This is an optimization exercise on Yosys and OpenROAD, whose aim is small area, not a production implementation.
RTL that was checked went through simulation tests only; none was proved equivalent to the original.
Some runs may be left out. An edit can pass the tests and still lose a function that they never use.
No functional check of the RTL was part of runs 10 to 12.

==> design.v <==
`timescale 1ns / 1ps
module elephent(
    input	clk,
	 input	rst,
	 input	onoff,
	 output o
	 );
	parameter clk_hz = 500000;
	parameter doo = (clk_hz/262/2);
	parameter re = (clk_hz/294/2);
	parameter mi = (clk_hz/330/2);
	parameter fa = (clk_hz/349/2);
	parameter sol = (clk_hz/392/2);
	parameter la = (clk_hz/440/2);
	parameter si = (clk_hz/494/2);
	parameter step = (clk_hz/5);
	reg s_do,s_re,s_mi,s_fa,s_sol,s_la,s_si;
	reg [31:0] cnt1,cnt2,cnt3,cnt4,cnt5,cnt6,cnt7;
	reg sp;
	assign	o = sp;
	always@(posedge clk)
	begin
		if(rst) cnt1 <= 0; else
		if(cnt1 == 0) cnt1 <= doo-1; else cnt1 <= cnt1-1;
	end
	always@(posedge clk) if(rst) s_do <= 0; else if(cnt1 == 0) s_do <= ~s_do;
	always@(posedge clk)
	begin
		if(rst) cnt2 <= 0; else
		if(cnt2 == 0) cnt2 <= re-1; else cnt2 <= cnt2-1;
	end
	always@(posedge clk) if(rst) s_re <= 0; else if(cnt2 == 0) s_re <= ~s_re;
	always@(posedge clk)
	begin
		if(rst) cnt3 <= 0; else
		if(cnt3 == 0) cnt3 <= mi-1; else cnt3 <= cnt3-1;
	end
	always@(posedge clk) if(rst) s_mi <= 0; else if(cnt3 == 0) s_mi <= ~s_mi;
	always@(posedge clk)
	begin
		if(rst) cnt4 <= 0; else
		if(cnt4 == 0) cnt4 <= fa-1; else cnt4 <= cnt4-1;
	end
	always@(posedge clk) if(rst) s_fa <= 0; else if(cnt4 == 0) s_fa <= ~s_fa;
	always@(posedge clk)
	begin
		if(rst) cnt5 <= 0; else
		if(cnt5 == 0) cnt5 <= sol-1; else cnt5 <= cnt5-1;
	end
	always@(posedge clk) if(rst) s_sol <= 0; else if(cnt5 == 0) s_sol <= ~s_sol;
	always@(posedge clk)
	begin
		if(rst) cnt6 <= 0; else
		if(cnt6 == 0) cnt6 <= la-1; else cnt6 <= cnt6-1;
	end
	always@(posedge clk) if(rst) s_la <= 0; else if(cnt6 == 0) s_la <= ~s_la;
	always@(posedge clk)
	begin
		if(rst) cnt7 <= 0; else
		if(cnt7 == 0) cnt7 <= si-1; else cnt7 <= cnt7-1;
	end
	always@(posedge clk) if(rst) s_si <= 0; else if(cnt7 == 0) s_si <= ~s_si;
	reg[6:0] state;
	always@(*)
		if(onoff == 0) sp=0;
		else
			begin
				case (state)
				8 : sp=s_sol; 
				16 : sp=s_sol; 
				24 : sp=s_sol; 
				34 : sp=s_sol;
				36 : sp=s_mi; 
				38 : sp=s_re; 
				40 : sp=s_mi; 
				42 : sp=s_sol;
				44 : sp=s_do; 
				50 : sp=s_sol; 
				52 : sp=s_mi; 
				54 : sp=s_re;
				56 : sp=s_mi; 
				58 : sp=s_do; 
				60 : sp=s_re; 
				62 : sp=s_do; 
				64 : sp=s_la; 
				66 : sp=s_do;
				68 : sp=s_do; 
				70 : sp=s_la; 
				72 : sp=s_sol; 
				75 : sp=s_do;
				78 : sp=s_do; 
				80 : sp=s_la; 
				82 : sp=s_do; 
				83 : sp=s_do;
				84 : sp=s_do; 
				86 : sp=s_la; 
				88 : sp=s_sol; 
				90 : sp=s_do;
				94 : sp=s_sol; 
				96 : sp=s_la; 
				98 : sp=s_sol; 
				100 : sp=s_mi;
				104 : sp=s_re; 
				108 : sp=s_do; 
				default : sp=0;
			endcase
		end
	reg [31:0] cnt;
	always@(posedge clk)
	if(rst) begin state <= 0; cnt <= 0; end else
	if(onoff ==0) state <=0; else
	begin
		if(cnt == step) begin state <= state+1; cnt <=0; end
		else cnt <= cnt+1;
	end
endmodule
==> run.sh <==
#!/bin/bash
# synth_recipe.tcl (not shown) runs the flow's synth.tcl, then flattens the netlist and writes it again
# the make line also repeats each setting of config.mk as NAME=value (left out here)
make -C /OpenROAD-flow-scripts/flow DESIGN_CONFIG=/design/flow/config.mk WORK_HOME=/design/flow/orfs CLKGATE_MAP_FILE= SYNTH_SCRIPT=/design/flow/synth_recipe.tcl finish
==> config.mk <==
export PLATFORM = sky130hd
export DESIGN_NAME = elephent
export DESIGN_NICKNAME = elephent
export VERILOG_FILES = /design/flow/design.v
export SDC_FILE = /design/flow/constraint.sdc
export NUM_CORES = 4
export LEC_CHECK = 0
export CAP_MARGIN = 20
export CORE_MARGIN = 2
export CORE_UTILIZATION = 40
export SLEW_MARGIN = 20
==> constraint.sdc <==
create_clock -name core_clock -period 10.0 [get_ports {clk}]
set_input_delay 2.0000 -clock core_clock [delete_from_list [all_inputs] [get_ports {clk}]]
set_output_delay 2.0000 -clock core_clock [all_outputs]
set_load 0.01 [all_outputs]
==> impl_metrics.ini, run 1 <==
[cells_and_area]
buf_share_pct = 0.3886
instances_no_fill = 1399
mostFrequentLayoutCell = nor2_1
comb.multi_input.count = 812
drive_gt1_share_pct = 4.972
final_nets = 1087
largest_class = multi-input combinational cells
final_area_um2 = 10300
inv_count = 22
n_sequential_cell = 204
final_cell_mix = nor2_1 (206), dfxtp_1 (204), xnor2_1 (124)
multi_input_area_um2 = 4936
nClkBuffers = 31
sh_seq_area_pct = 39.64
n_all_buffers = 5
regArea_um2 = 4084
multi_input_area_share_pct = 47.91
area_growth_pct = 10.11

[floorplanning]
initial_utilization_pct = 41.08
core_um2 = 22780
io_pins = 4
die_y_um = 156.9
die_w_um = 156.9
nWellTaps = 313

[setup_path]
cp.arrival_ps = 3510
critPathKind = input port to output port
cp.required_ps = 8000
cp_cell_sequence = clkdlybuf4s50_1 -> inv_1 -> a31oi_1 -> clkdlybuf4s50_1
max_stage_delay_ps = 660
crit_path_end_kind = output port
crit_top_cell = clkdlybuf4s50_1
worst-path-max-fanout = 10
crit_path_top_delay_cell = clkdlybuf4s50_1
startpoint_type = input port
crit_family = buffers and inverters
critPathBufInv = 3
crit_start = onoff
reg2reg_from = cnt1[7]

[timing]
finalCritPeriodShare_pct = 55.13
post-route-min-period_ps = 5513
setup_tns_ps = 0
hold_violations = 0
fmax_ghz = 0.1814
worstMarginPinSlew_ps = 981.5
relSlewSlack_pct = 34.42
rsz0062_at_grt = false
setup-violations-final = 0
holdWs_ps = 457.8
drv_slew = 0

[global_route]
grt_first_pass_wirelength_um = 30210
gr-total-overflow = 0
grt_pass1_vias = 6723
grt_usage_pct = 14.24
grt_max_degree = 50
antenna_found_initial = 0

[cts]
hold_buffers = 0
clkTransAtPathRegs_ps = 50
cts_tree = yes
cts-buffers-inserted = 24
cts-root-buf = clkbuf_16

[placement]
dp_hpwl_um = 10910
place_area_um2 = 9534
dp_cells = 1356

[synthesis]
yosysWarnings = 1
synth_adder_area_share_pct = 2.006
synth_xor_area_share_pct = 15.91
synth-simple-area-share_pct = 29.25
synth-main-ff-cell = dfxtp_1
avgSynthCellArea_um2 = 8.623
yosys.area.top_type = dfxtp_1
synth_top_family_by_area = simple AND/OR/NAND/NOR gates
synth.distinct_cells = 45
async_flop_share_pct = 0
synth_seq_area_share_pct = 43.65
synthTopCellsByArea = dfxtp_1 (44%), xnor2_1 (12%), nor2_1 (8.3%), nor4_1 (4.7%), xor2_1 (4.3%)
synth_common_cells = nor2_1 (206), dfxtp_1 (204), xnor2_1 (124)
synth-edff-count = 0
netlist_area_um2 = 9356
synth_compound_area_share_pct = 5.269
synth.area.mux_share_pct = 0.3209
synth_cells = 1085
synth_top_area_share_pct = 43.65

[outcome]
outcome = timing/DRC/antenna clean

[detailed_routing]
drt-wirelength-per-cell_um = 12.22
dr.pass1.iters = 4
via_per_inst = 5.102
drt_iter0_markers = 314
drtAntennaViolNets = 0
drcViolationCount = 0

[min_path]
min_path_type = flip-flop to flip-flop
==> run 1: flip-flops by register name (all words and copies together) (netlist names) <==
register	flops
s_do	1
s_mi	1
s_la	1
cnt1	32
s_re	1
state	7
cnt5	32
cnt3	32
cnt6	32
cnt	32
cnt2	32
s_sol	1
==> run 1: worst reg2reg max path, stage by stage, from the launching register on <==
cell	delay, ps
dfxtp_1	320
or3_1	430
or4_1	800
or4_1	800
nand2b_1	740
nor2_1	120
==> run 1: per-layer routing <==
layer  GRT usage [%]  share of wire, %  up-vias  routed length [um]
met5               0                 0        -                   0
met4           4.675               1.9        0                 325
met3           2.368               2.8       26                 486
met2           23.31                44       62                7557
met1           19.13                51     3311                8733
li1                -                 -     3739                   -
==> run 1: path summary, 6_finish.rpt <==
kind                                  to  depth (start not counted)  slack [ps]
worst max-delay path                   o                          4        4490
worst min-delay path             cnt3[0]                          1         460
worst min register to register   cnt3[0]                          1         460
worst max register to register  cnt1[12]                          5        6640
==> run 1: per-stage QoR <==
step,util [%],setup WS (ps)
2_1_floorplan,-,5394
3_3_place_gp,41.86,4454
3_5_place_dp,41.86,4522
4_1_cts,45.23,4503
5_1_grt,45.23,4416
6_report,45.23,4487
### Final layout, run 1

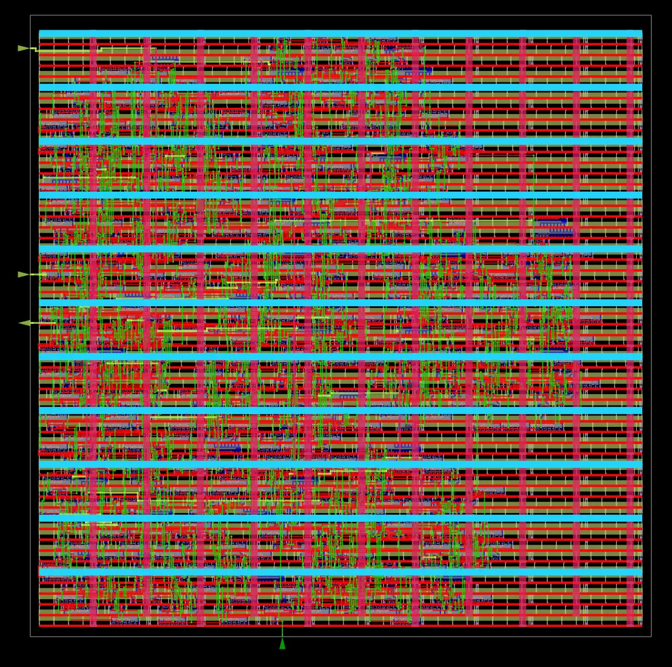
row count: 55
die area: 24630 um^2

### Metal 3, run 1

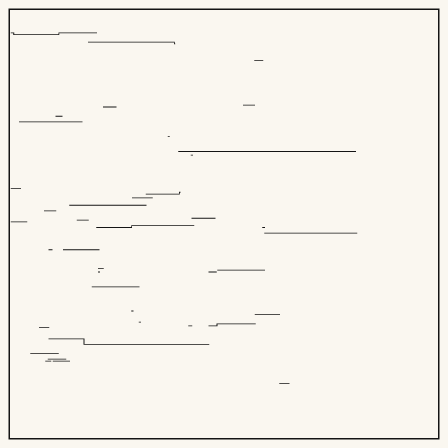
share of all routed wire = 2.8%
main direction = horizontal
nets with wire on the layer = 19
wire length on this layer = 486 um
longest straight run = 64.9 um
GR Layer Usage met3: 2.368%
final wirelength: 17100 um
via count: 7138

### Clock wires, drivers and flops, run 1

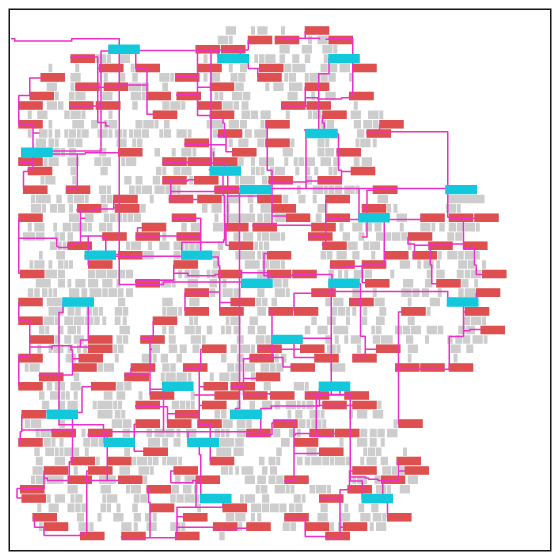
clock wires -> magenta  # length 2700 um
flip-flops -> red  # count 204
clock drivers -> cyan  # count 24
routed clock nets = 25
worst skew pair latency: 510 ps
skew final: 13.28 ps

==> run 2, diff against run 1 <==
==> design.v (replaced) <==
module elephent(
    input  clk,
    input  rst,
    input  onoff,
    output o
);
    reg [9:0] y_do; reg s_do;
    wire [9:0] x_do = y_do ^ 10'b1010101010;
    wire j_do = (x_do & 10'b0011111111) == 10'b0011111111;
    wire [9:0] n_do = {x_do[8:0], x_do[2] ^ x_do[9]};
    wire [9:0] m_do = {n_do[9], n_do[8], n_do[7], n_do[6], n_do[5], n_do[4], n_do[3], n_do[2], n_do[1], (j_do ? 1'b0 : n_do[0])};
    always @(posedge clk) begin
        if (rst) begin y_do <= 10'b1001010101; s_do <= 1'b0; end
        else begin y_do <= m_do ^ 10'b1010101010; s_do <= s_do ^ j_do; end
    end
    reg [9:0] y_re; reg s_re;
    wire [9:0] x_re = y_re ^ 10'b1010101010;
    wire j_re = (x_re & 10'b0111111111) == 10'b0110010001;
    wire [9:0] n_re = {x_re[8:0], x_re[0] ^ x_re[9]};
    wire [9:0] m_re = {n_re[9], n_re[8], n_re[7], n_re[6], n_re[5], n_re[4], n_re[3], n_re[2], n_re[1], (j_re ? 1'b1 : n_re[0])};
    always @(posedge clk) begin
        if (rst) begin y_re <= 10'b0100111011; s_re <= 1'b0; end
        else begin y_re <= m_re ^ 10'b1010101010; s_re <= s_re ^ j_re; end
    end
    reg [9:0] y_mi; reg s_mi;
    wire [9:0] x_mi = y_mi ^ 10'b1010101010;
    wire j_mi = (x_mi & 10'b1011011011) == 10'b0010010010;
    wire [9:0] n_mi = {x_mi[8:0], x_mi[0] ^ x_mi[9]};
    wire [9:0] m_mi = {n_mi[9], n_mi[8], n_mi[7], n_mi[6], n_mi[5], n_mi[4], (j_mi ? 1'b0 : n_mi[3]), n_mi[2], n_mi[1], n_mi[0]};
    always @(posedge clk) begin
        if (rst) begin y_mi <= 10'b1000011100; s_mi <= 1'b0; end
        else begin y_mi <= m_mi ^ 10'b1010101010; s_mi <= s_mi ^ j_mi; end
    end
    reg [9:0] y_sol; reg s_sol;
    wire [9:0] x_sol = y_sol ^ 10'b1010101010;
    wire j_sol = (x_sol & 10'b0111111011) == 10'b0010110010;
    wire [9:0] n_sol = {x_sol[8:0], x_sol[2] ^ x_sol[9]};
    wire [9:0] m_sol = {n_sol[9], n_sol[8], n_sol[7], n_sol[6], n_sol[5], n_sol[4], n_sol[3], n_sol[2], n_sol[1], (j_sol ? 1'b0 : n_sol[0])};
    always @(posedge clk) begin
        if (rst) begin y_sol <= 10'b0000011000; s_sol <= 1'b0; end
        else begin y_sol <= m_sol ^ 10'b1010101010; s_sol <= s_sol ^ j_sol; end
    end
    reg [9:0] y_la; reg s_la;
    wire [9:0] x_la = y_la ^ 10'b1010101010;
    wire j_la = (x_la & 10'b1101111001) == 10'b0000001000;
    wire [9:0] n_la = {x_la[8:0], x_la[0] ^ x_la[9]};
    wire [9:0] m_la = {n_la[9], n_la[8], n_la[7], n_la[6], n_la[5], n_la[4], n_la[3], n_la[2], n_la[1], (j_la ? 1'b1 : n_la[0])};
    always @(posedge clk) begin
        if (rst) begin y_la <= 10'b1010100100; s_la <= 1'b0; end
        else begin y_la <= m_la ^ 10'b1010101010; s_la <= s_la ^ j_la; end
    end
    reg [6:0] state;
    reg [16:0] cnt;
    always @(posedge clk)
        if (rst) begin state <= 0; cnt <= 0; end
        else if (!onoff) state <= 0;
        else if (cnt == 100000) begin state <= state + 1; cnt <= 0; end
        else cnt <= cnt + 1;
    reg sp;
    always @(*)
        if (!onoff) sp = 0;
        else case (state)
            8,16,24,34,42,50,72,88,94,98: sp = s_sol;
            36,40,52,56,100: sp = s_mi;
            38,54,60,104: sp = s_re;
            64,70,80,86,96: sp = s_la;
            44,58,62,66,68,75,78,82,83,84,90,108: sp = s_do;
            default: sp = 0;
        endcase
    assign o = sp;
endmodule
### Final layout, run 2

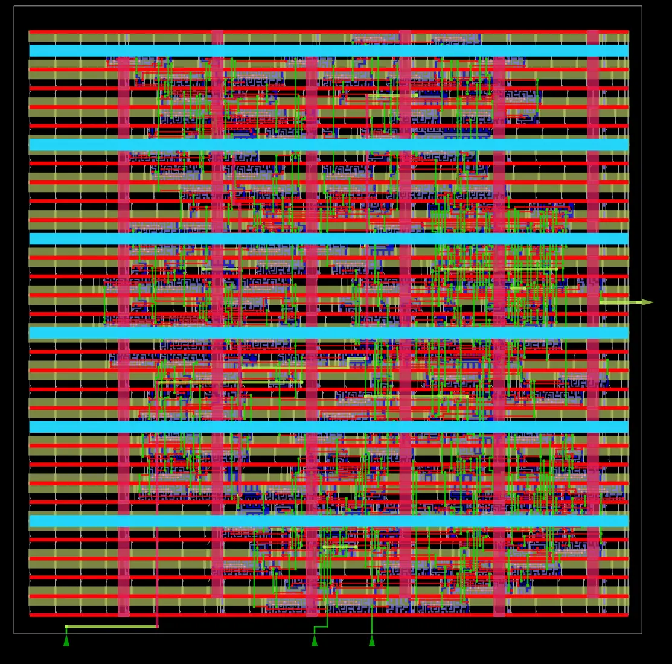
row count: 31
cell area after layout: 3309 um^2
final non-filler cell total: 418

==> run 2 against run 1 <==
  * Global-route usage decreased by 1.9 points
  * Register-to-register slack gained 1600 ps
  * Synthesized cell count is 71% lower
  * Still clean
  * Die area down 67%
  * Count of clock-buffer cells in the layout down 22
  * Critical endpoint unchanged
  * Core utilization rose by 0.16 points
  * Synthesized area is 68% lower
  * Maximum frequency is 1.1% higher
  * Via count decreased by 72%
  * Critical path depth fell by 1
  * Cell area fell by 68%
==> impl_metrics.ini, run 2 <==
[detailed_routing]
drt-wirelength-per-cell_um = 11.06
wl_um = 4623
num_vias = 1979
dr.pass1.iters = 4
drcViolationCount = 0
via_per_inst = 4.734
drtAntennaViolNets = 0

[synthesis]
synth-edff-count = 0
synth.distinct_cells = 47
synth_top_family_by_area = simple AND/OR/NAND/NOR gates
synth_xor_area_share_pct = 8.721
yosysWarnings = 1
synth_seq_area_share_pct = 52.49
netlist_area_um2 = 3013
synth.area.mux_share_pct = 0
synth-main-ff-cell = dfxtp_1
synth_compound_area_share_pct = 5.606
synth-simple-area-share_pct = 27.45
synth_top_area_share_pct = 52.49
async_flop_share_pct = 0
yosys.area.top_type = dfxtp_1

[cells_and_area]
final_util_pct = 45.38
regArea_um2 = 1582
comb.multi_input.count = 209
area_growth_pct = 9.842
drive_gt1_share_pct = 8.777
nClkBuffers = 9
inv_count = 11
n_all_buffers = 4
final_nets = 322
largest_register_ffs = 17
regMostFlops = cnt
multi_input_area_um2 = 1321

[timing]
post-route-min-period_ps = 5453
setup-violations-final = 0
setup_tns_ps = 0
holdWs_ps = 380.8
fin_ws_ps = 4547
finalCritPeriodShare_pct = 54.53
skew_ps = 9.977
fmax_ghz = 0.1834
worstMarginPinSlew_ps = 515.1
drv_slew = 0

[setup_path]
crit_path_top_delay_cell = clkdlybuf4s50_1
critPathBufInv = 2
critPathKind = input port to output port
reg2regPathDepth = 6
worst-path-max-fanout = 9
crit_path_end_kind = output port
cp.arrival_ps = 3450
cp.depth = 3
cp_cell_sequence = clkdlybuf4s50_1 -> o41a_1 -> clkdlybuf4s50_1
crit_top_cell = clkdlybuf4s50_1

[cts]
clk_latency_ps = 350
cts_tree = yes

[floorplanning]
nWellTaps = 99
core_um2 = 7292
die_w_um = 90.79
initial_utilization_pct = 41.32
die_y_um = 90.79

[outcome]
outcome = timing/DRC/antenna clean

[global_route]
grt_max_degree = 59
grt_first_pass_wirelength_um = 8217
antenna_found_initial = 0
grt_usage_pct = 12.38

[placement]
dp_slack_ps = 4546
dp_hpwl_um = 3050
### M1 wires, run 2

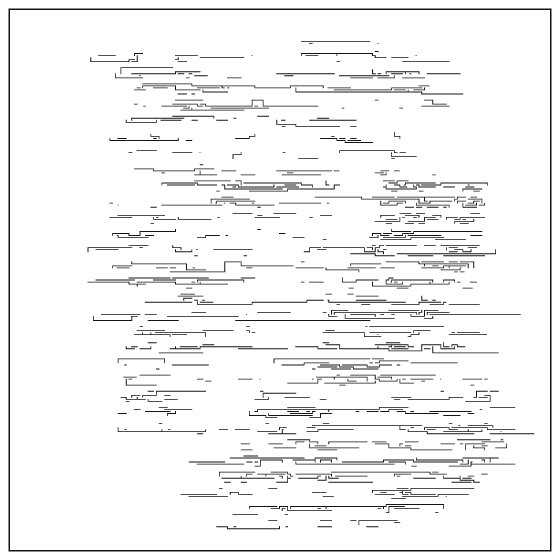
nets with wire on the layer = 305
longest straight run = 22.5 um

-- run 2: cell count changes after synthesis, sizes merged, moves of 23 or more --
cell / before / now
or3: 37 / 5
nor3: 53 / 3
nor2: 206 / 60
xnor2: 124 / 12
nand3: 31 / 6
a21oi: 45 / 7
or4: 24 / 1
xor2: 46 / 18
dfxtp: 204 / 79
nor4: 70 / 2
nand2: 47 / 14
-- run 2: how the worst min path moves through the flow --
stage / to / slack, ps / cells past startpoint
global route: y_la[8] / 400 / 1
detailed placement: y_la[2] / 370 / 1
floorplan: y_la[2] / 360 / 1
CTS: y_la[2] / 390 / 1
global placement: y_do[9] / 360 / 1
finish: y_la[2] / 380 / 1
-- run 2: metal layers --
layer / vias to the layer above / track usage [%] / wire length (um)
met5: - / 0 / 0
met4: 0 / 7.576 / 123
met3: 9 / 3.005 / 110
met2: 19 / 17.72 / 1880
met1: 902 / 16.76 / 2509
li1: 1049 / - / -
==> run 3, diff against run 2 <==
--- a/config.mk
+++ b/config.mk
@@ -6,4 +6,5 @@
 export NUM_CORES = 4
 export LEC_CHECK = 0
+export ABC_AREA = 1
 export CAP_MARGIN = 20
 export CORE_MARGIN = 2
### Placed cells, one color a class, run 3

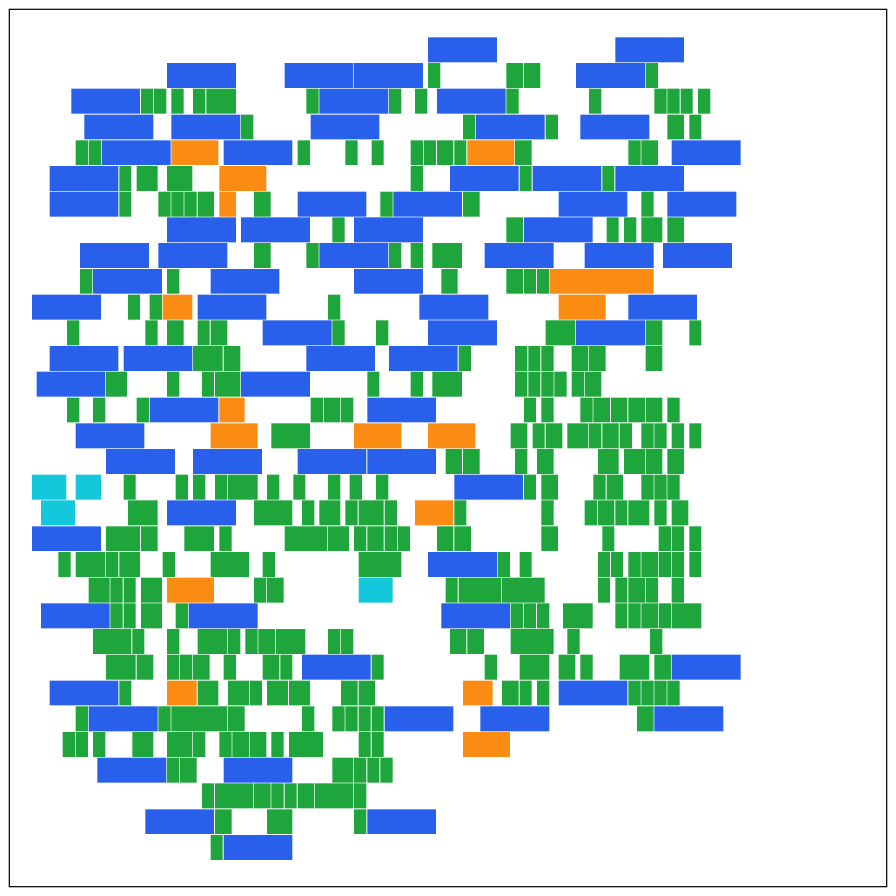
clock drivers and dummy loads -> orange  # cells 16
combinational and other logic -> green  # cells 315
other buffers and delay cells -> cyan  # cells 4
flops -> blue  # cells 79

==> run 3 against run 2 <==
  * Count of clock-buffer cells in the layout is the same
  * Hold slack lost 6.6 ps
  * Cell count grew 23%
  * Synthesized cell count grew 28%
  * Critical path depth grew 1
  * Non-clock buffer count is the same
  * Clock skew grew 7.1 ps
  * Critical endpoint unchanged
==> impl_metrics.ini, run 3 <==
[detailed_routing]
num_vias = 2454
drt-wirelength-per-cell_um = 10.84
wl_met1_um = 2849
drcViolationCount = 0
via_per_inst = 4.756
wl_um = 5593
drt_iter0_markers = 97
drtAntennaViolNets = 0
dr.pass1.iters = 4
top_layer = met4
wl_met3_um = 177
wl_met2_um = 2424

[global_route]
use_met1_pct = 19.48
grt_usage_pct = 14.86
antenna_found_initial = 0
grt_max_degree = 38
grt_use_met2_pct = 22.81
met3_usage_pct = 3.173
grt_first_pass_wirelength_um = 10150
top_usage_layer = met2
gr-total-overflow = 0

[synthesis]
synth_top_area_share_pct = 50.36
synth_top_family_by_area = simple AND/OR/NAND/NOR gates
synth_seq_area_share_pct = 50.36
synth_adder_area_share_pct = 1.992
synth-main-ff-cell = dfxtp_1
synth.area.mux_share_pct = 0
synth_compound_area_share_pct = 5.618
synth-edff-count = 0
synth-simple-area-share_pct = 31.79
netlist_area_um2 = 3141
synth_xor_area_share_pct = 3.904
yosysWarnings = 1
yosys.area.top_type = dfxtp_1
synthTopCellsByArea = dfxtp_1 (50%), nand2_1 (9.6%), nor2_1 (8.5%), inv_1 (5.0%), nand3_1 (4.3%)
async_flop_share_pct = 0
synth.distinct_cells = 31

[cells_and_area]
final_cell_mix = nand2_1 (80), dfxtp_1 (79), nor2_1 (71)
multi_input_area_um2 = 1360
largest_register_ffs = 17
final_area_um2 = 3477
drive_gt1_share_pct = 7.971
area_growth_pct = 10.72
regArea_um2 = 1582
final_nets = 417
final_util_pct = 45.47
regMostFlops = cnt
mostFrequentLayoutCell = nand2_1

[setup_path]
crit_top_cell = clkdlybuf4s50_1
crit_path_top_delay_cell = clkdlybuf4s50_1
crit_path_end_kind = output port
cp_cell_sequence = clkdlybuf4s50_1 -> nand2_1 -> inv_1 -> clkdlybuf4s50_1
critPathKind = input port to output port
cp.arrival_ps = 3260
worst-path-max-fanout = 5

[timing]
worstMarginPinSlew_ps = 810.3
hold_violations = 0
post-route-min-period_ps = 5258
rsz0062_at_grt = false
setup-violations-final = 0
drv_slew = 0
setup_tns_ps = 0
finalCritPeriodShare_pct = 52.58
skew_ps = 17.12
fmax_ghz = 0.1902
holdWs_ps = 374.2

[cts]
clock_sinks = 79
cts_buffer_depth = 2
htree_levels = 3
cts-resized-gates = 0
cts-buffers-inserted = 9
cts_tree = yes
clk_latency_ps = 350

[placement]
dp_hpwl_um = 3871
place_congestion = 0.8531
place_area_um2 = 3273

[floorplanning]
die_y_um = 92.61
dieArea_um2 = 8576
fp-row-count = 32
die_w_um = 92.61
initial_utilization_pct = 41.07
core_um2 = 7647

[outcome]
outcome = timing/DRC/antenna clean
### Metal 3, run 3

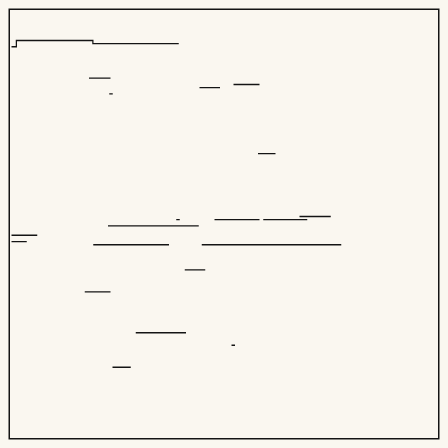
longest straight run = 29.9 um
main direction = horizontal
wire length on this layer = 178 um

[run 3: path summary, 6_finish.rpt]
| path | startpoint | to | slack, ps | depth (start not counted) |
|---|---|---|---|---|
| min | y_la[1] | y_la[2] | 370 | 1 |
| min reg2reg | y_la[1] | y_la[2] | 370 | 1 |
| max reg2reg | cnt[0] | cnt[10] | 8440 | 9 |
| max | onoff | o | 4740 | 4 |
[run 3: cell type report]
cell class | count | area share, %
inverters | 44 | 4.786
clock inverters | 7 | 2.303
clock buffers | 9 | 3.562
well taps | 102 | 3.670
repair buffers | 4 | 1.080
flip-flops and latches | 79 | 45.48
multi-input cells | 271 | 39.11
[run 3: metrics by stage]
step / instances / setup WS [ps]
2_1_floorplan: 402 / 5885
3_3_place_gp: 500 / 4735
3_5_place_dp: 500 / 4745
4_1_cts: 516 / 4735
5_1_grt: 516 / 4649
6_report: 516 / 4742
[run 3: critical path, delay by kind of cell]
kind,cells,cell delay [ps]
buffers and inverters,3,1170
and+or+nand+nor,1,90
==> run 4, diff against run 3 <==
--- a/design.v
+++ b/design.v
@@ -50,20 +50,25 @@
         else begin y_la <= m_la ^ 10'b1010101010; s_la <= s_la ^ j_la; end
     end
-    reg [6:0] state;
-    reg [16:0] cnt;
+    reg [16:0] yc;
+    wire [16:0] xc = yc ^ 17'b11011000111111111;
+    wire last = (xc & 17'b11111101111111101) == 17'b01101101011111101;
+    wire [16:0] nc = {xc[15:0], xc[11] ^ xc[16]};
+    wire [16:0] mc = {nc[16], nc[15], nc[14], nc[13], nc[12], nc[11], (last ? 1'b0 : nc[10]), nc[9], nc[8], nc[7], nc[6], nc[5], nc[4], nc[3], nc[2], nc[1], nc[0]};
     always @(posedge clk)
-        if (rst) begin state <= 0; cnt <= 0; end
-        else if (!onoff) state <= 0;
-        else if (cnt == 100000) begin state <= state + 1; cnt <= 0; end
-        else cnt <= cnt + 1;
+        if (rst) yc <= 0;
+        else if (onoff) yc <= mc ^ 17'b11011000111111111;
+    reg [6:0] code;
+    always @(posedge clk)
+        if (rst || !onoff) code <= 7'd0;
+        else if (last) code <= code + 7'd1;
     reg sp;
     always @(*)
         if (!onoff) sp = 0;
-        else case (state)
-            8,16,24,34,42,50,72,88,94,98: sp = s_sol;
-            36,40,52,56,100: sp = s_mi;
-            38,54,60,104: sp = s_re;
-            64,70,80,86,96: sp = s_la;
-            44,58,62,66,68,75,78,82,83,84,90,108: sp = s_do;
+        else case (code)
+            8, 16, 24, 34, 42, 50, 72, 88, 94, 98: sp = s_sol;
+            36, 40, 52, 56, 100: sp = s_mi;
+            38, 54, 60, 104: sp = s_re;
+            64, 70, 80, 86, 96: sp = s_la;
+            44, 58, 62, 66, 68, 75, 78, 82, 83, 84, 90, 108: sp = s_do;
             default: sp = 0;
         endcase
==> flow/run.sh (new file) <==
#!/bin/bash
# Own layout flow: the standard flow (standard.sh), with two changes:
#  - synthesis is the standard synthesis script with ABC's mapping script replaced by an
#    area-oriented one (flow/area.abc); registers are mapped before ABC, so their names and
#    cells are those of the standard synthesis;
#  - clock tree synthesis without dummy loads.
set -euo pipefail
W=$(pwd)
cat > "$W/own_synth.tcl" <<EOT
proc abc {args} {
  set i [lsearch -exact \$args -script]
  if {\$i >= 0} { set args [lreplace \$args \$i [expr {\$i + 1}] -script $W/flow/area.abc] }
  yosys abc {*}\$args
}
source $W/synth_recipe.tcl
EOT
bash "$W/standard.sh" "SYNTH_SCRIPT=$W/own_synth.tcl" \
  "CTS_ARGS=-sink_clustering_enable -repair_clock_nets -dont_use_dummy_load" \
  finish > "$W/flow_make.log" 2>&1
==> flow/area.abc (new file) <==
strash
dch
amap
topo
==> standard.sh (new file) <==
#!/bin/bash
# synth_recipe.tcl (not shown) runs the flow's synth.tcl, then flattens the netlist and writes it again
# the make line also repeats each setting of config.mk as NAME=value (left out here)
make -C /OpenROAD-flow-scripts/flow DESIGN_CONFIG=/design/flow/config.mk WORK_HOME=/design/flow/orfs CLKGATE_MAP_FILE= SYNTH_SCRIPT=/design/flow/synth_recipe.tcl "${@:-finish}"
--- a/config.mk
+++ b/config.mk
@@ -6,5 +6,4 @@
 export NUM_CORES = 4
 export LEC_CHECK = 0
-export ABC_AREA = 1
 export CAP_MARGIN = 20
 export CORE_MARGIN = 2
removed: run.sh
### Final layout, run 4

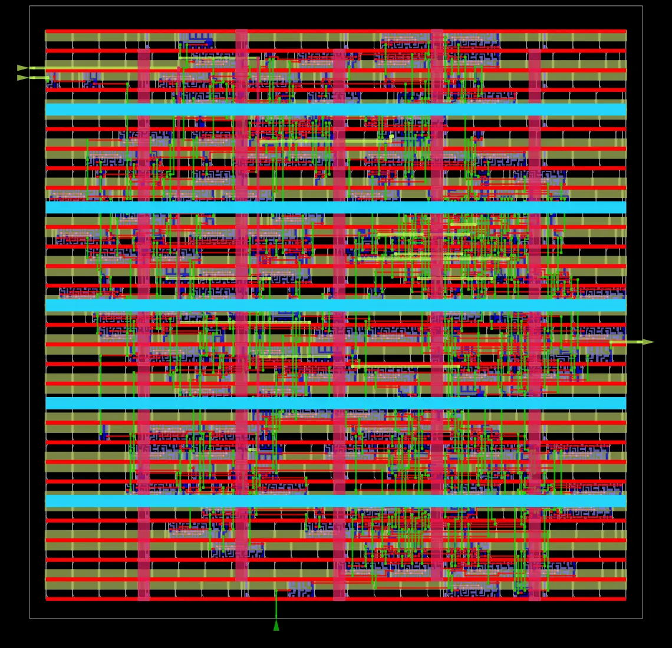
DIE HEIGHT: 85.13 um
Die Wd: 85.13 um
row count: 29
cell area after layout: 2885 um^2
IO Count: 4

==> run 4 against run 3 <==
  * Critical path type unchanged
  * Critical path depth unchanged
  * Still clean
  * Sequential cell count unchanged
  * Hold slack worse by 8.3 ps
  * Die area down 16%
==> impl_metrics.ini, run 4 <==
[cts]
hold_buffers = 0
cts_tree = yes
htree_levels = 3
cts-resized-gates = 0
cts-buffers-inserted = 9
cts_buffer_depth = 2
clock_sinks = 79
clk_latency_ps = 340

[min_path]
min_to = y_mi[3]
hold_path_startpoint = y_mi[2]
hold_path_depth = 1

[timing]
fmax_ghz = 0.1596
post-route-min-period_ps = 6265
fin_ws_ps = 3735
holdWs_ps = 365.9
setup-violations-final = 0
hold_violations = 0
setup_tns_ps = 0
rsz0062_at_grt = false
skew_ps = 17.59
worstMarginPinSlew_ps = 684.6
finalCritPeriodShare_pct = 62.65

[global_route]
grt_usage_pct = 14.42
gr-total-overflow = 0
grt_first_pass_wirelength_um = 8280
grt_max_degree = 49
grt_pass1_vias = 1891
antenna_found_initial = 0

[floorplanning]
core_um2 = 6350
initial_utilization_pct = 41.46
nWellTaps = 77
dieArea_um2 = 7246

[cells_and_area]
largest_register_ffs = 17
instances_no_fill = 374
mostFrequentLayoutCell = dfxtp_1
multi_input_area_um2 = 972.2
inv_count = 21
nClkBuffers = 9
final-clk-cell-share_pct = 4.293
area_growth_pct = 9.601
n_sequential_cell = 79
comb.multi_input.count = 184
n_all_buffers = 4
final.fill_count = 604
final_nets = 305
final_cell_mix = dfxtp_1 (79), nor2_1 (66), nand2_1 (24)
largest_class = registers
regMostFlops = yc
buf_share_pct = 1.127
final_util_pct = 45.44
sh_seq_area_pct = 54.81
regArea_um2 = 1582
multi_input_area_share_pct = 33.69

[detailed_routing]
drt-wirelength-per-cell_um = 12.18
drt_iter0_markers = 68
drcViolationCount = 0
dr.pass1.iters = 4
drtAntennaViolNets = 0
via_per_inst = 5.158

[synthesis]
synthTopCellsByArea = dfxtp_1 (60%), nor2_1 (9.4%), nand2_1 (3.4%), a22oi_1 (3.1%), clkinv_1 (3.0%)
synth.most_common_cell = dfxtp_1
netlist_area_um2 = 2633
synth-main-ff-cell = dfxtp_1
synth_top_area_share_pct = 60.08
async_flop_share_pct = 0
yosys.area.top_type = dfxtp_1
yosysWarnings = 1
synth-edff-count = 0
synth.distinct_cells = 32

[setup_path]
startpoint_type = input port
reg2reg_to = code[6]
ff2ff_setup_slack_ps = 7770
cp.arrival_ps = 4260
crit_path_end_kind = output port
worst-path-max-fanout = 20
reg2regPathDepth = 10
reg2reg_from = yc[16]
cp-endpoint = o
crit_start = onoff
critPathKind = input port to output port

[outcome]
outcome = timing/DRC/antenna clean

[placement]
place_congestion = 0.7988
dp_hpwl_um = 3011
dp_cells = 365
place_area_um2 = 2761
dp_slack_ps = 3769
### Metal 3, run 4

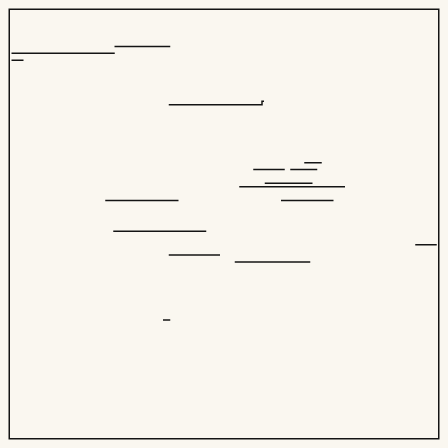
wire length on this layer = 169 um
nets with wire on the layer = 10
main direction = horizontal
share of all routed wire = 3.7%
GR Layer Usage met3: 4.669%
final wirelength: 4555 um
via count: 1929

==> run 4: cell families (layout without fill, tap and decap cells) <==
logic type / Yosys count / count (layout) / share of synthesized area (%)
AND/OR/NAND/NOR: 123 / 123 / 20.68
flip-flops: 79 / 79 / 60.08
AO/OA/AOI/OAI: 58 / 58 / 14.83
buffers and inverters: 21 / 34 / 2.994
adder cells (fa/ha/maj): 3 / 3 / 1.426
==> run 4: worst max-delay path, cell delays in order <==
cell	delay, ps
clkdlybuf4s50_1	890
clkinv_1	570
nor2_1	250
clkdlybuf4s50_1	560
==> run 4: per-layer routing <==
layer,GRT usage [%],vias to the layer above,wire length (um)
li1,-,1014,-
met1,18.79,883,2350
met2,21.24,25,1957
met3,4.669,7,168
met4,7.792,0,78
met5,0,-,0
==> run 5, diff against run 4 <==
--- a/flow/run.sh
+++ b/flow/run.sh
@@ -16,4 +16,4 @@
 EOT
 bash "$W/standard.sh" "SYNTH_SCRIPT=$W/own_synth.tcl" \
-  "CTS_ARGS=-sink_clustering_enable -repair_clock_nets -dont_use_dummy_load" \
+  "CTS_ARGS=-sink_clustering_enable -repair_clock_nets -dont_use_dummy_load -buf_list sky130_fd_sc_hd__clkbuf_2 -root_buf sky130_fd_sc_hd__clkbuf_4 -sink_clustering_size 12 -sink_clustering_max_diameter 60" \
   finish > "$W/flow_make.log" 2>&1
### Placed cells, one color a class, run 5

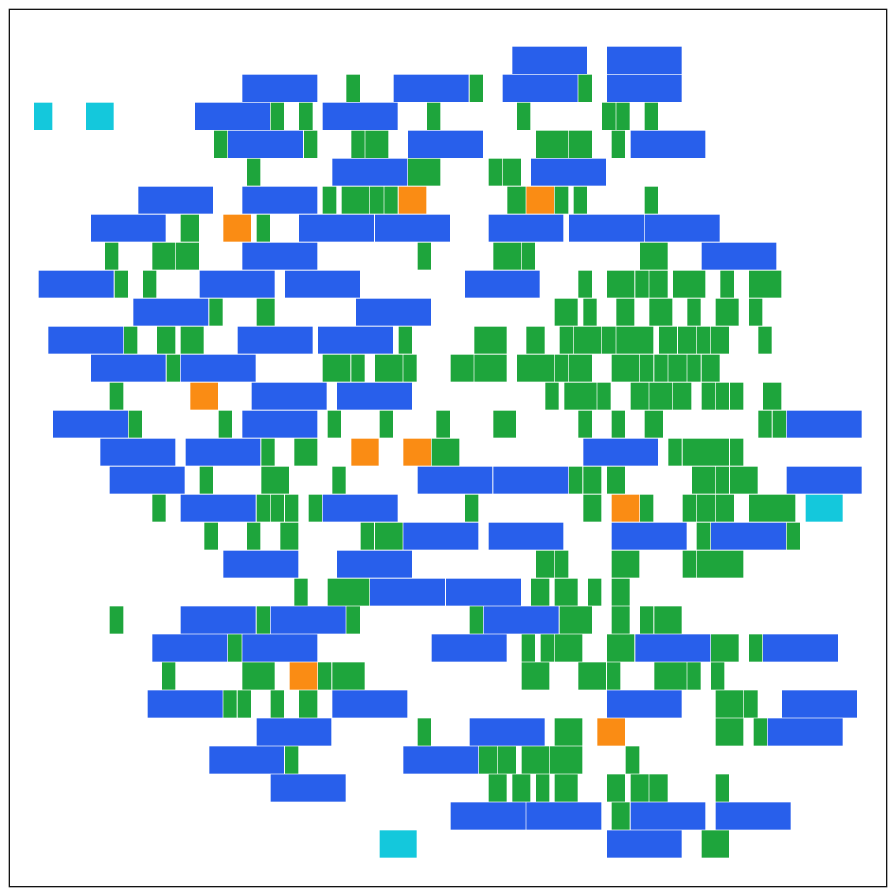
other buffers and delay cells -> cyan  # cells 4
clock drivers -> orange  # cells 9
flops -> blue  # cells 79
combinational and other logic -> green  # cells 205

==> run 5 against run 4 <==
  * Via count grew 0.73%
  * Sequential cell count is the same
  * Cell area shrank 2.0%
  * Core utilization shrank 0.89 points
  * Maximum frequency grew 0.25%
  * Clock skew grew 9.3 ps
  * Register-to-register slack is essentially flat
  * Critical path depth is the same
  * Still clean
  * Count of clock-buffer cells in the layout is the same
==> impl_metrics.ini, run 5 <==
[global_route]
grt_first_pass_wirelength_um = 8238
grt_usage_pct = 14.28
met3_usage_pct = 4.669
grt_use_met2_pct = 20.95
use_met1_pct = 18.98
grt_pass1_vias = 1884
antenna_found_initial = 0

[synthesis]
synth_xor_area_share_pct = 0
synthTopCellsByArea = dfxtp_1 (60%), nor2_1 (9.4%), nand2_1 (3.4%), a22oi_1 (3.1%), clkinv_1 (3.0%)
synth_compound_area_share_pct = 14.83
netlist_area_um2 = 2633
synth.area.mux_share_pct = 0
synth_top_area_share_pct = 60.08
synth.most_common_cell = dfxtp_1
synth-simple-area-share_pct = 20.67

[timing]
worstMarginPinSlew_ps = 708.2
hold_violations = 0

[cts]
cts-resized-gates = 0
cts-buffers-inserted = 9
hold_buffers = 0

[min_path]
min_to = y_la[2]

[floorplanning]
die_w_um = 85.13
core_um2 = 6350
io_pins = 4
fp-row-count = 29
die_y_um = 85.13
initial_utilization_pct = 41.46

[cells_and_area]
area_growth_pct = 7.462
largest_register_ffs = 17
regMostFlops = yc
final_nets = 305

[detailed_routing]
via_per_inst = 5.195
wl_um = 4594
drcViolationCount = 0

[setup_path]
crit_path_top_delay_cell = clkdlybuf4s50_1
cp.arrival_ps = 4250
worst-path-max-fanout = 20
cp-endpoint = o
crit_start = onoff
reg2regPathDepth = 10

[outcome]
outcome = timing/DRC/antenna clean
### Clock wires, drivers and flops, run 5

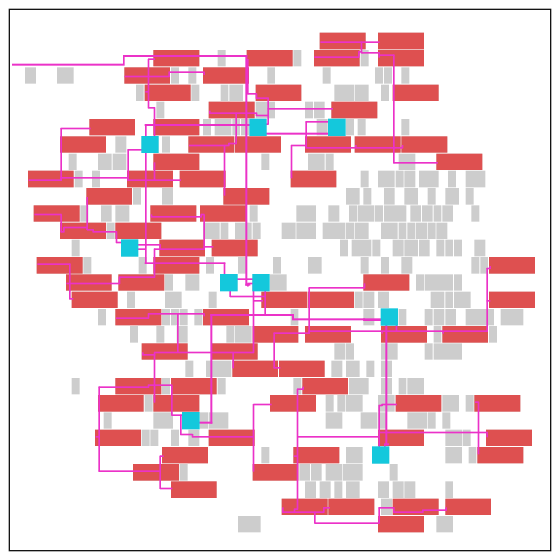
clock drivers -> cyan  # count 9
flip-flops -> red  # count 79
clock wires -> magenta  # length 854 um
routed clock nets = 10
skew final: 26.87 ps
worst skew pair latency: 410 ps

[run 5: cell count changes in the layout (fill, tap and decap cells not counted)]
cell	change
clkbuf_4	+9
clkbuf_8	-9
[run 5: area by class of cell]
type                            count  area [um^2]
Fill cell                         620         3521
Timing Repair Buffer                4        32.53
Clock buffer                        9        67.56
Sequential cell                    79         1582
Tap cell                           77        96.34
Inverter                           21        78.83
Multi-Input combinational cell    184        972.2
[run 5: per-layer routing]
| metal | up-vias | wire, um |
|---|---|---|
| li1 | 1017 | - |
| met1 | 888 | 2361 |
| met2 | 32 | 1956 |
| met3 | 6 | 203 |
| met4 | 0 | 72 |
| met5 | - | 0 |
[run 5: through the flow]
step / hold WS, ps / cell area, um^2 / utilization, % / setup WS [ps]
2_1_floorplan: 343.4 / 2633 / - / 5493
3_3_place_gp: 354.4 / 2761 / 43.49 / 3832
3_5_place_dp: 359.7 / 2761 / 43.49 / 3769
4_1_cts: 372.7 / 2829 / 44.55 / 3768
5_1_grt: 381.3 / 2829 / 44.55 / 3545
6_report: 366.6 / 2829 / 44.55 / 3751
[run 5: worst max-delay path: cells and delay by family]
kind,cells,cell delay [ps]
and+or+nand+nor,1,250
buffers and inverters,3,1990
==> run 6, diff against run 5 <==
--- a/flow/run.sh
+++ b/flow/run.sh
@@ -16,4 +16,4 @@
 EOT
 bash "$W/standard.sh" "SYNTH_SCRIPT=$W/own_synth.tcl" \
-  "CTS_ARGS=-sink_clustering_enable -repair_clock_nets -dont_use_dummy_load -buf_list sky130_fd_sc_hd__clkbuf_2 -root_buf sky130_fd_sc_hd__clkbuf_4 -sink_clustering_size 12 -sink_clustering_max_diameter 60" \
+  "CTS_ARGS=-sink_clustering_enable -repair_clock_nets -dont_use_dummy_load -buf_list sky130_fd_sc_hd__clkbuf_4 -root_buf sky130_fd_sc_hd__clkbuf_4 -sink_clustering_size 20 -sink_clustering_max_diameter 100" \
   finish > "$W/flow_make.log" 2>&1
### M1 wires, run 6

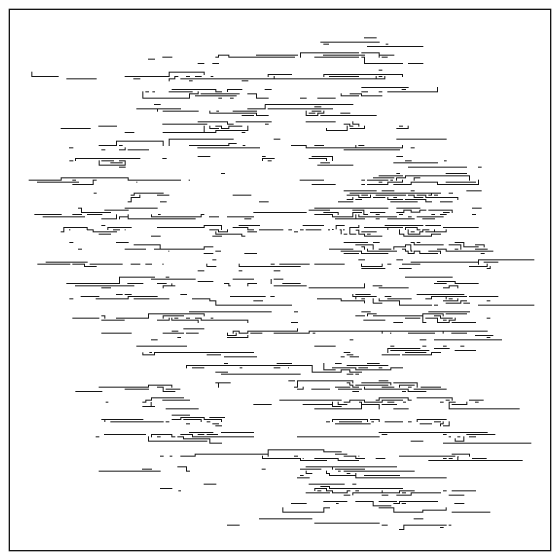
nets with wire on the layer = 294
main direction = horizontal
share of all routed wire = 51%
wire length on this layer = 2360 um

==> run 6 against run 5 <==
  * Still clean
  * Clock skew unchanged
  * Register-to-register slack about the same
  * Largest cell class unchanged
==> impl_metrics.ini, run 6 <==
[synthesis]
synth.area.mux_share_pct = 0
netlist_area_um2 = 2633
synth_top_area_share_pct = 60.08
synth_xor_area_share_pct = 0
synth-simple-area-share_pct = 20.67
synth.most_common_cell = dfxtp_1
synth_compound_area_share_pct = 14.83

[detailed_routing]
drtAntennaViolNets = 0
wl_met2_um = 1956
wl_met1_um = 2361
top_layer = met4
drcViolationCount = 0
via_per_inst = 5.195

[cells_and_area]
final.fill_count = 620
final_nets = 305
final_util_pct = 44.55
regMostFlops = yc
area_growth_pct = 7.462
final_cell_mix = dfxtp_1 (79), nor2_1 (66), nand2_1 (24)
largest_register_ffs = 17

[timing]
worstMarginPinSlew_ps = 708.2
holdWs_ps = 366.6
hold_violations = 0
skew_ps = 26.87

[floorplanning]
core_um2 = 6350
die_y_um = 85.13
initial_utilization_pct = 41.46
die_w_um = 85.13
io_pins = 4

[global_route]
antenna_found_initial = 0
use_met1_pct = 18.98
met3_usage_pct = 4.669
grt_first_pass_wirelength_um = 8238

[setup_path]
crit_start = onoff
cp.arrival_ps = 4250
worst-path-max-fanout = 20

[cts]
clk_latency_ps = 410
hold_buffers = 0

[placement]
place_area_um2 = 2761
dp_slack_ps = 3769

[outcome]
outcome = timing/DRC/antenna clean
### Final layout, run 6

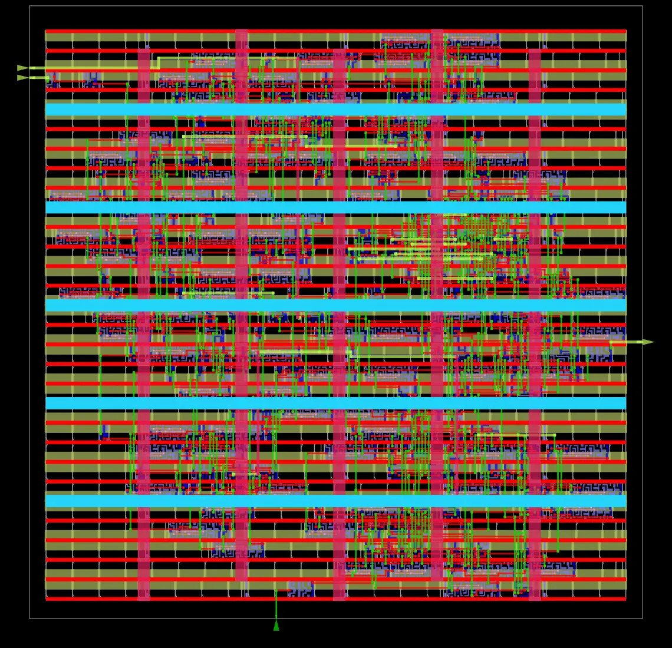
cell area after layout: 2829 um^2
final non-filler cell total: 374

## run 6: cell counts after synthesis
No cell type changed its count.
## run 6: area by class of cell
type | instances | area, um^2 | share of cell area, %
Clock buffer | 9 | 67.56 | 2.388
Multi-Input combinational cell | 184 | 972.2 | 34.37
Inverter | 21 | 78.83 | 2.786
Sequential cell | 79 | 1582 | 55.90
Timing Repair Buffer | 4 | 32.53 | 1.150
Tap cell | 77 | 96.34 | 3.406
## run 6: worst max-delay path, cell delays in order
cell and delay, ps:
clkdlybuf4s50_1 860, clkinv_1 570, nor2_1 250, clkdlybuf4s50_1 560
## run 6: how the worst min path moves through the flow
stage	start	to	cells after the start
6_report	y_la[1]	y_la[2]	1
5_1_grt	y_mi[2]	y_mi[3]	1
4_1_cts	y_la[1]	y_la[2]	1
3_5_place_dp	y_mi[8]	y_mi[9]	1
3_3_place_gp	y_la[1]	y_la[2]	1
2_1_floorplan	y_la[1]	y_la[2]	1
==> run 7, diff against run 6 <==
==> flow/area.abc (replaced) <==
strash
&get -n
&deepsyn -T 60
&put
dc2
dch
amap
topo
--- a/config.mk
+++ b/config.mk
@@ -8,4 +8,4 @@
 export CAP_MARGIN = 20
 export CORE_MARGIN = 2
-export CORE_UTILIZATION = 40
+export CORE_UTILIZATION = 75
 export SLEW_MARGIN = 20
### Placed cells, one color a class, run 7

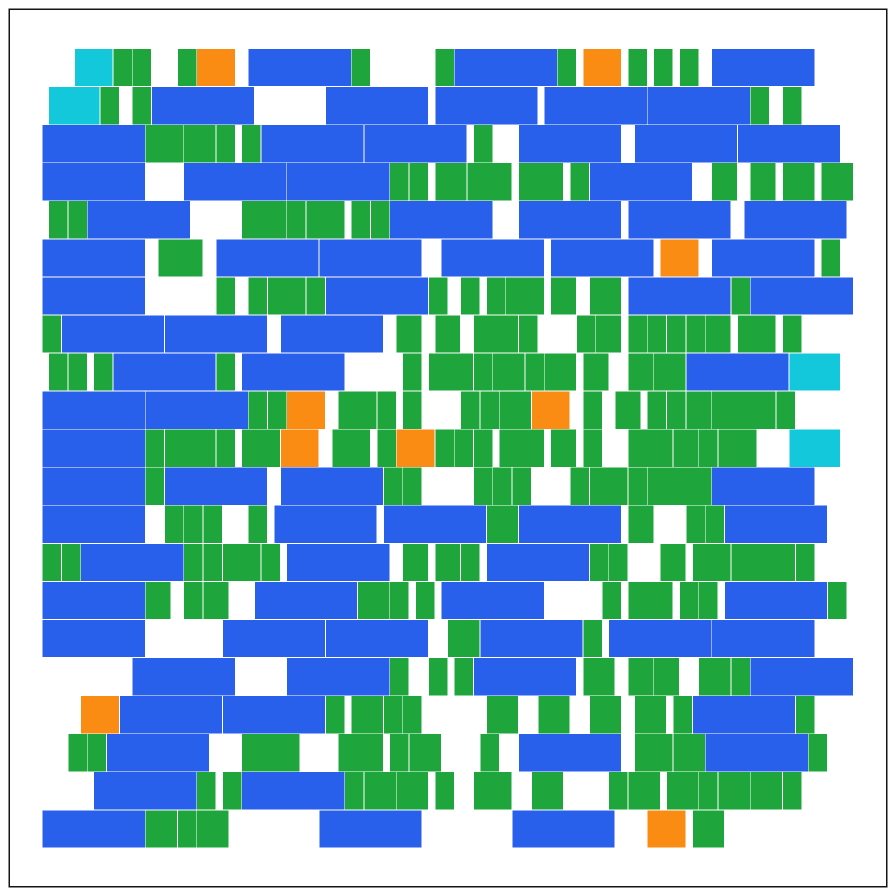
flops -> blue  # cells 79
clock drivers -> orange  # cells 9
other buffers and delay cells -> cyan  # cells 4
combinational and other logic -> green  # cells 199
core area: 3311 um^2
fin util: 82.69%

==> run 7 against run 6 <==
  * Worst setup slack improved by 940 ps
  * Critical path type unchanged
  * Clock skew is 1.6 ps higher
  * Hold slack improved by 14 ps
  * Largest cell class unchanged
  * Sequential cell count unchanged
  * Critical path depth is the same
  * Via count is 0.62% higher
==> impl_metrics.ini, run 7 <==
[outcome]
outcome = timing/DRC/antenna clean

[floorplanning]
dieArea_um2 = 3918
die_y_um = 62.60
die_w_um = 62.60
io_pins = 4
nWellTaps = 46
initial_utilization_pct = 77.78
fp-row-count = 21

[job]
cap_violations = 0

[synthesis]
synth.area.mux_share_pct = 0
netlist_area_um2 = 2575
synth-simple-area-share_pct = 19.92
yosys.area.top_type = dfxtp_1
avgSynthCellArea_um2 = 9.262
synth_xor_area_share_pct = 0.3401
synth.distinct_cells = 28
synth_cells = 278
yosysWarnings = 1
synthTopCellsByArea = dfxtp_1 (61%), nor2_1 (8.6%), clkinv_1 (4.8%), o22ai_1 (3.9%), nand2_1 (3.8%)
synth_compound_area_share_pct = 12.05
async_flop_share_pct = 0
synth-edff-count = 0
syn-num-nets = 284
synth_common_cells = dfxtp_1 (79), nor2_1 (59), clkinv_1 (33)
synth-main-ff-cell = dfxtp_1
synth.most_common_cell = dfxtp_1
synth_top_area_share_pct = 61.42

[detailed_routing]
wl_met1_um = 2192
num_vias = 1955
dr.pass1.iters = 4
top_layer = met4
drtAntennaViolNets = 0
via_per_inst = 5.801
drt-wirelength-per-cell_um = 14.54
drcViolationCount = 0
wl_met2_um = 2384
wl_met3_um = 246

[cells_and_area]
regMostFlops = yc
n_sequential_cell = 79
buf_share_pct = 1.371
final_cell_mix = dfxtp_1 (79), nor2_1 (59), clkinv_1 (33)
final_area_um2 = 2738
largest_class = registers
final_nets = 299
regArea_um2 = 1582
area_growth_pct = 6.317
inv_count = 33
final.fill_count = 205
sh_seq_area_pct = 57.77
instances_no_fill = 337
multi_input_area_um2 = 869.6
comb.multi_input.count = 166
nClkBuffers = 9
largest_register_ffs = 17
n_all_buffers = 4
final-clk-cell-share_pct = 2.468
multi_input_area_share_pct = 31.76

[cts]
clock_sinks = 79
cts-resized-gates = 0
hold_buffers = 0
post_cts_buffers = 0
cts_buffer_depth = 2
clk_latency_ps = 420
cts-buffers-inserted = 9
cts_tree = yes

[setup_path]
crit_family = buffers and inverters
crit_path_end_kind = output port
cp.required_ps = 8000
startpoint_type = input port
critPathKind = input port to output port
critPathBufInv = 3
max_stage_delay_ps = 550
cp.arrival_ps = 3310
worst-path-max-fanout = 3
cp_cell_sequence = clkdlybuf4s50_1 -> clkinv_1 -> a31oi_1 -> clkdlybuf4s50_1
crit_top_cell = clkdlybuf4s50_1
crit_path_top_delay_cell = clkdlybuf4s50_1

[timing]
skew_ps = 28.47
finalCritPeriodShare_pct = 53.14
worstMarginPinSlew_ps = 755.3
holdWs_ps = 380.5
setup_tns_ps = 0
hold_violations = 0

[global_route]
grt_first_pass_wirelength_um = 8480
grt_max_degree = 37
top_usage_layer = met2
gr-total-overflow = 0
grt_usage_pct = 28.51
met3_usage_pct = 9.730
grt_use_met2_pct = 47.04
use_met1_pct = 34.33
antenna_found_initial = 0

[placement]
place_congestion = 0.8324
place_area_um2 = 2670
numPortBuffers = 3
dp_hpwl_um = 3062

[min_path]
min_path_type = flip-flop to flip-flop
### Clock wires, drivers and flops, run 7

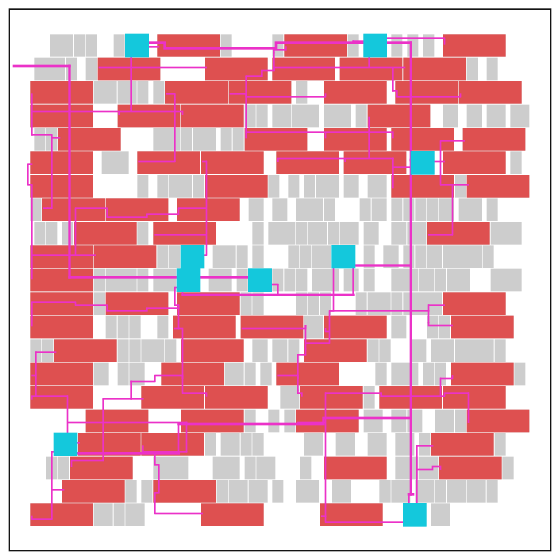
clock wires -> magenta  # length 748 um
clock drivers -> cyan  # count 9
flip-flops -> red  # count 79
flops lie = widely spread

## run 7: cell types whose count changed in the layout (fill, tap and decap cells not counted), moves of 3 or more
| cell | before | now |
|---|---|---|
| nand4_1 | 3 | 8 |
| clkinv_1 | 21 | 33 |
| nor2_1 | 66 | 59 |
| a21oi_1 | 11 | 5 |
| o21ai_0 | 12 | 2 |
| a22oi_1 | 11 | 1 |
| nor3_1 | 6 | 9 |
| o22ai_1 | 2 | 16 |
## run 7: final timing paths
kind,from,to,cells past startpoint,slack [ps]
hold reg to reg,y_do[5],y_do[6],1,380
hold / removal,y_do[5],y_do[6],1,380
setup reg to reg,yc[9],code[5],9,7680
setup / recovery,onoff,o,4,4690
## run 7: through the flow
| stage | setup slack (ps) | util, % |
|---|---|---|
| 5_1_grt | 4587 | 82.69 |
| 6_report | 4686 | 82.69 |
| 3_3_place_gp | 4736 | 80.65 |
| 2_1_floorplan | 5715 | - |
| 4_1_cts | 4675 | 82.69 |
| 3_5_place_dp | 4683 | 80.65 |
==> run 8, diff against run 7 <==
--- a/flow/run.sh
+++ b/flow/run.sh
@@ -16,4 +16,4 @@
 EOT
 bash "$W/standard.sh" "SYNTH_SCRIPT=$W/own_synth.tcl" \
-  "CTS_ARGS=-sink_clustering_enable -repair_clock_nets -dont_use_dummy_load -buf_list sky130_fd_sc_hd__clkbuf_4 -root_buf sky130_fd_sc_hd__clkbuf_4 -sink_clustering_size 20 -sink_clustering_max_diameter 100" \
+  "CTS_ARGS=-sink_clustering_enable -repair_clock_nets -dont_use_dummy_load -buf_list sky130_fd_sc_hd__clkbuf_4 -root_buf sky130_fd_sc_hd__clkbuf_8 -sink_clustering_size 8 -sink_clustering_max_diameter 40" \
   finish > "$W/flow_make.log" 2>&1
==> flow/area.abc (replaced) <==
strash
dch
amap
topo
--- a/config.mk
+++ b/config.mk
@@ -8,4 +8,4 @@
 export CAP_MARGIN = 20
 export CORE_MARGIN = 2
-export CORE_UTILIZATION = 75
+export CORE_UTILIZATION = 40
 export SLEW_MARGIN = 20
### Clock wires, drivers and flops, run 8

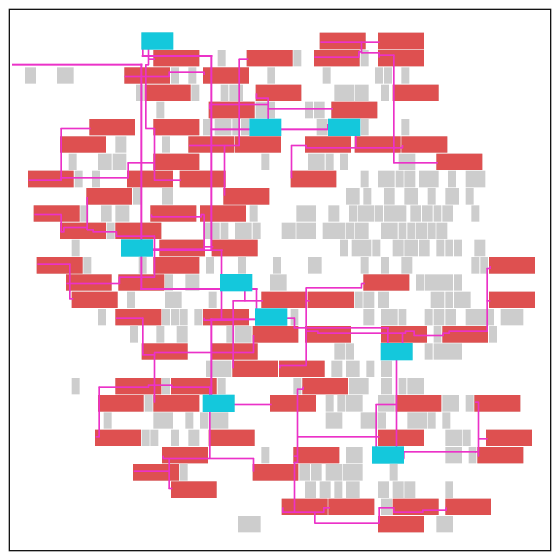
clock wires -> magenta  # length 854 um
flip-flops -> red  # count 79
clock drivers -> cyan  # count 9
routed clock nets = 10

==> run 8 against run 7 <==
  * Synthesized area grew 2.2%
  * Hold slack lost 15 ps
  * Largest cell class unchanged
  * Cell area grew 5.4%
  * Sequential cell count is the same
  * Routed wire length shrank 7.0%
  * Cell count grew 11%
  * First-iteration DRC count shrank 59%
  * Global-route usage shrank 14 points
  * Maximum frequency shrank 15%
  * Count of clock-buffer cells in the layout is the same
==> impl_metrics.ini, run 8 <==
[outcome]
outcome = timing/DRC/antenna clean

[cells_and_area]
regMostFlops = yc
final_area_um2 = 2885
largest_register_ffs = 17
final_util_pct = 45.44
area_growth_pct = 9.601
mostFrequentLayoutCell = dfxtp_1
final_nets = 305
final_cell_mix = dfxtp_1 (79), nor2_1 (66), nand2_1 (24)
final.fill_count = 604
drive_gt1_share_pct = 3.704
instances_no_fill = 374

[synthesis]
syn-num-nets = 290
yosys.area.top_type = dfxtp_1
async_flop_share_pct = 0
synth-main-ff-cell = dfxtp_1
yosysWarnings = 1
synthTopCellsByArea = dfxtp_1 (60%), nor2_1 (9.4%), nand2_1 (3.4%), a22oi_1 (3.1%), clkinv_1 (3.0%)
synth_cells = 284
synth_top_area_share_pct = 60.08
avgSynthCellArea_um2 = 9.269
synth.distinct_cells = 32
netlist_area_um2 = 2633
synth.most_common_cell = dfxtp_1
synth-edff-count = 0
synth_common_cells = dfxtp_1 (79), nor2_1 (66), nand2_1 (24)

[setup_path]
reg2reg_from = yc[16]
cp-endpoint = o
crit_path_end_kind = output port
cp.arrival_ps = 4260
critPathKind = input port to output port
worst-path-max-fanout = 20
crit_start = onoff
reg2reg_to = code[6]
startpoint_type = input port
ff2ff_setup_slack_ps = 7770
cp.required_ps = 8000
reg2regPathDepth = 10

[detailed_routing]
wl_met2_um = 1957
drtAntennaViolNets = 0
wl_met3_um = 168
top_layer = met4
dr.pass1.iters = 4
via_per_inst = 5.158
num_vias = 1929
wl_met1_um = 2350
drt-wirelength-per-cell_um = 12.18
drcViolationCount = 0

[global_route]
grt_max_degree = 49
antenna_found_initial = 0
grt_usage_pct = 14.42
top_usage_layer = met2
grt_first_pass_wirelength_um = 8280
gr-total-overflow = 0
grt_use_met2_pct = 21.24
met3_usage_pct = 4.669

[cts]
post_cts_buffers = 0
clock_sinks = 79
cts_buffer_depth = 2
hold_buffers = 0
cts-resized-gates = 0
cts-buffers-inserted = 9
cts_tree = yes
clk_latency_ps = 340
clkTransAtPathRegs_ps = 80

[job]
cap_violations = 0

[floorplanning]
initial_utilization_pct = 41.46
io_pins = 4
core_um2 = 6350
die_y_um = 85.13
die_w_um = 85.13
dieArea_um2 = 7246
fp-row-count = 29

[timing]
holdWs_ps = 365.9
drv_slew = 0
finalCritPeriodShare_pct = 62.65
hold_violations = 0
setup-violations-final = 0
fin_ws_ps = 3735
setup_tns_ps = 0
worstMarginPinSlew_ps = 684.6
skew_ps = 17.59
rsz0062_at_grt = false

[placement]
dp_hpwl_um = 3011
dp_slack_ps = 3769
numPortBuffers = 3
place_area_um2 = 2761
place_congestion = 0.7988

[min_path]
hold_path_startpoint = y_mi[2]
min_to = y_mi[3]
min_path_type = flip-flop to flip-flop
hold_path_depth = 1
### M1 wires, run 8

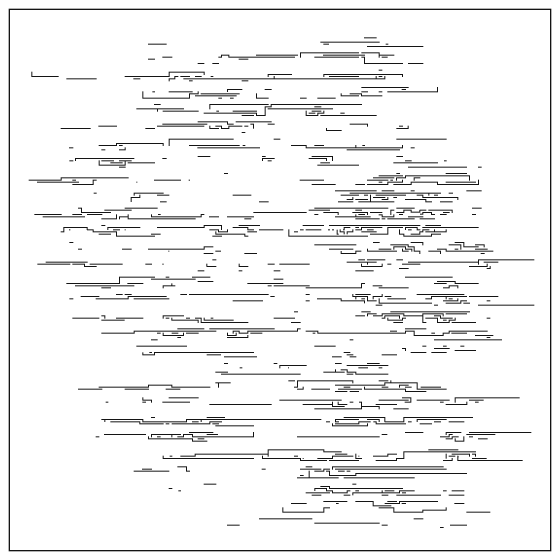
longest straight run = 31.7 um
wire length on this layer = 2350 um
nets with wire on the layer = 294
GRT met1 Usage: 18.79%

==> run 8: changes by cell type after synthesis, moves of 5 or more <==
cell,change
nand4_1,-5
o22ai_1,-14
a21oi_1,+6
nor2_1,+7
o21ai_0,+10
clkinv_1,-12
a22oi_1,+10
==> run 8: worst max-delay path, stage by stage <==
cell             delay (ps)
clkdlybuf4s50_1         890
clkinv_1                570
nor2_1                  250
clkdlybuf4s50_1         560
==> run 8: cell type report <==
| cell class | count | area [um^2] | share of cell area (%) |
|---|---|---|---|
| sequential | 79 | 1582 | 54.81 |
| multi-input combinational | 184 | 972.2 | 33.69 |
| clock buffer | 9 | 123.9 | 4.293 |
| tap | 77 | 96.34 | 3.339 |
| inverter | 21 | 78.83 | 2.732 |
| timing repair buffer | 4 | 32.53 | 1.127 |
==> run 8: cells by family after synthesis <==
logic type	Yosys count	synth area share [%]
AND/OR/NAND/NOR	123	20.68
flip-flops	79	60.08
AO/OA/AOI/OAI	58	14.83
buffers and inverters	21	2.994
adder cells (fa/ha/maj)	3	1.426
==> run 9, diff against run 8 <==
--- a/flow/run.sh
+++ b/flow/run.sh
@@ -16,4 +16,4 @@
 EOT
 bash "$W/standard.sh" "SYNTH_SCRIPT=$W/own_synth.tcl" \
-  "CTS_ARGS=-sink_clustering_enable -repair_clock_nets -dont_use_dummy_load -buf_list sky130_fd_sc_hd__clkbuf_4 -root_buf sky130_fd_sc_hd__clkbuf_8 -sink_clustering_size 8 -sink_clustering_max_diameter 40" \
+  "CTS_ARGS=-sink_clustering_enable -repair_clock_nets -dont_use_dummy_load -buf_list {sky130_fd_sc_hd__clkbuf_4 sky130_fd_sc_hd__clkbuf_8} -root_buf sky130_fd_sc_hd__clkbuf_8" \
   finish > "$W/flow_make.log" 2>&1
### Placed cells, one color a class, run 9

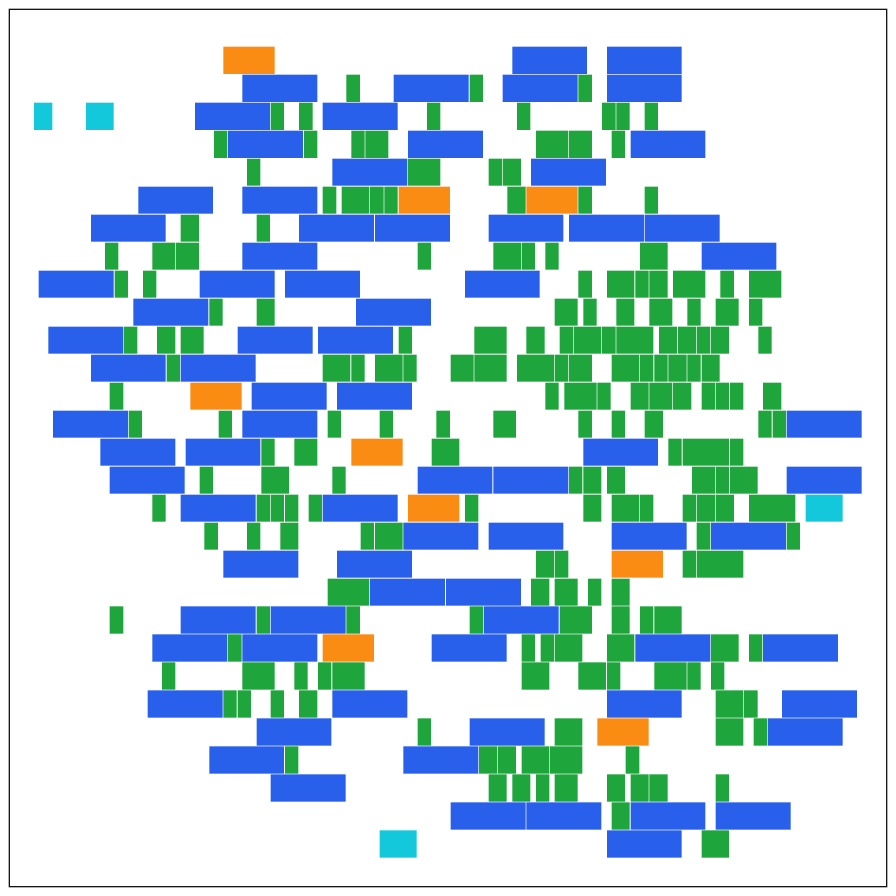
combinational and other logic -> green  # cells 205
flops -> blue  # cells 79
other buffers and delay cells -> cyan  # cells 4
clock drivers -> orange  # cells 9

==> run 9 against run 8 <==
  * Clock skew unchanged
  * Critical endpoint unchanged
  * Largest cell class unchanged
  * Routed wire length stayed put
  * Critical path type unchanged
  * Cell count did not move
==> impl_metrics.ini, run 9 <==
[outcome]
outcome = timing/DRC/antenna clean

[timing]
holdWs_ps = 365.9
drv_slew = 0
worstMarginPinSlew_ps = 684.6
hold_violations = 0
rsz0062_at_grt = false
fin_ws_ps = 3735
finalCritPeriodShare_pct = 62.65
setup-violations-final = 0
fmax_ghz = 0.1596

[synthesis]
yosysWarnings = 1
synth-main-ff-cell = dfxtp_1
synth_common_cells = dfxtp_1 (79), nor2_1 (66), nand2_1 (24)
yosys.area.top_type = dfxtp_1
synth-edff-count = 0
synthTopCellsByArea = dfxtp_1 (60%), nor2_1 (9.4%), nand2_1 (3.4%), a22oi_1 (3.1%), clkinv_1 (3.0%)
avgSynthCellArea_um2 = 9.269
synth.area.mux_share_pct = 0
synth_top_family_by_area = simple AND/OR/NAND/NOR gates
synth_adder_area_share_pct = 1.426
synth_top_area_share_pct = 60.08
synth.most_common_cell = dfxtp_1
synth_xor_area_share_pct = 0
netlist_area_um2 = 2633

[global_route]
grt_usage_pct = 14.42
antenna_found_initial = 0
gr-total-overflow = 0
grt_max_degree = 49
grt_first_pass_wirelength_um = 8280

[floorplanning]
io_pins = 4
fp-row-count = 29
initial_utilization_pct = 41.46
core_um2 = 6350
die_y_um = 85.13
die_w_um = 85.13
dieArea_um2 = 7246

[setup_path]
ff2ff_setup_slack_ps = 7770
max_stage_delay_ps = 890
crit_top_cell = clkdlybuf4s50_1
critPathBufInv = 3
reg2reg_to = code[6]
reg2regPathDepth = 10
startpoint_type = input port
cp.arrival_ps = 4260
cp_cell_sequence = clkdlybuf4s50_1 -> clkinv_1 -> nor2_1 -> clkdlybuf4s50_1
crit_path_end_kind = output port
cp.required_ps = 8000
crit_path_top_delay_cell = clkdlybuf4s50_1
worst-path-max-fanout = 20

[cts]
cts-resized-gates = 0
clkTransAtPathRegs_ps = 80
cts_tree = yes
post_cts_buffers = 0
clk_latency_ps = 340
cts-buffers-inserted = 9
hold_buffers = 0
cts_buffer_depth = 2
clock_sinks = 79

[min_path]
hold_path_depth = 1
hold_path_startpoint = y_mi[2]
min_path_type = flip-flop to flip-flop
min_to = y_mi[3]

[placement]
dp_hpwl_um = 3011
place_area_um2 = 2761
numPortBuffers = 3

[detailed_routing]
dr.pass1.iters = 4
drt-wirelength-per-cell_um = 12.18
top_layer = met4
drcViolationCount = 0
wl_um = 4555
wl_met2_um = 1957
drtAntennaViolNets = 0
wl_met1_um = 2350
num_vias = 1929
wl_met3_um = 168

[cells_and_area]
final_area_um2 = 2885
instances_no_fill = 374
final_util_pct = 45.44
final_nets = 305
final_cell_mix = dfxtp_1 (79), nor2_1 (66), nand2_1 (24)
drive_gt1_share_pct = 3.704
final.fill_count = 604
regArea_um2 = 1582
mostFrequentLayoutCell = dfxtp_1
multi_input_area_um2 = 972.2
area_growth_pct = 9.601
regMostFlops = yc

[job]
cap_violations = 0
## run 9: area by class of cell
class                   instances  share of cell area, %
clock buffers                   9                  4.293
well taps                      77                  3.339
flip-flops and latches         79                  54.81
multi-input cells             184                  33.69
repair buffers                  4                  1.127
inverters                      21                  2.732
## run 9: per-layer routing
metal  global-route usage (%)  vias to the layer above
li1                         -                     1014
met1                    18.79                      883
met2                    21.24                       25
met3                    4.669                        7
met4                    7.792                        0
met5                        0                        -
## run 9: worst max path at each step
| stage | startpoint | endpoint | slack, ps | cells past startpoint |
|---|---|---|---|---|
| 2_1_floorplan | onoff | o | 5490 | 2 |
| 3_3_place_gp | onoff | o | 3830 | 4 |
| 3_5_place_dp | onoff | o | 3770 | 4 |
| 4_1_cts | onoff | o | 3770 | 4 |
| 5_1_grt | onoff | o | 3550 | 4 |
| 6_report | onoff | o | 3740 | 4 |
==> run 10, diff against run 9 <==
--- a/design.v
+++ b/design.v
@@ -55,10 +55,9 @@
     wire [16:0] nc = {xc[15:0], xc[11] ^ xc[16]};
     wire [16:0] mc = {nc[16], nc[15], nc[14], nc[13], nc[12], nc[11], (last ? 1'b0 : nc[10]), nc[9], nc[8], nc[7], nc[6], nc[5], nc[4], nc[3], nc[2], nc[1], nc[0]};
-    always @(posedge clk)
-        if (rst) yc <= 0;
-        else if (onoff) yc <= mc ^ 17'b11011000111111111;
+    wire adv = onoff & ~rst, hold = ~onoff & ~rst;
+    always @(posedge clk) yc <= ({17{adv}} & (mc ^ 17'b11011000111111111)) | ({17{hold}} & yc);
     reg [6:0] code;
     always @(posedge clk)
-        if (rst || !onoff) code <= 7'd0;
+        if (rst || !onoff) code <= 7'd35;
         else if (last) code <= code + 7'd1;
     reg sp;
@@ -66,9 +65,9 @@
         if (!onoff) sp = 0;
         else case (code)
-            8, 16, 24, 34, 42, 50, 72, 88, 94, 98: sp = s_sol;
-            36, 40, 52, 56, 100: sp = s_mi;
-            38, 54, 60, 104: sp = s_re;
-            64, 70, 80, 86, 96: sp = s_la;
-            44, 58, 62, 66, 68, 75, 78, 82, 83, 84, 90, 108: sp = s_do;
+            43, 51, 59, 69, 77, 85, 107, 123, 1, 5: sp = s_sol;
+            71, 75, 87, 91, 7: sp = s_mi;
+            73, 89, 95, 11: sp = s_re;
+            99, 105, 115, 121, 3: sp = s_la;
+            79, 93, 97, 101, 103, 110, 113, 117, 118, 119, 125, 15: sp = s_do;
             default: sp = 0;
         endcase
--- a/flow/run.sh
+++ b/flow/run.sh
@@ -16,4 +16,4 @@
 EOT
 bash "$W/standard.sh" "SYNTH_SCRIPT=$W/own_synth.tcl" \
-  "CTS_ARGS=-sink_clustering_enable -repair_clock_nets -dont_use_dummy_load -buf_list {sky130_fd_sc_hd__clkbuf_4 sky130_fd_sc_hd__clkbuf_8} -root_buf sky130_fd_sc_hd__clkbuf_8" \
+  "CTS_ARGS=-sink_clustering_enable -repair_clock_nets -dont_use_dummy_load -buf_list sky130_fd_sc_hd__clkbuf_4 -root_buf sky130_fd_sc_hd__clkbuf_4 -sink_clustering_size 20 -sink_clustering_max_diameter 100" \
   finish > "$W/flow_make.log" 2>&1
==> flow/area.abc (replaced) <==
strash
&get -n
&deepsyn -T 60
&put
dc2
dch
amap
topo
--- a/config.mk
+++ b/config.mk
@@ -8,4 +8,4 @@
 export CAP_MARGIN = 20
 export CORE_MARGIN = 2
-export CORE_UTILIZATION = 40
+export CORE_UTILIZATION = 85
 export SLEW_MARGIN = 20
==> run 10 against run 9 <==
  * The run now fails in global placement
  * Synthesized area fell by 3.2%
  * Synthesized cell count is 5.3% lower
==> impl_metrics.ini, run 10 <==
[outcome]
outcome = did not finish
lastStage = global placement
error_line = [ERROR GPL-0301] Utilization 100.406 % exceeds 100%.

[synthesis]
async_flop_share_pct = 0
ys_seq_elements = 79
synth_cells = 269
avgSynthCellArea_um2 = 9.470
synth.distinct_cells = 29
syn-num-nets = 275
synthTopCellsByArea = dfxtp_1 (62%), nor2_1 (7.8%), nand2_1 (4.1%), clkinv_1 (4.0%), a211oi_1 (2.4%)
yosys.area.top_type = dfxtp_1
netlist_area_um2 = 2547
synth-main-ff-cell = dfxtp_1
synth_common_cells = dfxtp_1 (79), nor2_1 (53), nand2_1 (28)
synth_top_area_share_pct = 62.08
yosysWarnings = 1
synth.most_common_cell = dfxtp_1
synth-edff-count = 0
synth_seq_area_share_pct = 62.08

[floorplanning]
die_y_um = 58.75
fp-row-count = 19
io_pins = 4
die_w_um = 58.75
initial_utilization_pct = 90.81

[placement]
numPortBuffers = 3
run 10: logic make-up after synthesis:
group	synth area share, %
simple gates	19.11
flops	62.08
compound gates	13.02
buf+inv	3.978
fa+ha+maj	1.474
xor+xnor	0.3439
==> run 11, diff against run 10 <==
--- a/flow/run.sh
+++ b/flow/run.sh
@@ -16,4 +16,4 @@
 EOT
 bash "$W/standard.sh" "SYNTH_SCRIPT=$W/own_synth.tcl" \
-  "CTS_ARGS=-sink_clustering_enable -repair_clock_nets -dont_use_dummy_load -buf_list sky130_fd_sc_hd__clkbuf_4 -root_buf sky130_fd_sc_hd__clkbuf_4 -sink_clustering_size 20 -sink_clustering_max_diameter 100" \
+  "CTS_ARGS=-sink_clustering_enable -repair_clock_nets -dont_use_dummy_load" \
   finish > "$W/flow_make.log" 2>&1
--- a/config.mk
+++ b/config.mk
@@ -8,4 +8,4 @@
 export CAP_MARGIN = 20
 export CORE_MARGIN = 2
-export CORE_UTILIZATION = 85
+export CORE_UTILIZATION = 75
 export SLEW_MARGIN = 20
### Metal 3, run 11

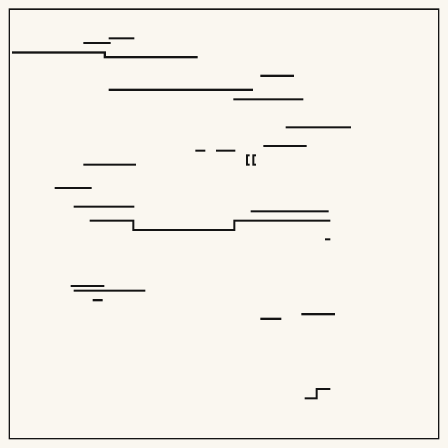
longest straight run = 20.7 um
share of all routed wire = 4.2%
wire length on this layer = 190 um
GR Layer Usage met3: 6.159%
final wirelength: 4556 um

==> run 11 against run 10 <==
  * Now clean on timing, DRC and antenna
  * Synthesized area is the same
  * Synthesized cell count is the same
==> impl_metrics.ini, run 11 <==
[synthesis]
synth-simple-area-share_pct = 19.11
ys_seq_elements = 79
synth-edff-count = 0
async_flop_share_pct = 0
synth_xor_area_share_pct = 0.3438
synth_compound_area_share_pct = 13.02
synth_seq_area_share_pct = 62.08
syn-num-nets = 275
synth_top_family_by_area = simple AND/OR/NAND/NOR gates
synth_top_area_share_pct = 62.08
netlist_area_um2 = 2547
synth_adder_area_share_pct = 1.473
yosys.area.top_type = dfxtp_1
synth-main-ff-cell = dfxtp_1
synth.most_common_cell = dfxtp_1
synth_common_cells = dfxtp_1 (79), nor2_1 (53), nand2_1 (28)
synth.distinct_cells = 29
yosysWarnings = 1
synth_cells = 269
synthTopCellsByArea = dfxtp_1 (62%), nor2_1 (7.8%), nand2_1 (4.1%), clkinv_1 (4.0%), a211oi_1 (2.4%)
avgSynthCellArea_um2 = 9.470
synth.area.mux_share_pct = 0

[cells_and_area]
final_nets = 290
final_util_pct = 81.86

[detailed_routing]
via_per_inst = 5.765
drt-wirelength-per-cell_um = 13.89
dr.pass1.iters = 4
drt_iter0_markers = 150

[outcome]
outcome = timing/DRC/antenna clean

[placement]
numPortBuffers = 3
place_congestion = 0.8675
place_area_um2 = 2643

[cts]
cts-buffers-inserted = 9
cts-resized-gates = 0
cts_buffer_depth = 2

[setup_path]
cp_cell_sequence = clkdlybuf4s50_1 -> clkinv_1 -> nor3_1 -> clkdlybuf4s50_1
crit_path_end_kind = output port
crit_start = onoff

[floorplanning]
die_w_um = 62.28
io_pins = 4
initial_utilization_pct = 76.95
fp-row-count = 21

[global_route]
gr-total-overflow = 0
antenna_found_initial = 0

[timing]
fin_ws_ps = 4496
skew_ps = 19.37
### Final layout, run 11

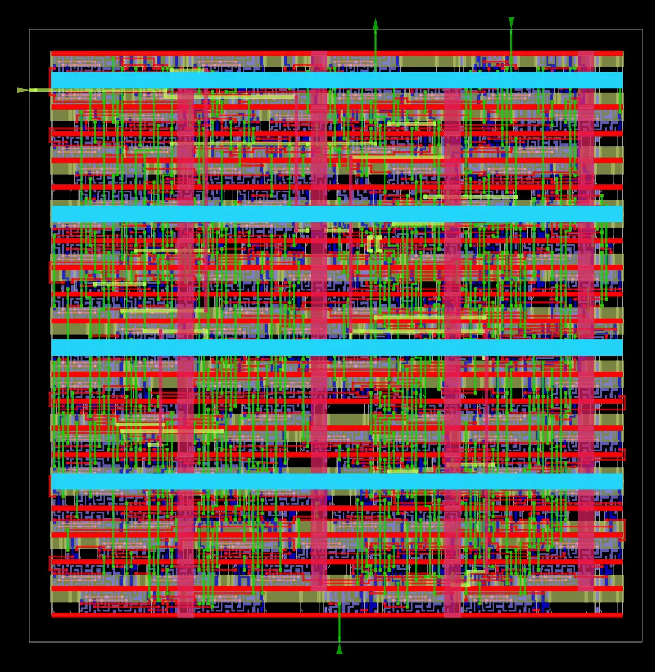
DIE HEIGHT: 62.28 um
die area: 3879 um^2

[run 11: cell counts after synthesis]
No cell type changed its count.
[run 11: metal layers]
layer	share of wire [%]	up-vias	wire length (um)	GRT usage, %
met3	4.1	12	189	6.159
met4	2.0	0	91	11.67
li1	-	964	-	-
met2	45	40	2056	42.80
met5	0	-	0	0
met1	49	875	2218	36.41
[run 11: worst reg2reg max path: cells and delay by family, from the launching register on]
family | cells | cell delay, ps
AO/OA/AOI/OAI | 2 | 440
AND/OR/NAND/NOR | 4 | 1500
buffers and inverters | 1 | 280
flip-flops | 1 | 340
[run 11: cell families (layout without fill, tap and decap cells)]
kind of cell,after synthesis,in the layout
flops,79,79
simple gates,112,112
fa+ha+maj,3,3
buf+inv,27,40
compound gates,47,47
xor+xnor,1,1
[run 11: layout make-up]
type                       instances  area [um^2]
multi-input combinational        163        864.6
clock buffer                       9        67.56
tap                               46        57.56
timing repair buffer               4        37.54
inverter                          27        101.3
sequential                        79         1582
fill                             219        600.6
==> run 12, diff against run 11 <==
--- a/flow/run.sh
+++ b/flow/run.sh
@@ -17,3 +17,4 @@
 bash "$W/standard.sh" "SYNTH_SCRIPT=$W/own_synth.tcl" \
   "CTS_ARGS=-sink_clustering_enable -repair_clock_nets -dont_use_dummy_load" \
+  "BUFFER_PORTS_ARGS=-buffer_cell sky130_fd_sc_hd__buf_1" \
   finish > "$W/flow_make.log" 2>&1
### Clock wires, drivers and flops, run 12

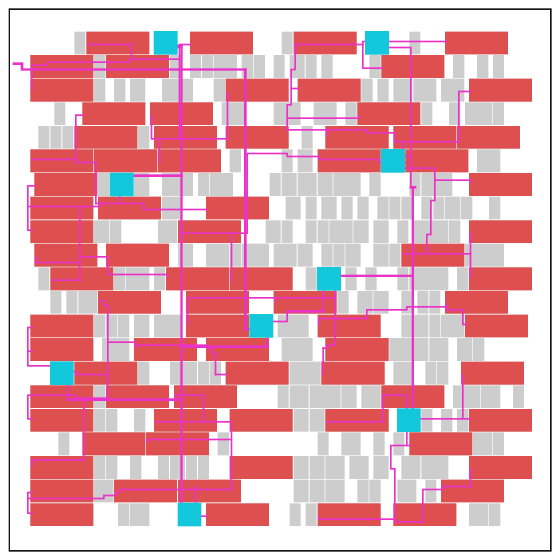
clock wires -> magenta  # length 770 um
flip-flops -> red  # count 79
clock drivers -> cyan  # count 9
routed clock nets = 10
skew final: 23.21 ps

==> run 12 against run 11 <==
  * Critical path depth unchanged
  * Cell area down 0.69%
  * Die area unchanged
  * Hold slack worse by 24 ps
  * Clock skew up 3.8 ps
  * First-iteration DRC count down 3.3%
  * Highest routed layer unchanged
==> impl_metrics.ini, run 12 <==
[synthesis]
yosysWarnings = 1
synth_xor_area_share_pct = 0.3438
synth_adder_area_share_pct = 1.473
synth_common_cells = dfxtp_1 (79), nor2_1 (53), nand2_1 (28)
netlist_area_um2 = 2547
ys_seq_elements = 79
synthTopCellsByArea = dfxtp_1 (62%), nor2_1 (7.8%), nand2_1 (4.1%), clkinv_1 (4.0%), a211oi_1 (2.4%)
yosys.area.top_type = dfxtp_1
synth.most_common_cell = dfxtp_1
synth-simple-area-share_pct = 19.11
synth_compound_area_share_pct = 13.02
avgSynthCellArea_um2 = 9.470
synth_seq_area_share_pct = 62.08
synth_top_family_by_area = simple AND/OR/NAND/NOR gates
synth.distinct_cells = 29
synth.area.mux_share_pct = 0
async_flop_share_pct = 0
synth-edff-count = 0
synth-main-ff-cell = dfxtp_1
syn-num-nets = 275

[cells_and_area]
final_util_pct = 81.29
final_nets = 290

[floorplanning]
io_pins = 4
die_y_um = 62.28
initial_utilization_pct = 76.95
fp-row-count = 21
dieArea_um2 = 3879
die_w_um = 62.28

[detailed_routing]
dr.pass1.iters = 4
drt-wirelength-per-cell_um = 12.57
wl_um = 4123
drt_iter0_markers = 145

[outcome]
outcome = timing/DRC/antenna clean

[cts]
cts-buffers-inserted = 9
cts_buffer_depth = 2
cts-resized-gates = 0

[setup_path]
crit_start = onoff

[global_route]
antenna_found_initial = 0
gr-total-overflow = 0

[timing]
fin_ws_ps = 5291

[placement]
place_congestion = 0.8459
### Placed cells, one color a class, run 12

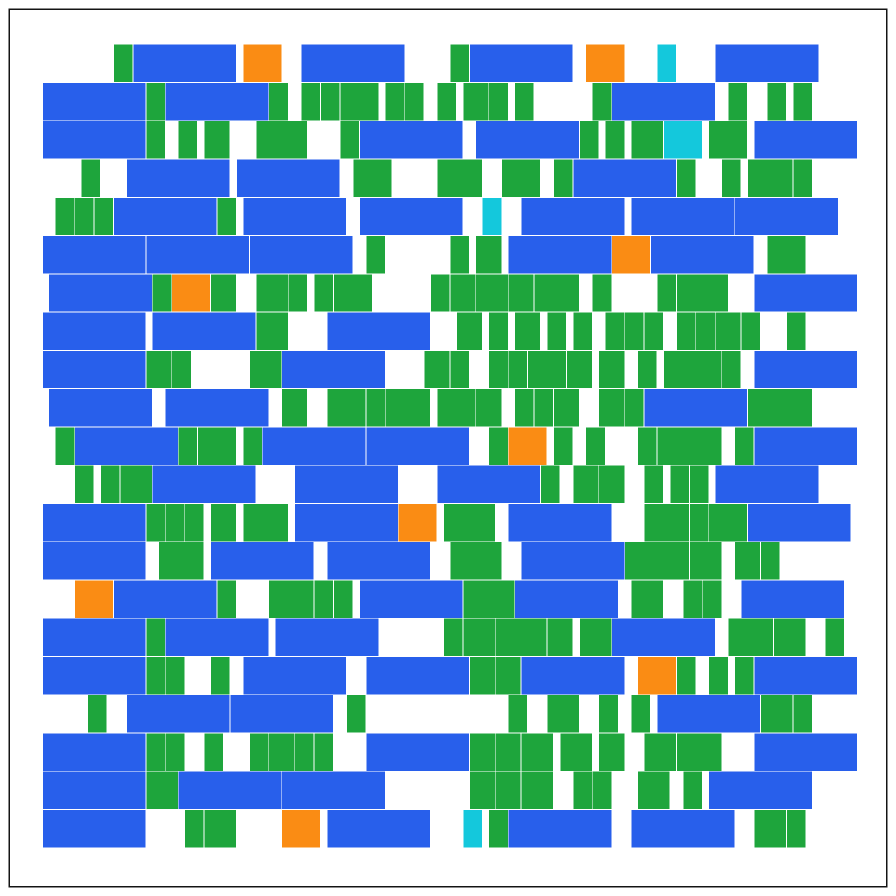
flops -> blue  # cells 79
other buffers and delay cells -> cyan  # cells 4
clock drivers -> orange  # cells 9
combinational and other logic -> green  # cells 190

-- run 12: cell counts after synthesis --
No cell type changed its count.
-- run 12: per-layer routing --
| layer | wire length, um | vias up | GRT usage (%) | share of wire [%] |
|---|---|---|---|---|
| met2 | 1766 | 18 | 37.77 | 43 |
| met3 | 100 | 10 | 6.884 | 2.4 |
| met1 | 2146 | 812 | 32.97 | 52 |
| met4 | 110 | 0 | 16.11 | 2.7 |
| met5 | 0 | - | 0 | 0 |
| li1 | - | 957 | - | - |
-- run 12: area by class of cell --
type | instances | area, um^2 | area share (%)
clock buffer | 9 | 67.56 | 2.510
multi-input combinational | 163 | 864.6 | 32.12
sequential | 79 | 1582 | 58.76
timing repair buffer | 4 | 18.77 | 0.6974
tap | 46 | 57.56 | 2.139
inverter | 27 | 101.3 | 3.766
-- run 12: cells by family (layout without fill, tap and decap cells) --
group / count (synthesis) / in the layout
AND/OR/NAND/NOR: 112 / 112
flip-flops: 79 / 79
AO/OA/AOI/OAI: 47 / 47
buffers and inverters: 27 / 40
adder cells (fa/ha/maj): 3 / 3
XOR/XNOR: 1 / 1
-- run 12: critical path, stage by stage --
cell and delay (ps):
buf_1 70, clkinv_1 210, nor3_1 240, buf_1 180
==> run 13, diff against run 12 <==
--- a/design.v
+++ b/design.v
@@ -55,9 +55,10 @@
     wire [16:0] nc = {xc[15:0], xc[11] ^ xc[16]};
     wire [16:0] mc = {nc[16], nc[15], nc[14], nc[13], nc[12], nc[11], (last ? 1'b0 : nc[10]), nc[9], nc[8], nc[7], nc[6], nc[5], nc[4], nc[3], nc[2], nc[1], nc[0]};
-    wire adv = onoff & ~rst, hold = ~onoff & ~rst;
-    always @(posedge clk) yc <= ({17{adv}} & (mc ^ 17'b11011000111111111)) | ({17{hold}} & yc);
+    always @(posedge clk)
+        if (rst) yc <= 0;
+        else if (onoff) yc <= mc ^ 17'b11011000111111111;
     reg [6:0] code;
     always @(posedge clk)
-        if (rst || !onoff) code <= 7'd35;
+        if (rst || !onoff) code <= 7'd0;
         else if (last) code <= code + 7'd1;
     reg sp;
@@ -65,9 +66,9 @@
         if (!onoff) sp = 0;
         else case (code)
-            43, 51, 59, 69, 77, 85, 107, 123, 1, 5: sp = s_sol;
-            71, 75, 87, 91, 7: sp = s_mi;
-            73, 89, 95, 11: sp = s_re;
-            99, 105, 115, 121, 3: sp = s_la;
-            79, 93, 97, 101, 103, 110, 113, 117, 118, 119, 125, 15: sp = s_do;
+            8, 16, 24, 34, 42, 50, 72, 88, 94, 98: sp = s_sol;
+            36, 40, 52, 56, 100: sp = s_mi;
+            38, 54, 60, 104: sp = s_re;
+            64, 70, 80, 86, 96: sp = s_la;
+            44, 58, 62, 66, 68, 75, 78, 82, 83, 84, 90, 108: sp = s_do;
             default: sp = 0;
         endcase
==> run.sh (new file) <==
#!/bin/bash
# synth_recipe.tcl (not shown) runs the flow's synth.tcl, then flattens the netlist and writes it again
# the make line also repeats each setting of config.mk as NAME=value (left out here)
make -C /OpenROAD-flow-scripts/flow DESIGN_CONFIG=/design/flow/config.mk WORK_HOME=/design/flow/orfs CLKGATE_MAP_FILE= SYNTH_SCRIPT=/design/flow/synth_recipe.tcl finish
--- a/config.mk
+++ b/config.mk
@@ -8,4 +8,4 @@
 export CAP_MARGIN = 20
 export CORE_MARGIN = 2
-export CORE_UTILIZATION = 75
+export CORE_UTILIZATION = 40
 export SLEW_MARGIN = 20
removed: flow/run.sh
removed: flow/area.abc
removed: standard.sh
### M1 wires, run 13

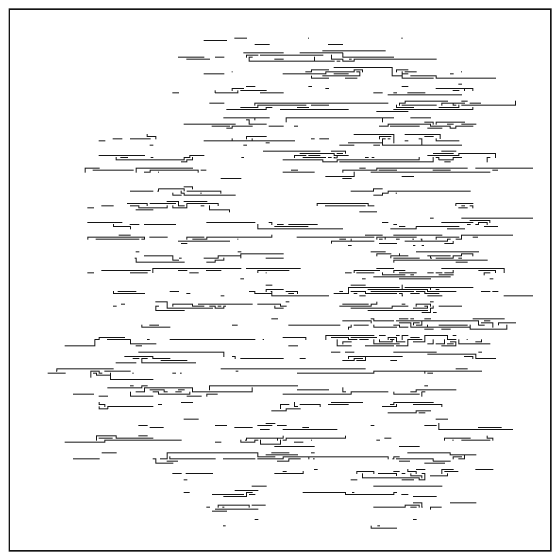
nets with wire on the layer = 272
main direction = horizontal
longest straight run = 23.5 um
final wirelength: 4247 um
via count: 1761
GRT met1 Usage: 18.16%

==> run 13 against run 12 <==
  * Non-clock buffer count did not move
  * Cell area rose by 15%
  * Critical path depth did not move
  * Via count fell by 2.0%
  * Register-to-register slack improved by 730 ps
  * First-iteration DRC count fell by 54%
  * Critical endpoint unchanged
  * Worst setup slack got worse by 1400 ps
  * Count of clock-buffer cells in the layout rose by 1
  * Sequential cell count did not move
==> impl_metrics.ini, run 13 <==
[cells_and_area]
multi_input_area_um2 = 1151
multi_input_area_share_pct = 37.17
inv_count = 3
nClkBuffers = 10
n_all_buffers = 4
final_util_pct = 45.58
area_growth_pct = 10.44
final-clk-cell-share_pct = 6.465
largest_class = registers
n_sequential_cell = 79
comb.multi_input.count = 183
sh_seq_area_pct = 51.07
final_nets = 286
regArea_um2 = 1582
buf_share_pct = 1.051

[cts]
clk_latency_ps = 340
cts-buffers-inserted = 9
cts_buffer_depth = 2
cts-resized-gates = 0

[floorplanning]
core_um2 = 6794
io_pins = 4
initial_utilization_pct = 41.27
fp-row-count = 30
nWellTaps = 96
dieArea_um2 = 7696
die_w_um = 87.73
die_y_um = 87.73

[synthesis]
synth_top_area_share_pct = 56.40
yosysWarnings = 1
synth_compound_area_share_pct = 5.087
synth-edff-count = 0
synth.area.mux_share_pct = 4.284
synthTopCellsByArea = dfxtp_1 (56%), nor2_1 (8.3%), nand2b_1 (4.9%), mux2i_1 (4.3%), xor2_1 (3.7%)
ys_seq_elements = 79
synth_top_family_by_area = simple AND/OR/NAND/NOR gates
synth_adder_area_share_pct = 1.696
synth.most_common_cell = dfxtp_1
synth_seq_area_share_pct = 56.40
avgSynthCellArea_um2 = 10.01
netlist_area_um2 = 2804
synth_xor_area_share_pct = 5.622
async_flop_share_pct = 0
synth-main-ff-cell = dfxtp_1
synth_common_cells = dfxtp_1 (79), nor2_1 (62), nand2b_1 (22)
yosys.area.top_type = dfxtp_1
synth.distinct_cells = 38
synth-simple-area-share_pct = 24.36
syn-num-nets = 286

[global_route]
gr-total-overflow = 0
antenna_found_initial = 0

[detailed_routing]
drt-wirelength-per-cell_um = 11.21
drcViolationCount = 0
drt_iter0_markers = 67
dr.pass1.iters = 4
drtAntennaViolNets = 0

[min_path]
min_to = y_mi[9]

[timing]
fin_ws_ps = 3858
post-route-min-period_ps = 6142
skew_ps = 10.23
rsz0062_at_grt = false
fmax_ghz = 0.1628
hold_violations = 0
holdWs_ps = 373.4

[placement]
place_area_um2 = 2897
place_congestion = 0.7782
dp_cells = 365

[setup_path]
crit_top_cell = clkdlybuf4s50_1
max_stage_delay_ps = 1020
crit_path_top_delay_cell = clkdlybuf4s50_1
cp_cell_sequence = clkdlybuf4s50_1 -> inv_1 -> a31oi_1 -> clkdlybuf4s50_1
crit_start = onoff

[outcome]
outcome = timing/DRC/antenna clean
### Clock wires, drivers and flops, run 13

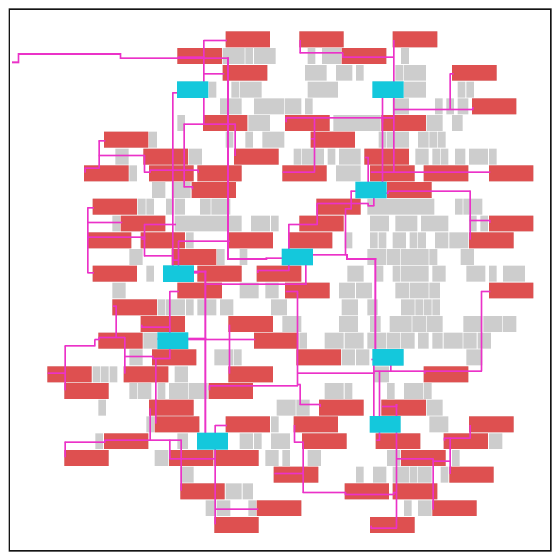
flip-flops -> red  # count 79
clock drivers -> cyan  # count 9
clock wires -> magenta  # length 912 um
routed clock nets = 10

-- run 13: cell types whose count changed in the layout (fill, tap and decap cells not counted), moves of 5 or more --
| cell | before | now |
|---|---|---|
| mux2i_1 | 0 | 12 |
| nand2_1 | 28 | 7 |
| o21ai_0 | 10 | 2 |
| nor2_1 | 53 | 62 |
| nand2b_1 | 0 | 22 |
| clkbuf_4 | 9 | 0 |
| o22ai_1 | 8 | 0 |
| clkinv_1 | 27 | 0 |
| nand3b_1 | 0 | 6 |
| a211oi_1 | 8 | 3 |
| nor3_1 | 10 | 0 |
| xnor2_1 | 0 | 6 |
| clkbuf_8 | 0 | 9 |
| xor2_1 | 1 | 12 |
-- run 13: worst max-delay path, delay by kind of cell --
family                 cells  cell delay, ps
AO/OA/AOI/OAI              1             250
buffers and inverters      3            1890
-- run 13: per-layer routing --
metal / GRT usage (%) / up-vias / wire, um
li1: - / 933 / -
met1: 18.16 / 803 / 2352
met2: 16.74 / 17 / 1712
met3: 3.770 / 8 / 106
met4: 8.951 / 0 / 76
met5: 0 / - / 0
--- run 14 (changed files replaced; the others as in run 13) ---
removed: run.sh
==> design.v <==
module elephent(
    input  clk,
    input  rst,
    input  onoff,
    output o
);
    reg par;
    always @(posedge clk) par <= ~rst & ~par;
    reg [8:0] y_do; reg s_do;
    wire [8:0] x_do = y_do ^ 9'b010101010;
    wire j_do = (x_do & 9'b011111111) == 9'b011100001;
    wire [8:0] n_do = {x_do[7:0], x_do[3] ^ x_do[8]};
    wire [8:0] m_do = {n_do[8], (j_do ? 1'b0 : n_do[7]), n_do[6], n_do[5], n_do[4], n_do[3], n_do[2], n_do[1], n_do[0]};
    always @(posedge clk)
        if (rst) begin y_do <= 9'b101001011; s_do <= 1'b0; end
        else begin y_do <= m_do ^ 9'b010101010; s_do <= s_do ^ (j_do & ~par); end
    reg [8:0] y_re; reg s_re;
    wire [8:0] x_re = y_re ^ 9'b101010101;
    wire j_re = (x_re & 9'b101111110) == 9'b001110010;
    wire [8:0] n_re = {x_re[7:0], x_re[1] ^ x_re[8]};
    wire [8:0] m_re = {n_re[8], n_re[7], n_re[6], n_re[5], n_re[4], n_re[3], (j_re ? 1'b0 : n_re[2]), n_re[1], n_re[0]};
    always @(posedge clk)
        if (rst) begin y_re <= 9'b100100111; s_re <= 1'b0; end
        else begin y_re <= m_re ^ 9'b101010101; s_re <= s_re ^ (j_re & ~par); end
    reg [9:0] y_mi; reg s_mi;
    wire [9:0] x_mi = y_mi ^ 10'b1010101010;
    wire j_mi = (x_mi & 10'b1101101101) == 10'b1001001001;
    wire [9:0] n_mi = {x_mi[8:0], x_mi[0] ^ x_mi[9]};
    wire [9:0] m_mi = {n_mi[9], n_mi[8], n_mi[7], n_mi[6], n_mi[5], n_mi[4], n_mi[3], (j_mi ? 1'b0 : n_mi[2]), n_mi[1], n_mi[0]};
    always @(posedge clk)
        if (rst) begin y_mi <= 10'b0011110001; s_mi <= 1'b0; end
        else begin y_mi <= m_mi ^ 10'b1010101010; s_mi <= s_mi ^ j_mi; end
    reg [9:0] y_sol; reg s_sol;
    wire [9:0] x_sol = y_sol ^ 10'b0101010101;
    wire j_sol = (x_sol & 10'b0111111011) == 10'b0010110010;
    wire [9:0] n_sol = {x_sol[8:0], x_sol[2] ^ x_sol[9]};
    wire [9:0] m_sol = {n_sol[9], n_sol[8], n_sol[7], n_sol[6], n_sol[5], n_sol[4], n_sol[3], n_sol[2], n_sol[1], (j_sol ? 1'b0 : n_sol[0])};
    always @(posedge clk)
        if (rst) begin y_sol <= 10'b1111100111; s_sol <= 1'b0; end
        else begin y_sol <= m_sol ^ 10'b0101010101; s_sol <= s_sol ^ j_sol; end
    reg [9:0] y_la; reg s_la;
    wire [9:0] x_la = y_la ^ 10'b1010101010;
    wire j_la = (x_la & 10'b0101111011) == 10'b0000000001;
    wire [9:0] n_la = {x_la[8:0], x_la[0] ^ x_la[9]};
    wire [9:0] m_la = {n_la[9], n_la[8], (j_la ? 1'b1 : n_la[7]), n_la[6], n_la[5], n_la[4], n_la[3], n_la[2], n_la[1], n_la[0]};
    always @(posedge clk)
        if (rst) begin y_la <= 10'b1000101011; s_la <= 1'b0; end
        else begin y_la <= m_la ^ 10'b1010101010; s_la <= s_la ^ j_la; end
    reg [16:0] yc;
    wire [16:0] xc = yc ^ 17'b11011000111111111;
    wire last = (xc & 17'b11111101111111101) == 17'b01101101011111101;
    wire [16:0] nc = {xc[15:0], xc[11] ^ xc[16]};
    wire [16:0] mc = {nc[16], nc[15], nc[14], nc[13], nc[12], nc[11], (last ? 1'b0 : nc[10]), nc[9], nc[8], nc[7], nc[6], nc[5], nc[4], nc[3], nc[2], nc[1], nc[0]};
    wire adv = onoff & ~rst, hold = ~onoff & ~rst;
    always @(posedge clk) yc <= ({17{adv}} & (mc ^ 17'b11011000111111111)) | ({17{hold}} & yc);
    reg [6:0] code;
    always @(posedge clk)
        if (rst || !onoff) code <= 7'd35;
        else if (last) code <= code + 7'd1;
    reg sp;
    always @(*)
        if (!onoff) sp = 1'b0;
        else case (code)
            43, 51, 59, 69, 77, 85, 107, 123, 1, 5: sp = s_sol;
            71, 75, 87, 91, 7: sp = s_mi;
            73, 89, 95, 11: sp = s_re;
            99, 105, 115, 121, 3: sp = s_la;
            79, 93, 97, 101, 103, 110, 113, 117, 118, 119, 125, 15: sp = s_do;
            default: sp = 1'b0;
        endcase
    assign o = sp;
endmodule
==> flow/run.sh <==
#!/bin/bash
# Own layout flow: the standard flow (standard.sh), with two changes:
#  - synthesis is the standard synthesis script with ABC's mapping script replaced by an
#    area-oriented one (flow/area.abc); registers are mapped before ABC, so their names and
#    cells are those of the standard synthesis;
#  - clock tree synthesis without dummy loads.
set -euo pipefail
W=$(pwd)
cat > "$W/own_synth.tcl" <<EOT
proc abc {args} {
  set i [lsearch -exact \$args -script]
  if {\$i >= 0} { set args [lreplace \$args \$i [expr {\$i + 1}] -script $W/flow/area.abc] }
  yosys abc {*}\$args
}
source $W/synth_recipe.tcl
EOT
bash "$W/standard.sh" "SYNTH_SCRIPT=$W/own_synth.tcl" \
  "CTS_ARGS=-sink_clustering_enable -repair_clock_nets -dont_use_dummy_load" \
  "BUFFER_PORTS_ARGS=-buffer_cell sky130_fd_sc_hd__buf_1" \
  finish > "$W/flow_make.log" 2>&1
==> flow/area.abc <==
strash
&get -n
&deepsyn -T 60
&put
dc2
dch
amap
topo
==> standard.sh <==
#!/bin/bash
# synth_recipe.tcl (not shown) runs the flow's synth.tcl, then flattens the netlist and writes it again
# the make line also repeats each setting of config.mk as NAME=value (left out here)
make -C /OpenROAD-flow-scripts/flow DESIGN_CONFIG=/design/flow/config.mk WORK_HOME=/design/flow/orfs CLKGATE_MAP_FILE= SYNTH_SCRIPT=/design/flow/synth_recipe.tcl "${@:-finish}"
==> config.mk <==
export PLATFORM = sky130hd
export DESIGN_NAME = elephent
export DESIGN_NICKNAME = elephent
export VERILOG_FILES = /design/flow/design.v
export SDC_FILE = /design/flow/constraint.sdc
export NUM_CORES = 4
export LEC_CHECK = 0
export CAP_MARGIN = 20
export CORE_MARGIN = 2
export CORE_UTILIZATION = 75
export SLEW_MARGIN = 20
### M1 wires, run 14

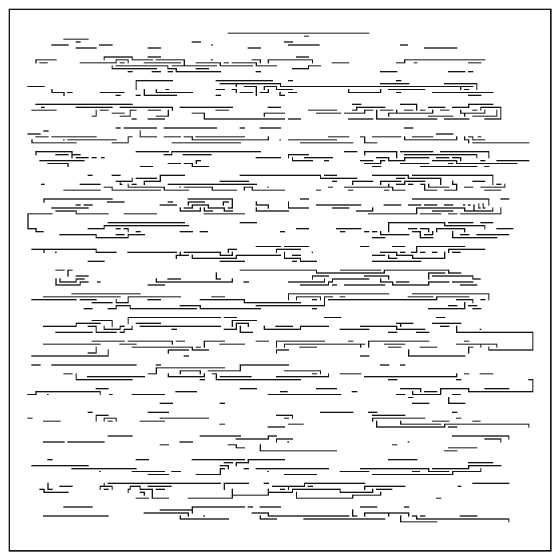
nets with wire on the layer = 279
longest straight run = 22.1 um
wire length on this layer = 2000 um
main direction = horizontal
share of all routed wire = 44%
via count: 1878
GRT met1 Usage: 31.99%

==> run 14 against run 13 <==
  * Still clean on timing, DRC and antenna
  * Cell area decreased by 14%
  * Cell count down 13%
  * Sequential share of layout area increased by 7.5 points
  * Die area shrank 50%
  * Non-clock buffer count unchanged
  * Critical path type is now flip-flop to output port
==> impl_metrics.ini, run 14 <==
[outcome]
outcome = timing/DRC/antenna clean

[timing]
fmax_ghz = 0.2237
holdWs_ps = 374.9
skew_ps = 28.06
post-route-min-period_ps = 4470
fin_ws_ps = 5530
hold_violations = 0
rsz0062_at_grt = false

[floorplanning]
die_w_um = 62.00
initial_utilization_pct = 76.80
io_pins = 4
dieArea_um2 = 3843
die_y_um = 62.00
fp-row-count = 21

[cts]
cts_buffer_depth = 2
clkTransAtPathRegs_ps = 100
clk_latency_ps = 410
clock_sinks = 78
cts-buffers-inserted = 9
cts-resized-gates = 0

[setup_path]
crit_family = compound AO/OA/AOI/OAI gates
max_stage_delay_ps = 440
critPathBufInv = 2
cp_cell_sequence = clkinv_1 -> nor2b_1 -> o21ai_0 -> a21oi_1 -> nor3_1 -> a222oi_1 -> nor2_1 -> buf_1
crit_path_top_delay_cell = dfxtp_1

[global_route]
top_usage_layer = met2
antenna_found_initial = 0
grt_pass1_vias = 1720
grt_use_met2_pct = 44.05
gr-total-overflow = 0

[synthesis]
synth.most_common_cell = dfxtp_1
synth_seq_area_share_pct = 61.90
synth_adder_area_share_pct = 1.488
synth-main-ff-cell = dfxtp_1
avgSynthCellArea_um2 = 9.377
synth.distinct_cells = 25
synth_common_cells = dfxtp_1 (78), nor2_1 (40), clkinv_1 (32)
synthTopCellsByArea = dfxtp_1 (62%), nor2_1 (6.0%), clkinv_1 (4.8%), nand2_1 (4.2%), o22ai_1 (3.7%)
synth.area.mux_share_pct = 0
yosysWarnings = 1
ys_seq_elements = 78
synth-edff-count = 0
synth_top_family_by_area = simple AND/OR/NAND/NOR gates
netlist_area_um2 = 2522
synth_top_area_share_pct = 61.90
synth_compound_area_share_pct = 12.85
async_flop_share_pct = 0

[placement]
place_area_um2 = 2599
place_congestion = 0.8811
dp_slack_ps = 5539
dp_cells = 319

[detailed_routing]
drt_iter0_markers = 174
drtAntennaViolNets = 0
wl_met3_um = 292
wl_met2_um = 2207
dr.pass1.iters = 5
top_layer = met4

[cells_and_area]
area_growth_pct = 5.704
final_util_pct = 81.18
final_nets = 290
### Metal 3, run 14

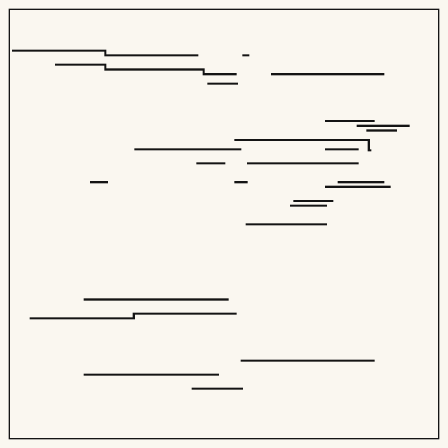
wire length on this layer = 293 um
main direction = horizontal
share of all routed wire = 6.4%
nets with wire on the layer = 15
GR Layer Usage met3: 13.04%
final wirelength: 4576 um

==> run 14: changes by cell type in the layout (fill, tap and decap cells not counted), sizes merged, moves of 15 or more <==
| cell | previous run | this run |
|---|---|---|
| clkinv | 1 | 32 |
| nand2 | 7 | 28 |
| nand2b | 22 | 0 |
| nor2 | 62 | 40 |
| o22ai | 0 | 15 |
==> run 14: final cells by class <==
class                           count  area, um^2  share of cell area [%]
Sequential cell                    78        1562                   58.56
Multi-Input combinational cell    159       840.8                   31.53
Clock buffer                        9       67.56                   2.534
Inverter                           32       120.1                   4.505
Tap cell                           46       57.56                   2.159
Timing Repair Buffer                4       18.77                  0.7039
==> run 14: final timing paths <==
| kind | start | end | slack (ps) | cells past startpoint |
|---|---|---|---|---|
| worst max-delay path | code[3] | o | 5530 | 8 |
| worst min-delay path | y_mi[4] | y_mi[5] | 370 | 1 |
| worst max register to register | yc[16] | code[5] | 7440 | 9 |
| worst min register to register | y_mi[4] | y_mi[5] | 370 | 1 |
==> run 15, diff against run 14 <==
--- a/flow/run.sh
+++ b/flow/run.sh
@@ -16,5 +16,5 @@
 EOT
 bash "$W/standard.sh" "SYNTH_SCRIPT=$W/own_synth.tcl" \
-  "CTS_ARGS=-sink_clustering_enable -repair_clock_nets -dont_use_dummy_load" \
+  "CTS_ARGS=-sink_clustering_enable -repair_clock_nets -dont_use_dummy_load -root_buf sky130_fd_sc_hd__clkbuf_8 -buf_list sky130_fd_sc_hd__clkbuf_8" \
   "BUFFER_PORTS_ARGS=-buffer_cell sky130_fd_sc_hd__buf_1" \
   finish > "$W/flow_make.log" 2>&1
### Final layout, run 15

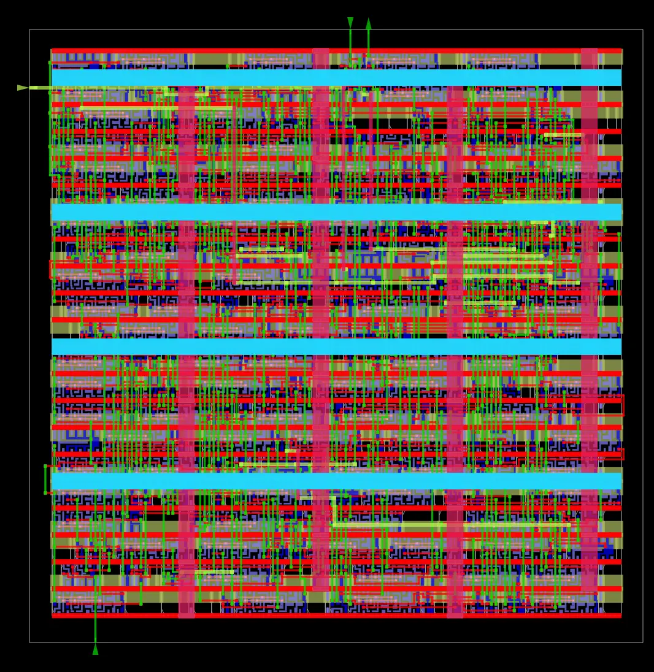
die area: 3843 um^2
row count: 21
DIE HEIGHT: 62.00 um
fin util: 82.90%
cell area after layout: 2723 um^2

==> run 15 against run 14 <==
  * Still clean
  * Cell count unchanged
  * Maximum frequency about the same
  * Sequential cell count did not move
  * Synthesized area stayed put
  * Clock skew shrank 9.0 ps
  * Critical endpoint unchanged
  * Highest routed layer unchanged
==> impl_metrics.ini, run 15 <==
[min_path]
min_to = y_mi[5]
hold_path_startpoint = y_mi[4]

[timing]
fmax_ghz = 0.2238
skew_ps = 19.11
post-route-min-period_ps = 4468
rsz0062_at_grt = false

[global_route]
top_usage_layer = met2
antenna_found_initial = 0
gr-total-overflow = 0
grt_use_met2_pct = 45.39
met3_usage_pct = 11.80

[placement]
place_area_um2 = 2599
place_congestion = 0.8811

[floorplanning]
io_pins = 4
initial_utilization_pct = 76.80
die_w_um = 62.00
nWellTaps = 46

[cells_and_area]
final_nets = 290
final-clk-cell-share_pct = 4.550
buf_share_pct = 0.6893
largest_class = registers
n_all_buffers = 4
n_sequential_cell = 78

[setup_path]
ff2ff_setup_slack_ps = 7430
cp.depth = 4
max_stage_delay_ps = 150
cp_cell_sequence = buf_1 -> clkinv_1 -> nor2_1 -> buf_1
reg2reg_from = yc[16]
reg2reg_to = code[5]

[synthesis]
ys_seq_elements = 78
synth_seq_area_share_pct = 61.90
synth-main-ff-cell = dfxtp_1
yosysWarnings = 1
async_flop_share_pct = 0
synthTopCellsByArea = dfxtp_1 (62%), nor2_1 (6.0%), clkinv_1 (4.8%), nand2_1 (4.2%), o22ai_1 (3.7%)
synth_common_cells = dfxtp_1 (78), nor2_1 (40), clkinv_1 (32)
synth.most_common_cell = dfxtp_1

[outcome]
outcome = timing/DRC/antenna clean

[detailed_routing]
wl_met2_um = 2304
drt_iter0_markers = 158
dr.pass1.iters = 4
wl_met3_um = 226
top_layer = met4
num_vias = 1873

[cts]
clock_sinks = 78
clkTransAtPathRegs_ps = 60
### Placed cells, one color a class, run 15

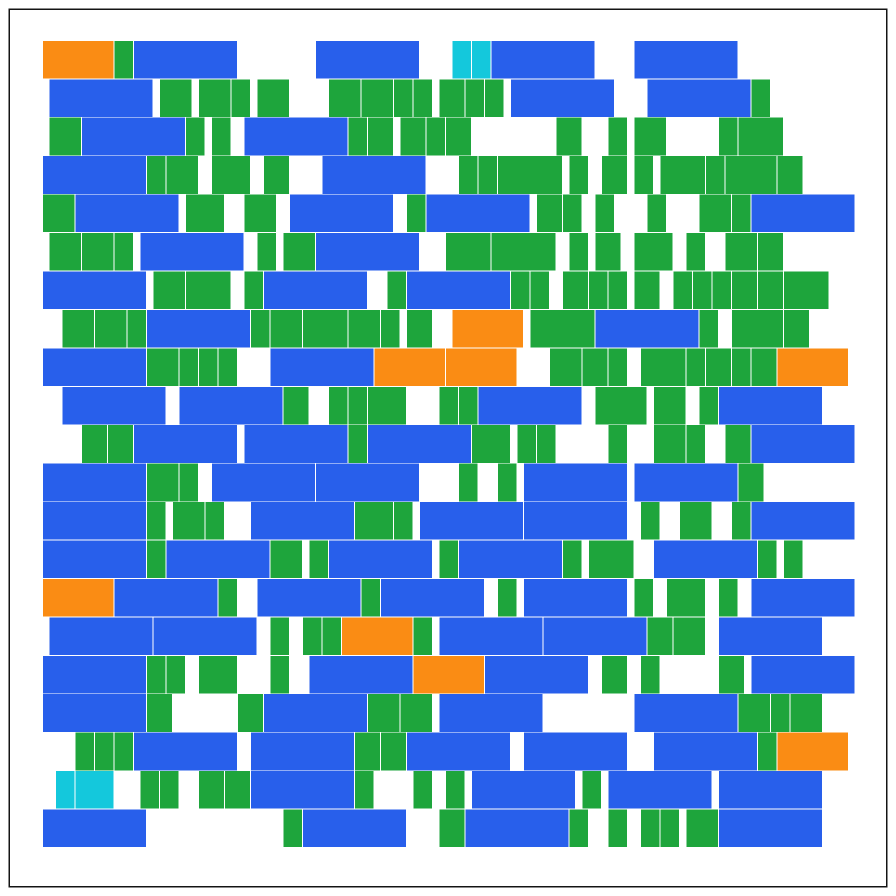
clock drivers -> orange  # cells 9
combinational and other logic -> green  # cells 191
flops -> blue  # cells 78
other buffers and delay cells -> cyan  # cells 4

run 15: cell counts after synthesis:
No cell type changed its count.
run 15: how the worst max path moves through the flow:
stage / end / slack [ps] / startpoint
detailed placement: o / 5540 / onoff
floorplan: o / 5710 / onoff
finish: o / 5530 / onoff
CTS: o / 5540 / onoff
global route: o / 5430 / onoff
global placement: o / 5550 / onoff
run 15: kinds of logic (layout without fill, tap and decap cells):
kind of cell / count (synthesis) / count (layout) / synth area share (%)
buf+inv: 32 / 45 / 4.762
compound gates: 50 / 50 / 12.85
simple gates: 106 / 106 / 19.00
fa+ha+maj: 3 / 3 / 1.488
flops: 78 / 78 / 61.90
run 15: metrics by stage:
stage          hold WS, ps  setup slack [ps]  util (%)  cells
6_report             373.7              5532     82.90    328
5_1_grt              393.0              5426     82.90    328
4_1_cts              372.0              5539     82.90    328
3_5_place_dp         360.8              5539     79.12    319
3_3_place_gp         353.3              5550     79.12    319
2_1_floorplan        351.7              5711         -    269

==> screenshots <==
Placed cells, one color a class.
panel A
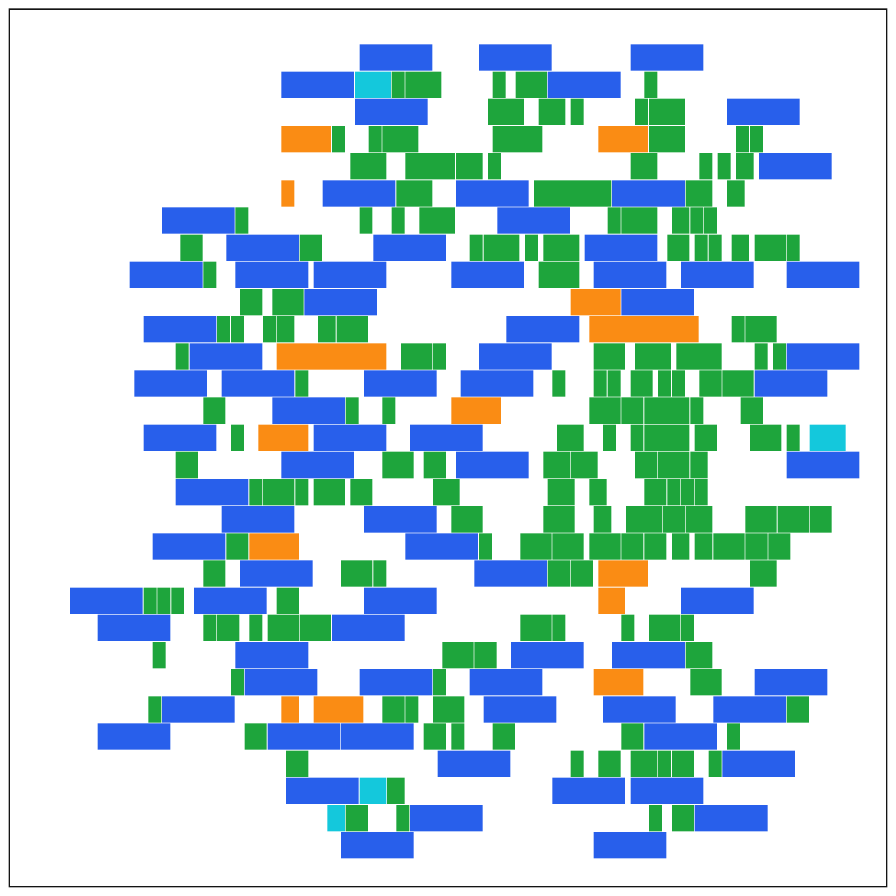
panel B
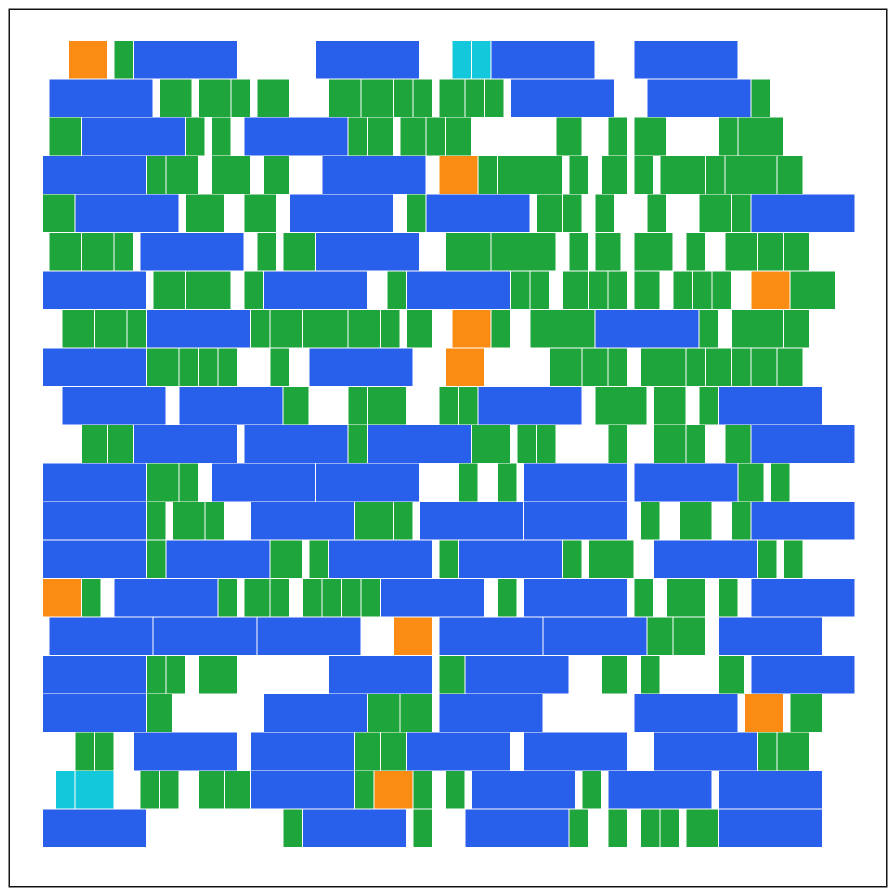
panel C
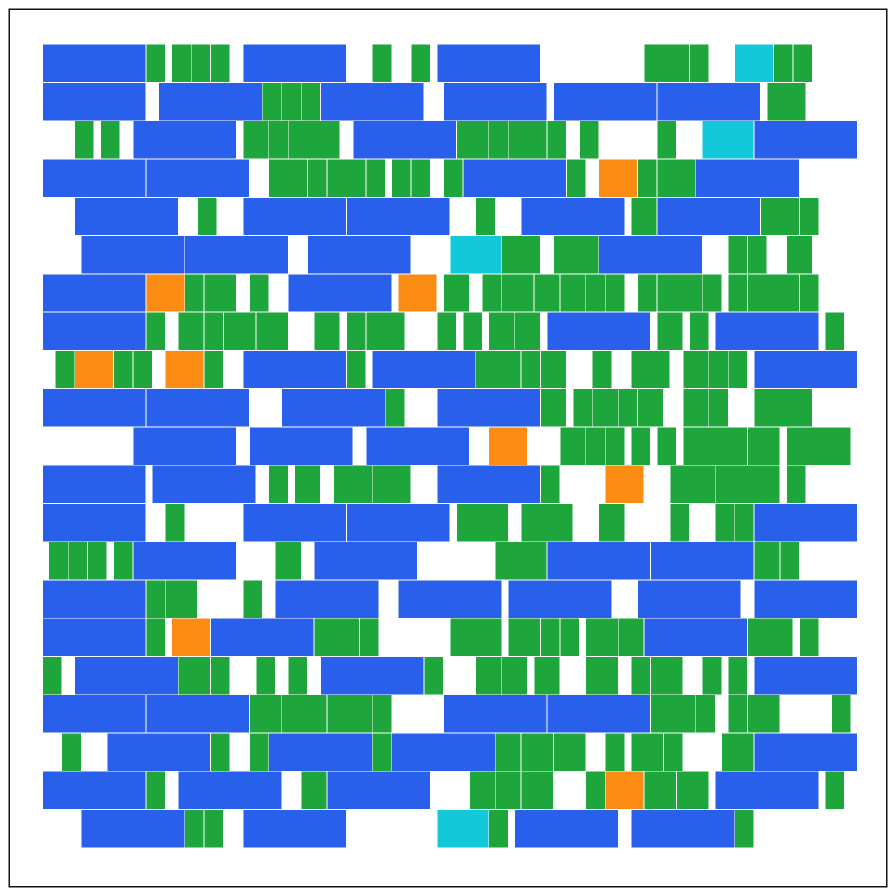
panel D
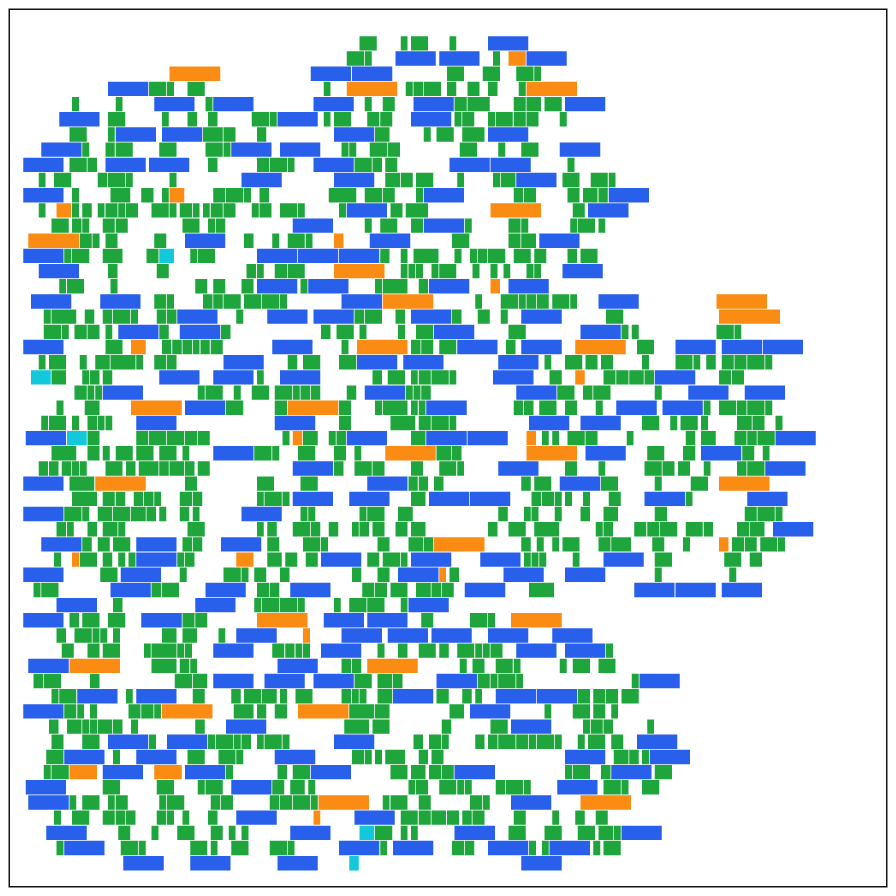
panel E
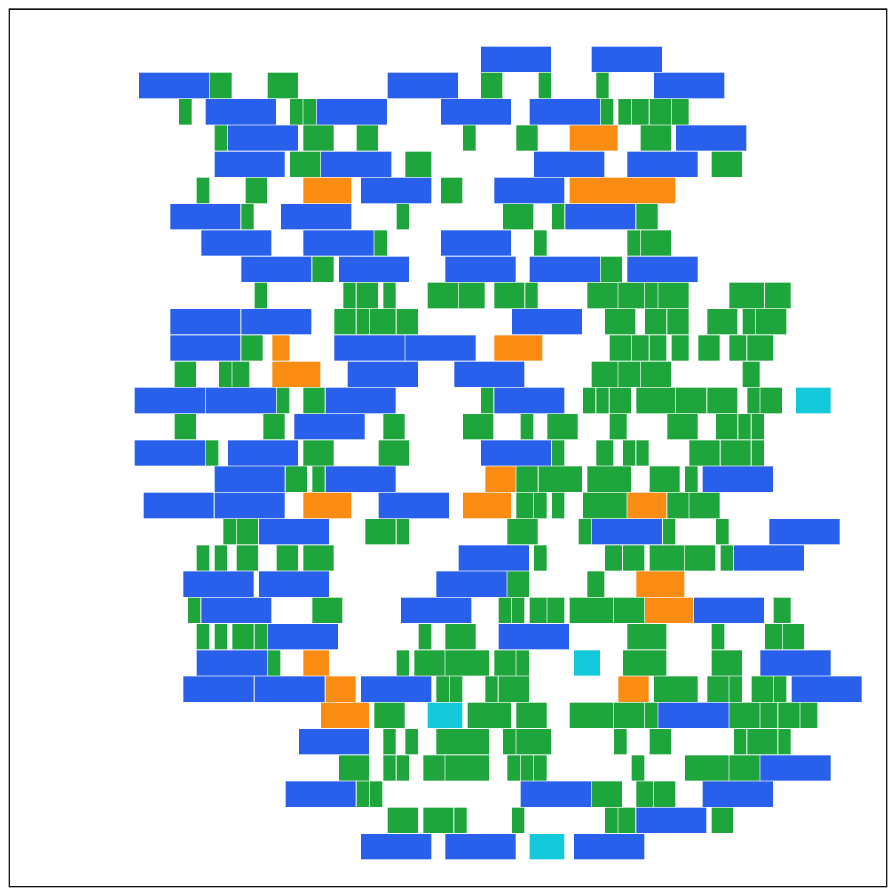
Of these, most sequential cells: panel D
Of these, most cells: panel D
Panel A comes from run 13.
Panel D comes from run 1.
Panel C comes from run 11.
Panel E comes from run 2.
Panel B comes from run 14.


==> screenshots <==
Final layout.
shot_01.png
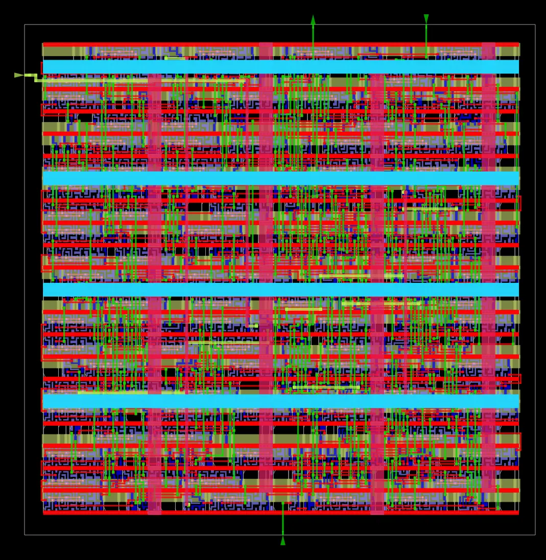
shot_02.png
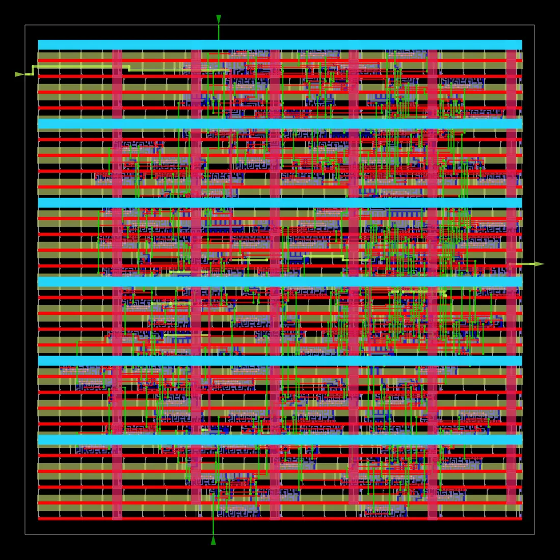
| picture | from |
|---|---|
| shot_01.png | run 12 |
| shot_02.png | run 13 |

==> afterwards: timing with drivers on the ports <==
No port has a modelled driver above. Below, the same layouts with a new extraction and two added sets of constraints. Step 1 (the two cells are an assumption about what drives the block):
set clk [get_ports {clk}]
set_driving_cell -lib_cell sky130_fd_sc_hd__clkbuf_16 $clk
set_driving_cell -lib_cell sky130_fd_sc_hd__buf_2 [delete_from_list [all_inputs] $clk]
Step 2 also shifts input and output timing later by t, the mid clock arrival at the registers, as if the neighbouring blocks saw the same clock. a / b / c = ideal ports / drivers / drivers and shift; a / b = the first two.
run | shift t [ns] | setup WS [ns] | worst slew at a driven data input, ns
run 1 | 0.550 | 4.487 / 4.465 / 4.465 | 0.03
run 2 | 0.372 | 4.547 / 4.511 / 4.511 | 0.04
run 3 | 0.375 | 4.742 / 4.701 / 4.701 | 0.04
run 4 | 0.359 | 3.735 / 3.713 / 3.713 | 0.03
run 5 | 0.418 | 3.751 / 3.729 / 3.729 | 0.03
run 6 | 0.418 | 3.751 / 3.729 / 3.729 | 0.03
run 7 | 0.433 | 4.686 / 4.661 / 4.661 | 0.03
run 8 | 0.359 | 3.735 / 3.713 / 3.713 | 0.03
run 9 | 0.359 | 3.735 / 3.713 / 3.713 | 0.03
run 11 | 0.409 | 4.496 / 4.474 / 4.474 | 0.03
run 12 | 0.425 | 5.291 / 5.269 / 5.269 | 0.03
run 13 | 0.362 | 3.858 / 3.833 / 3.833 | 0.03
run 14 | 0.421 | 5.530 / 5.506 / 5.518 | 0.03
run 15 | 0.357 | 5.532 / 5.510 / 5.510 | 0.03
After both steps every run listed still meets setup and hold. For run 3, which loses most, drivers alone change the setup slack by -0.041 ns; drivers and shift together by -0.041 ns.
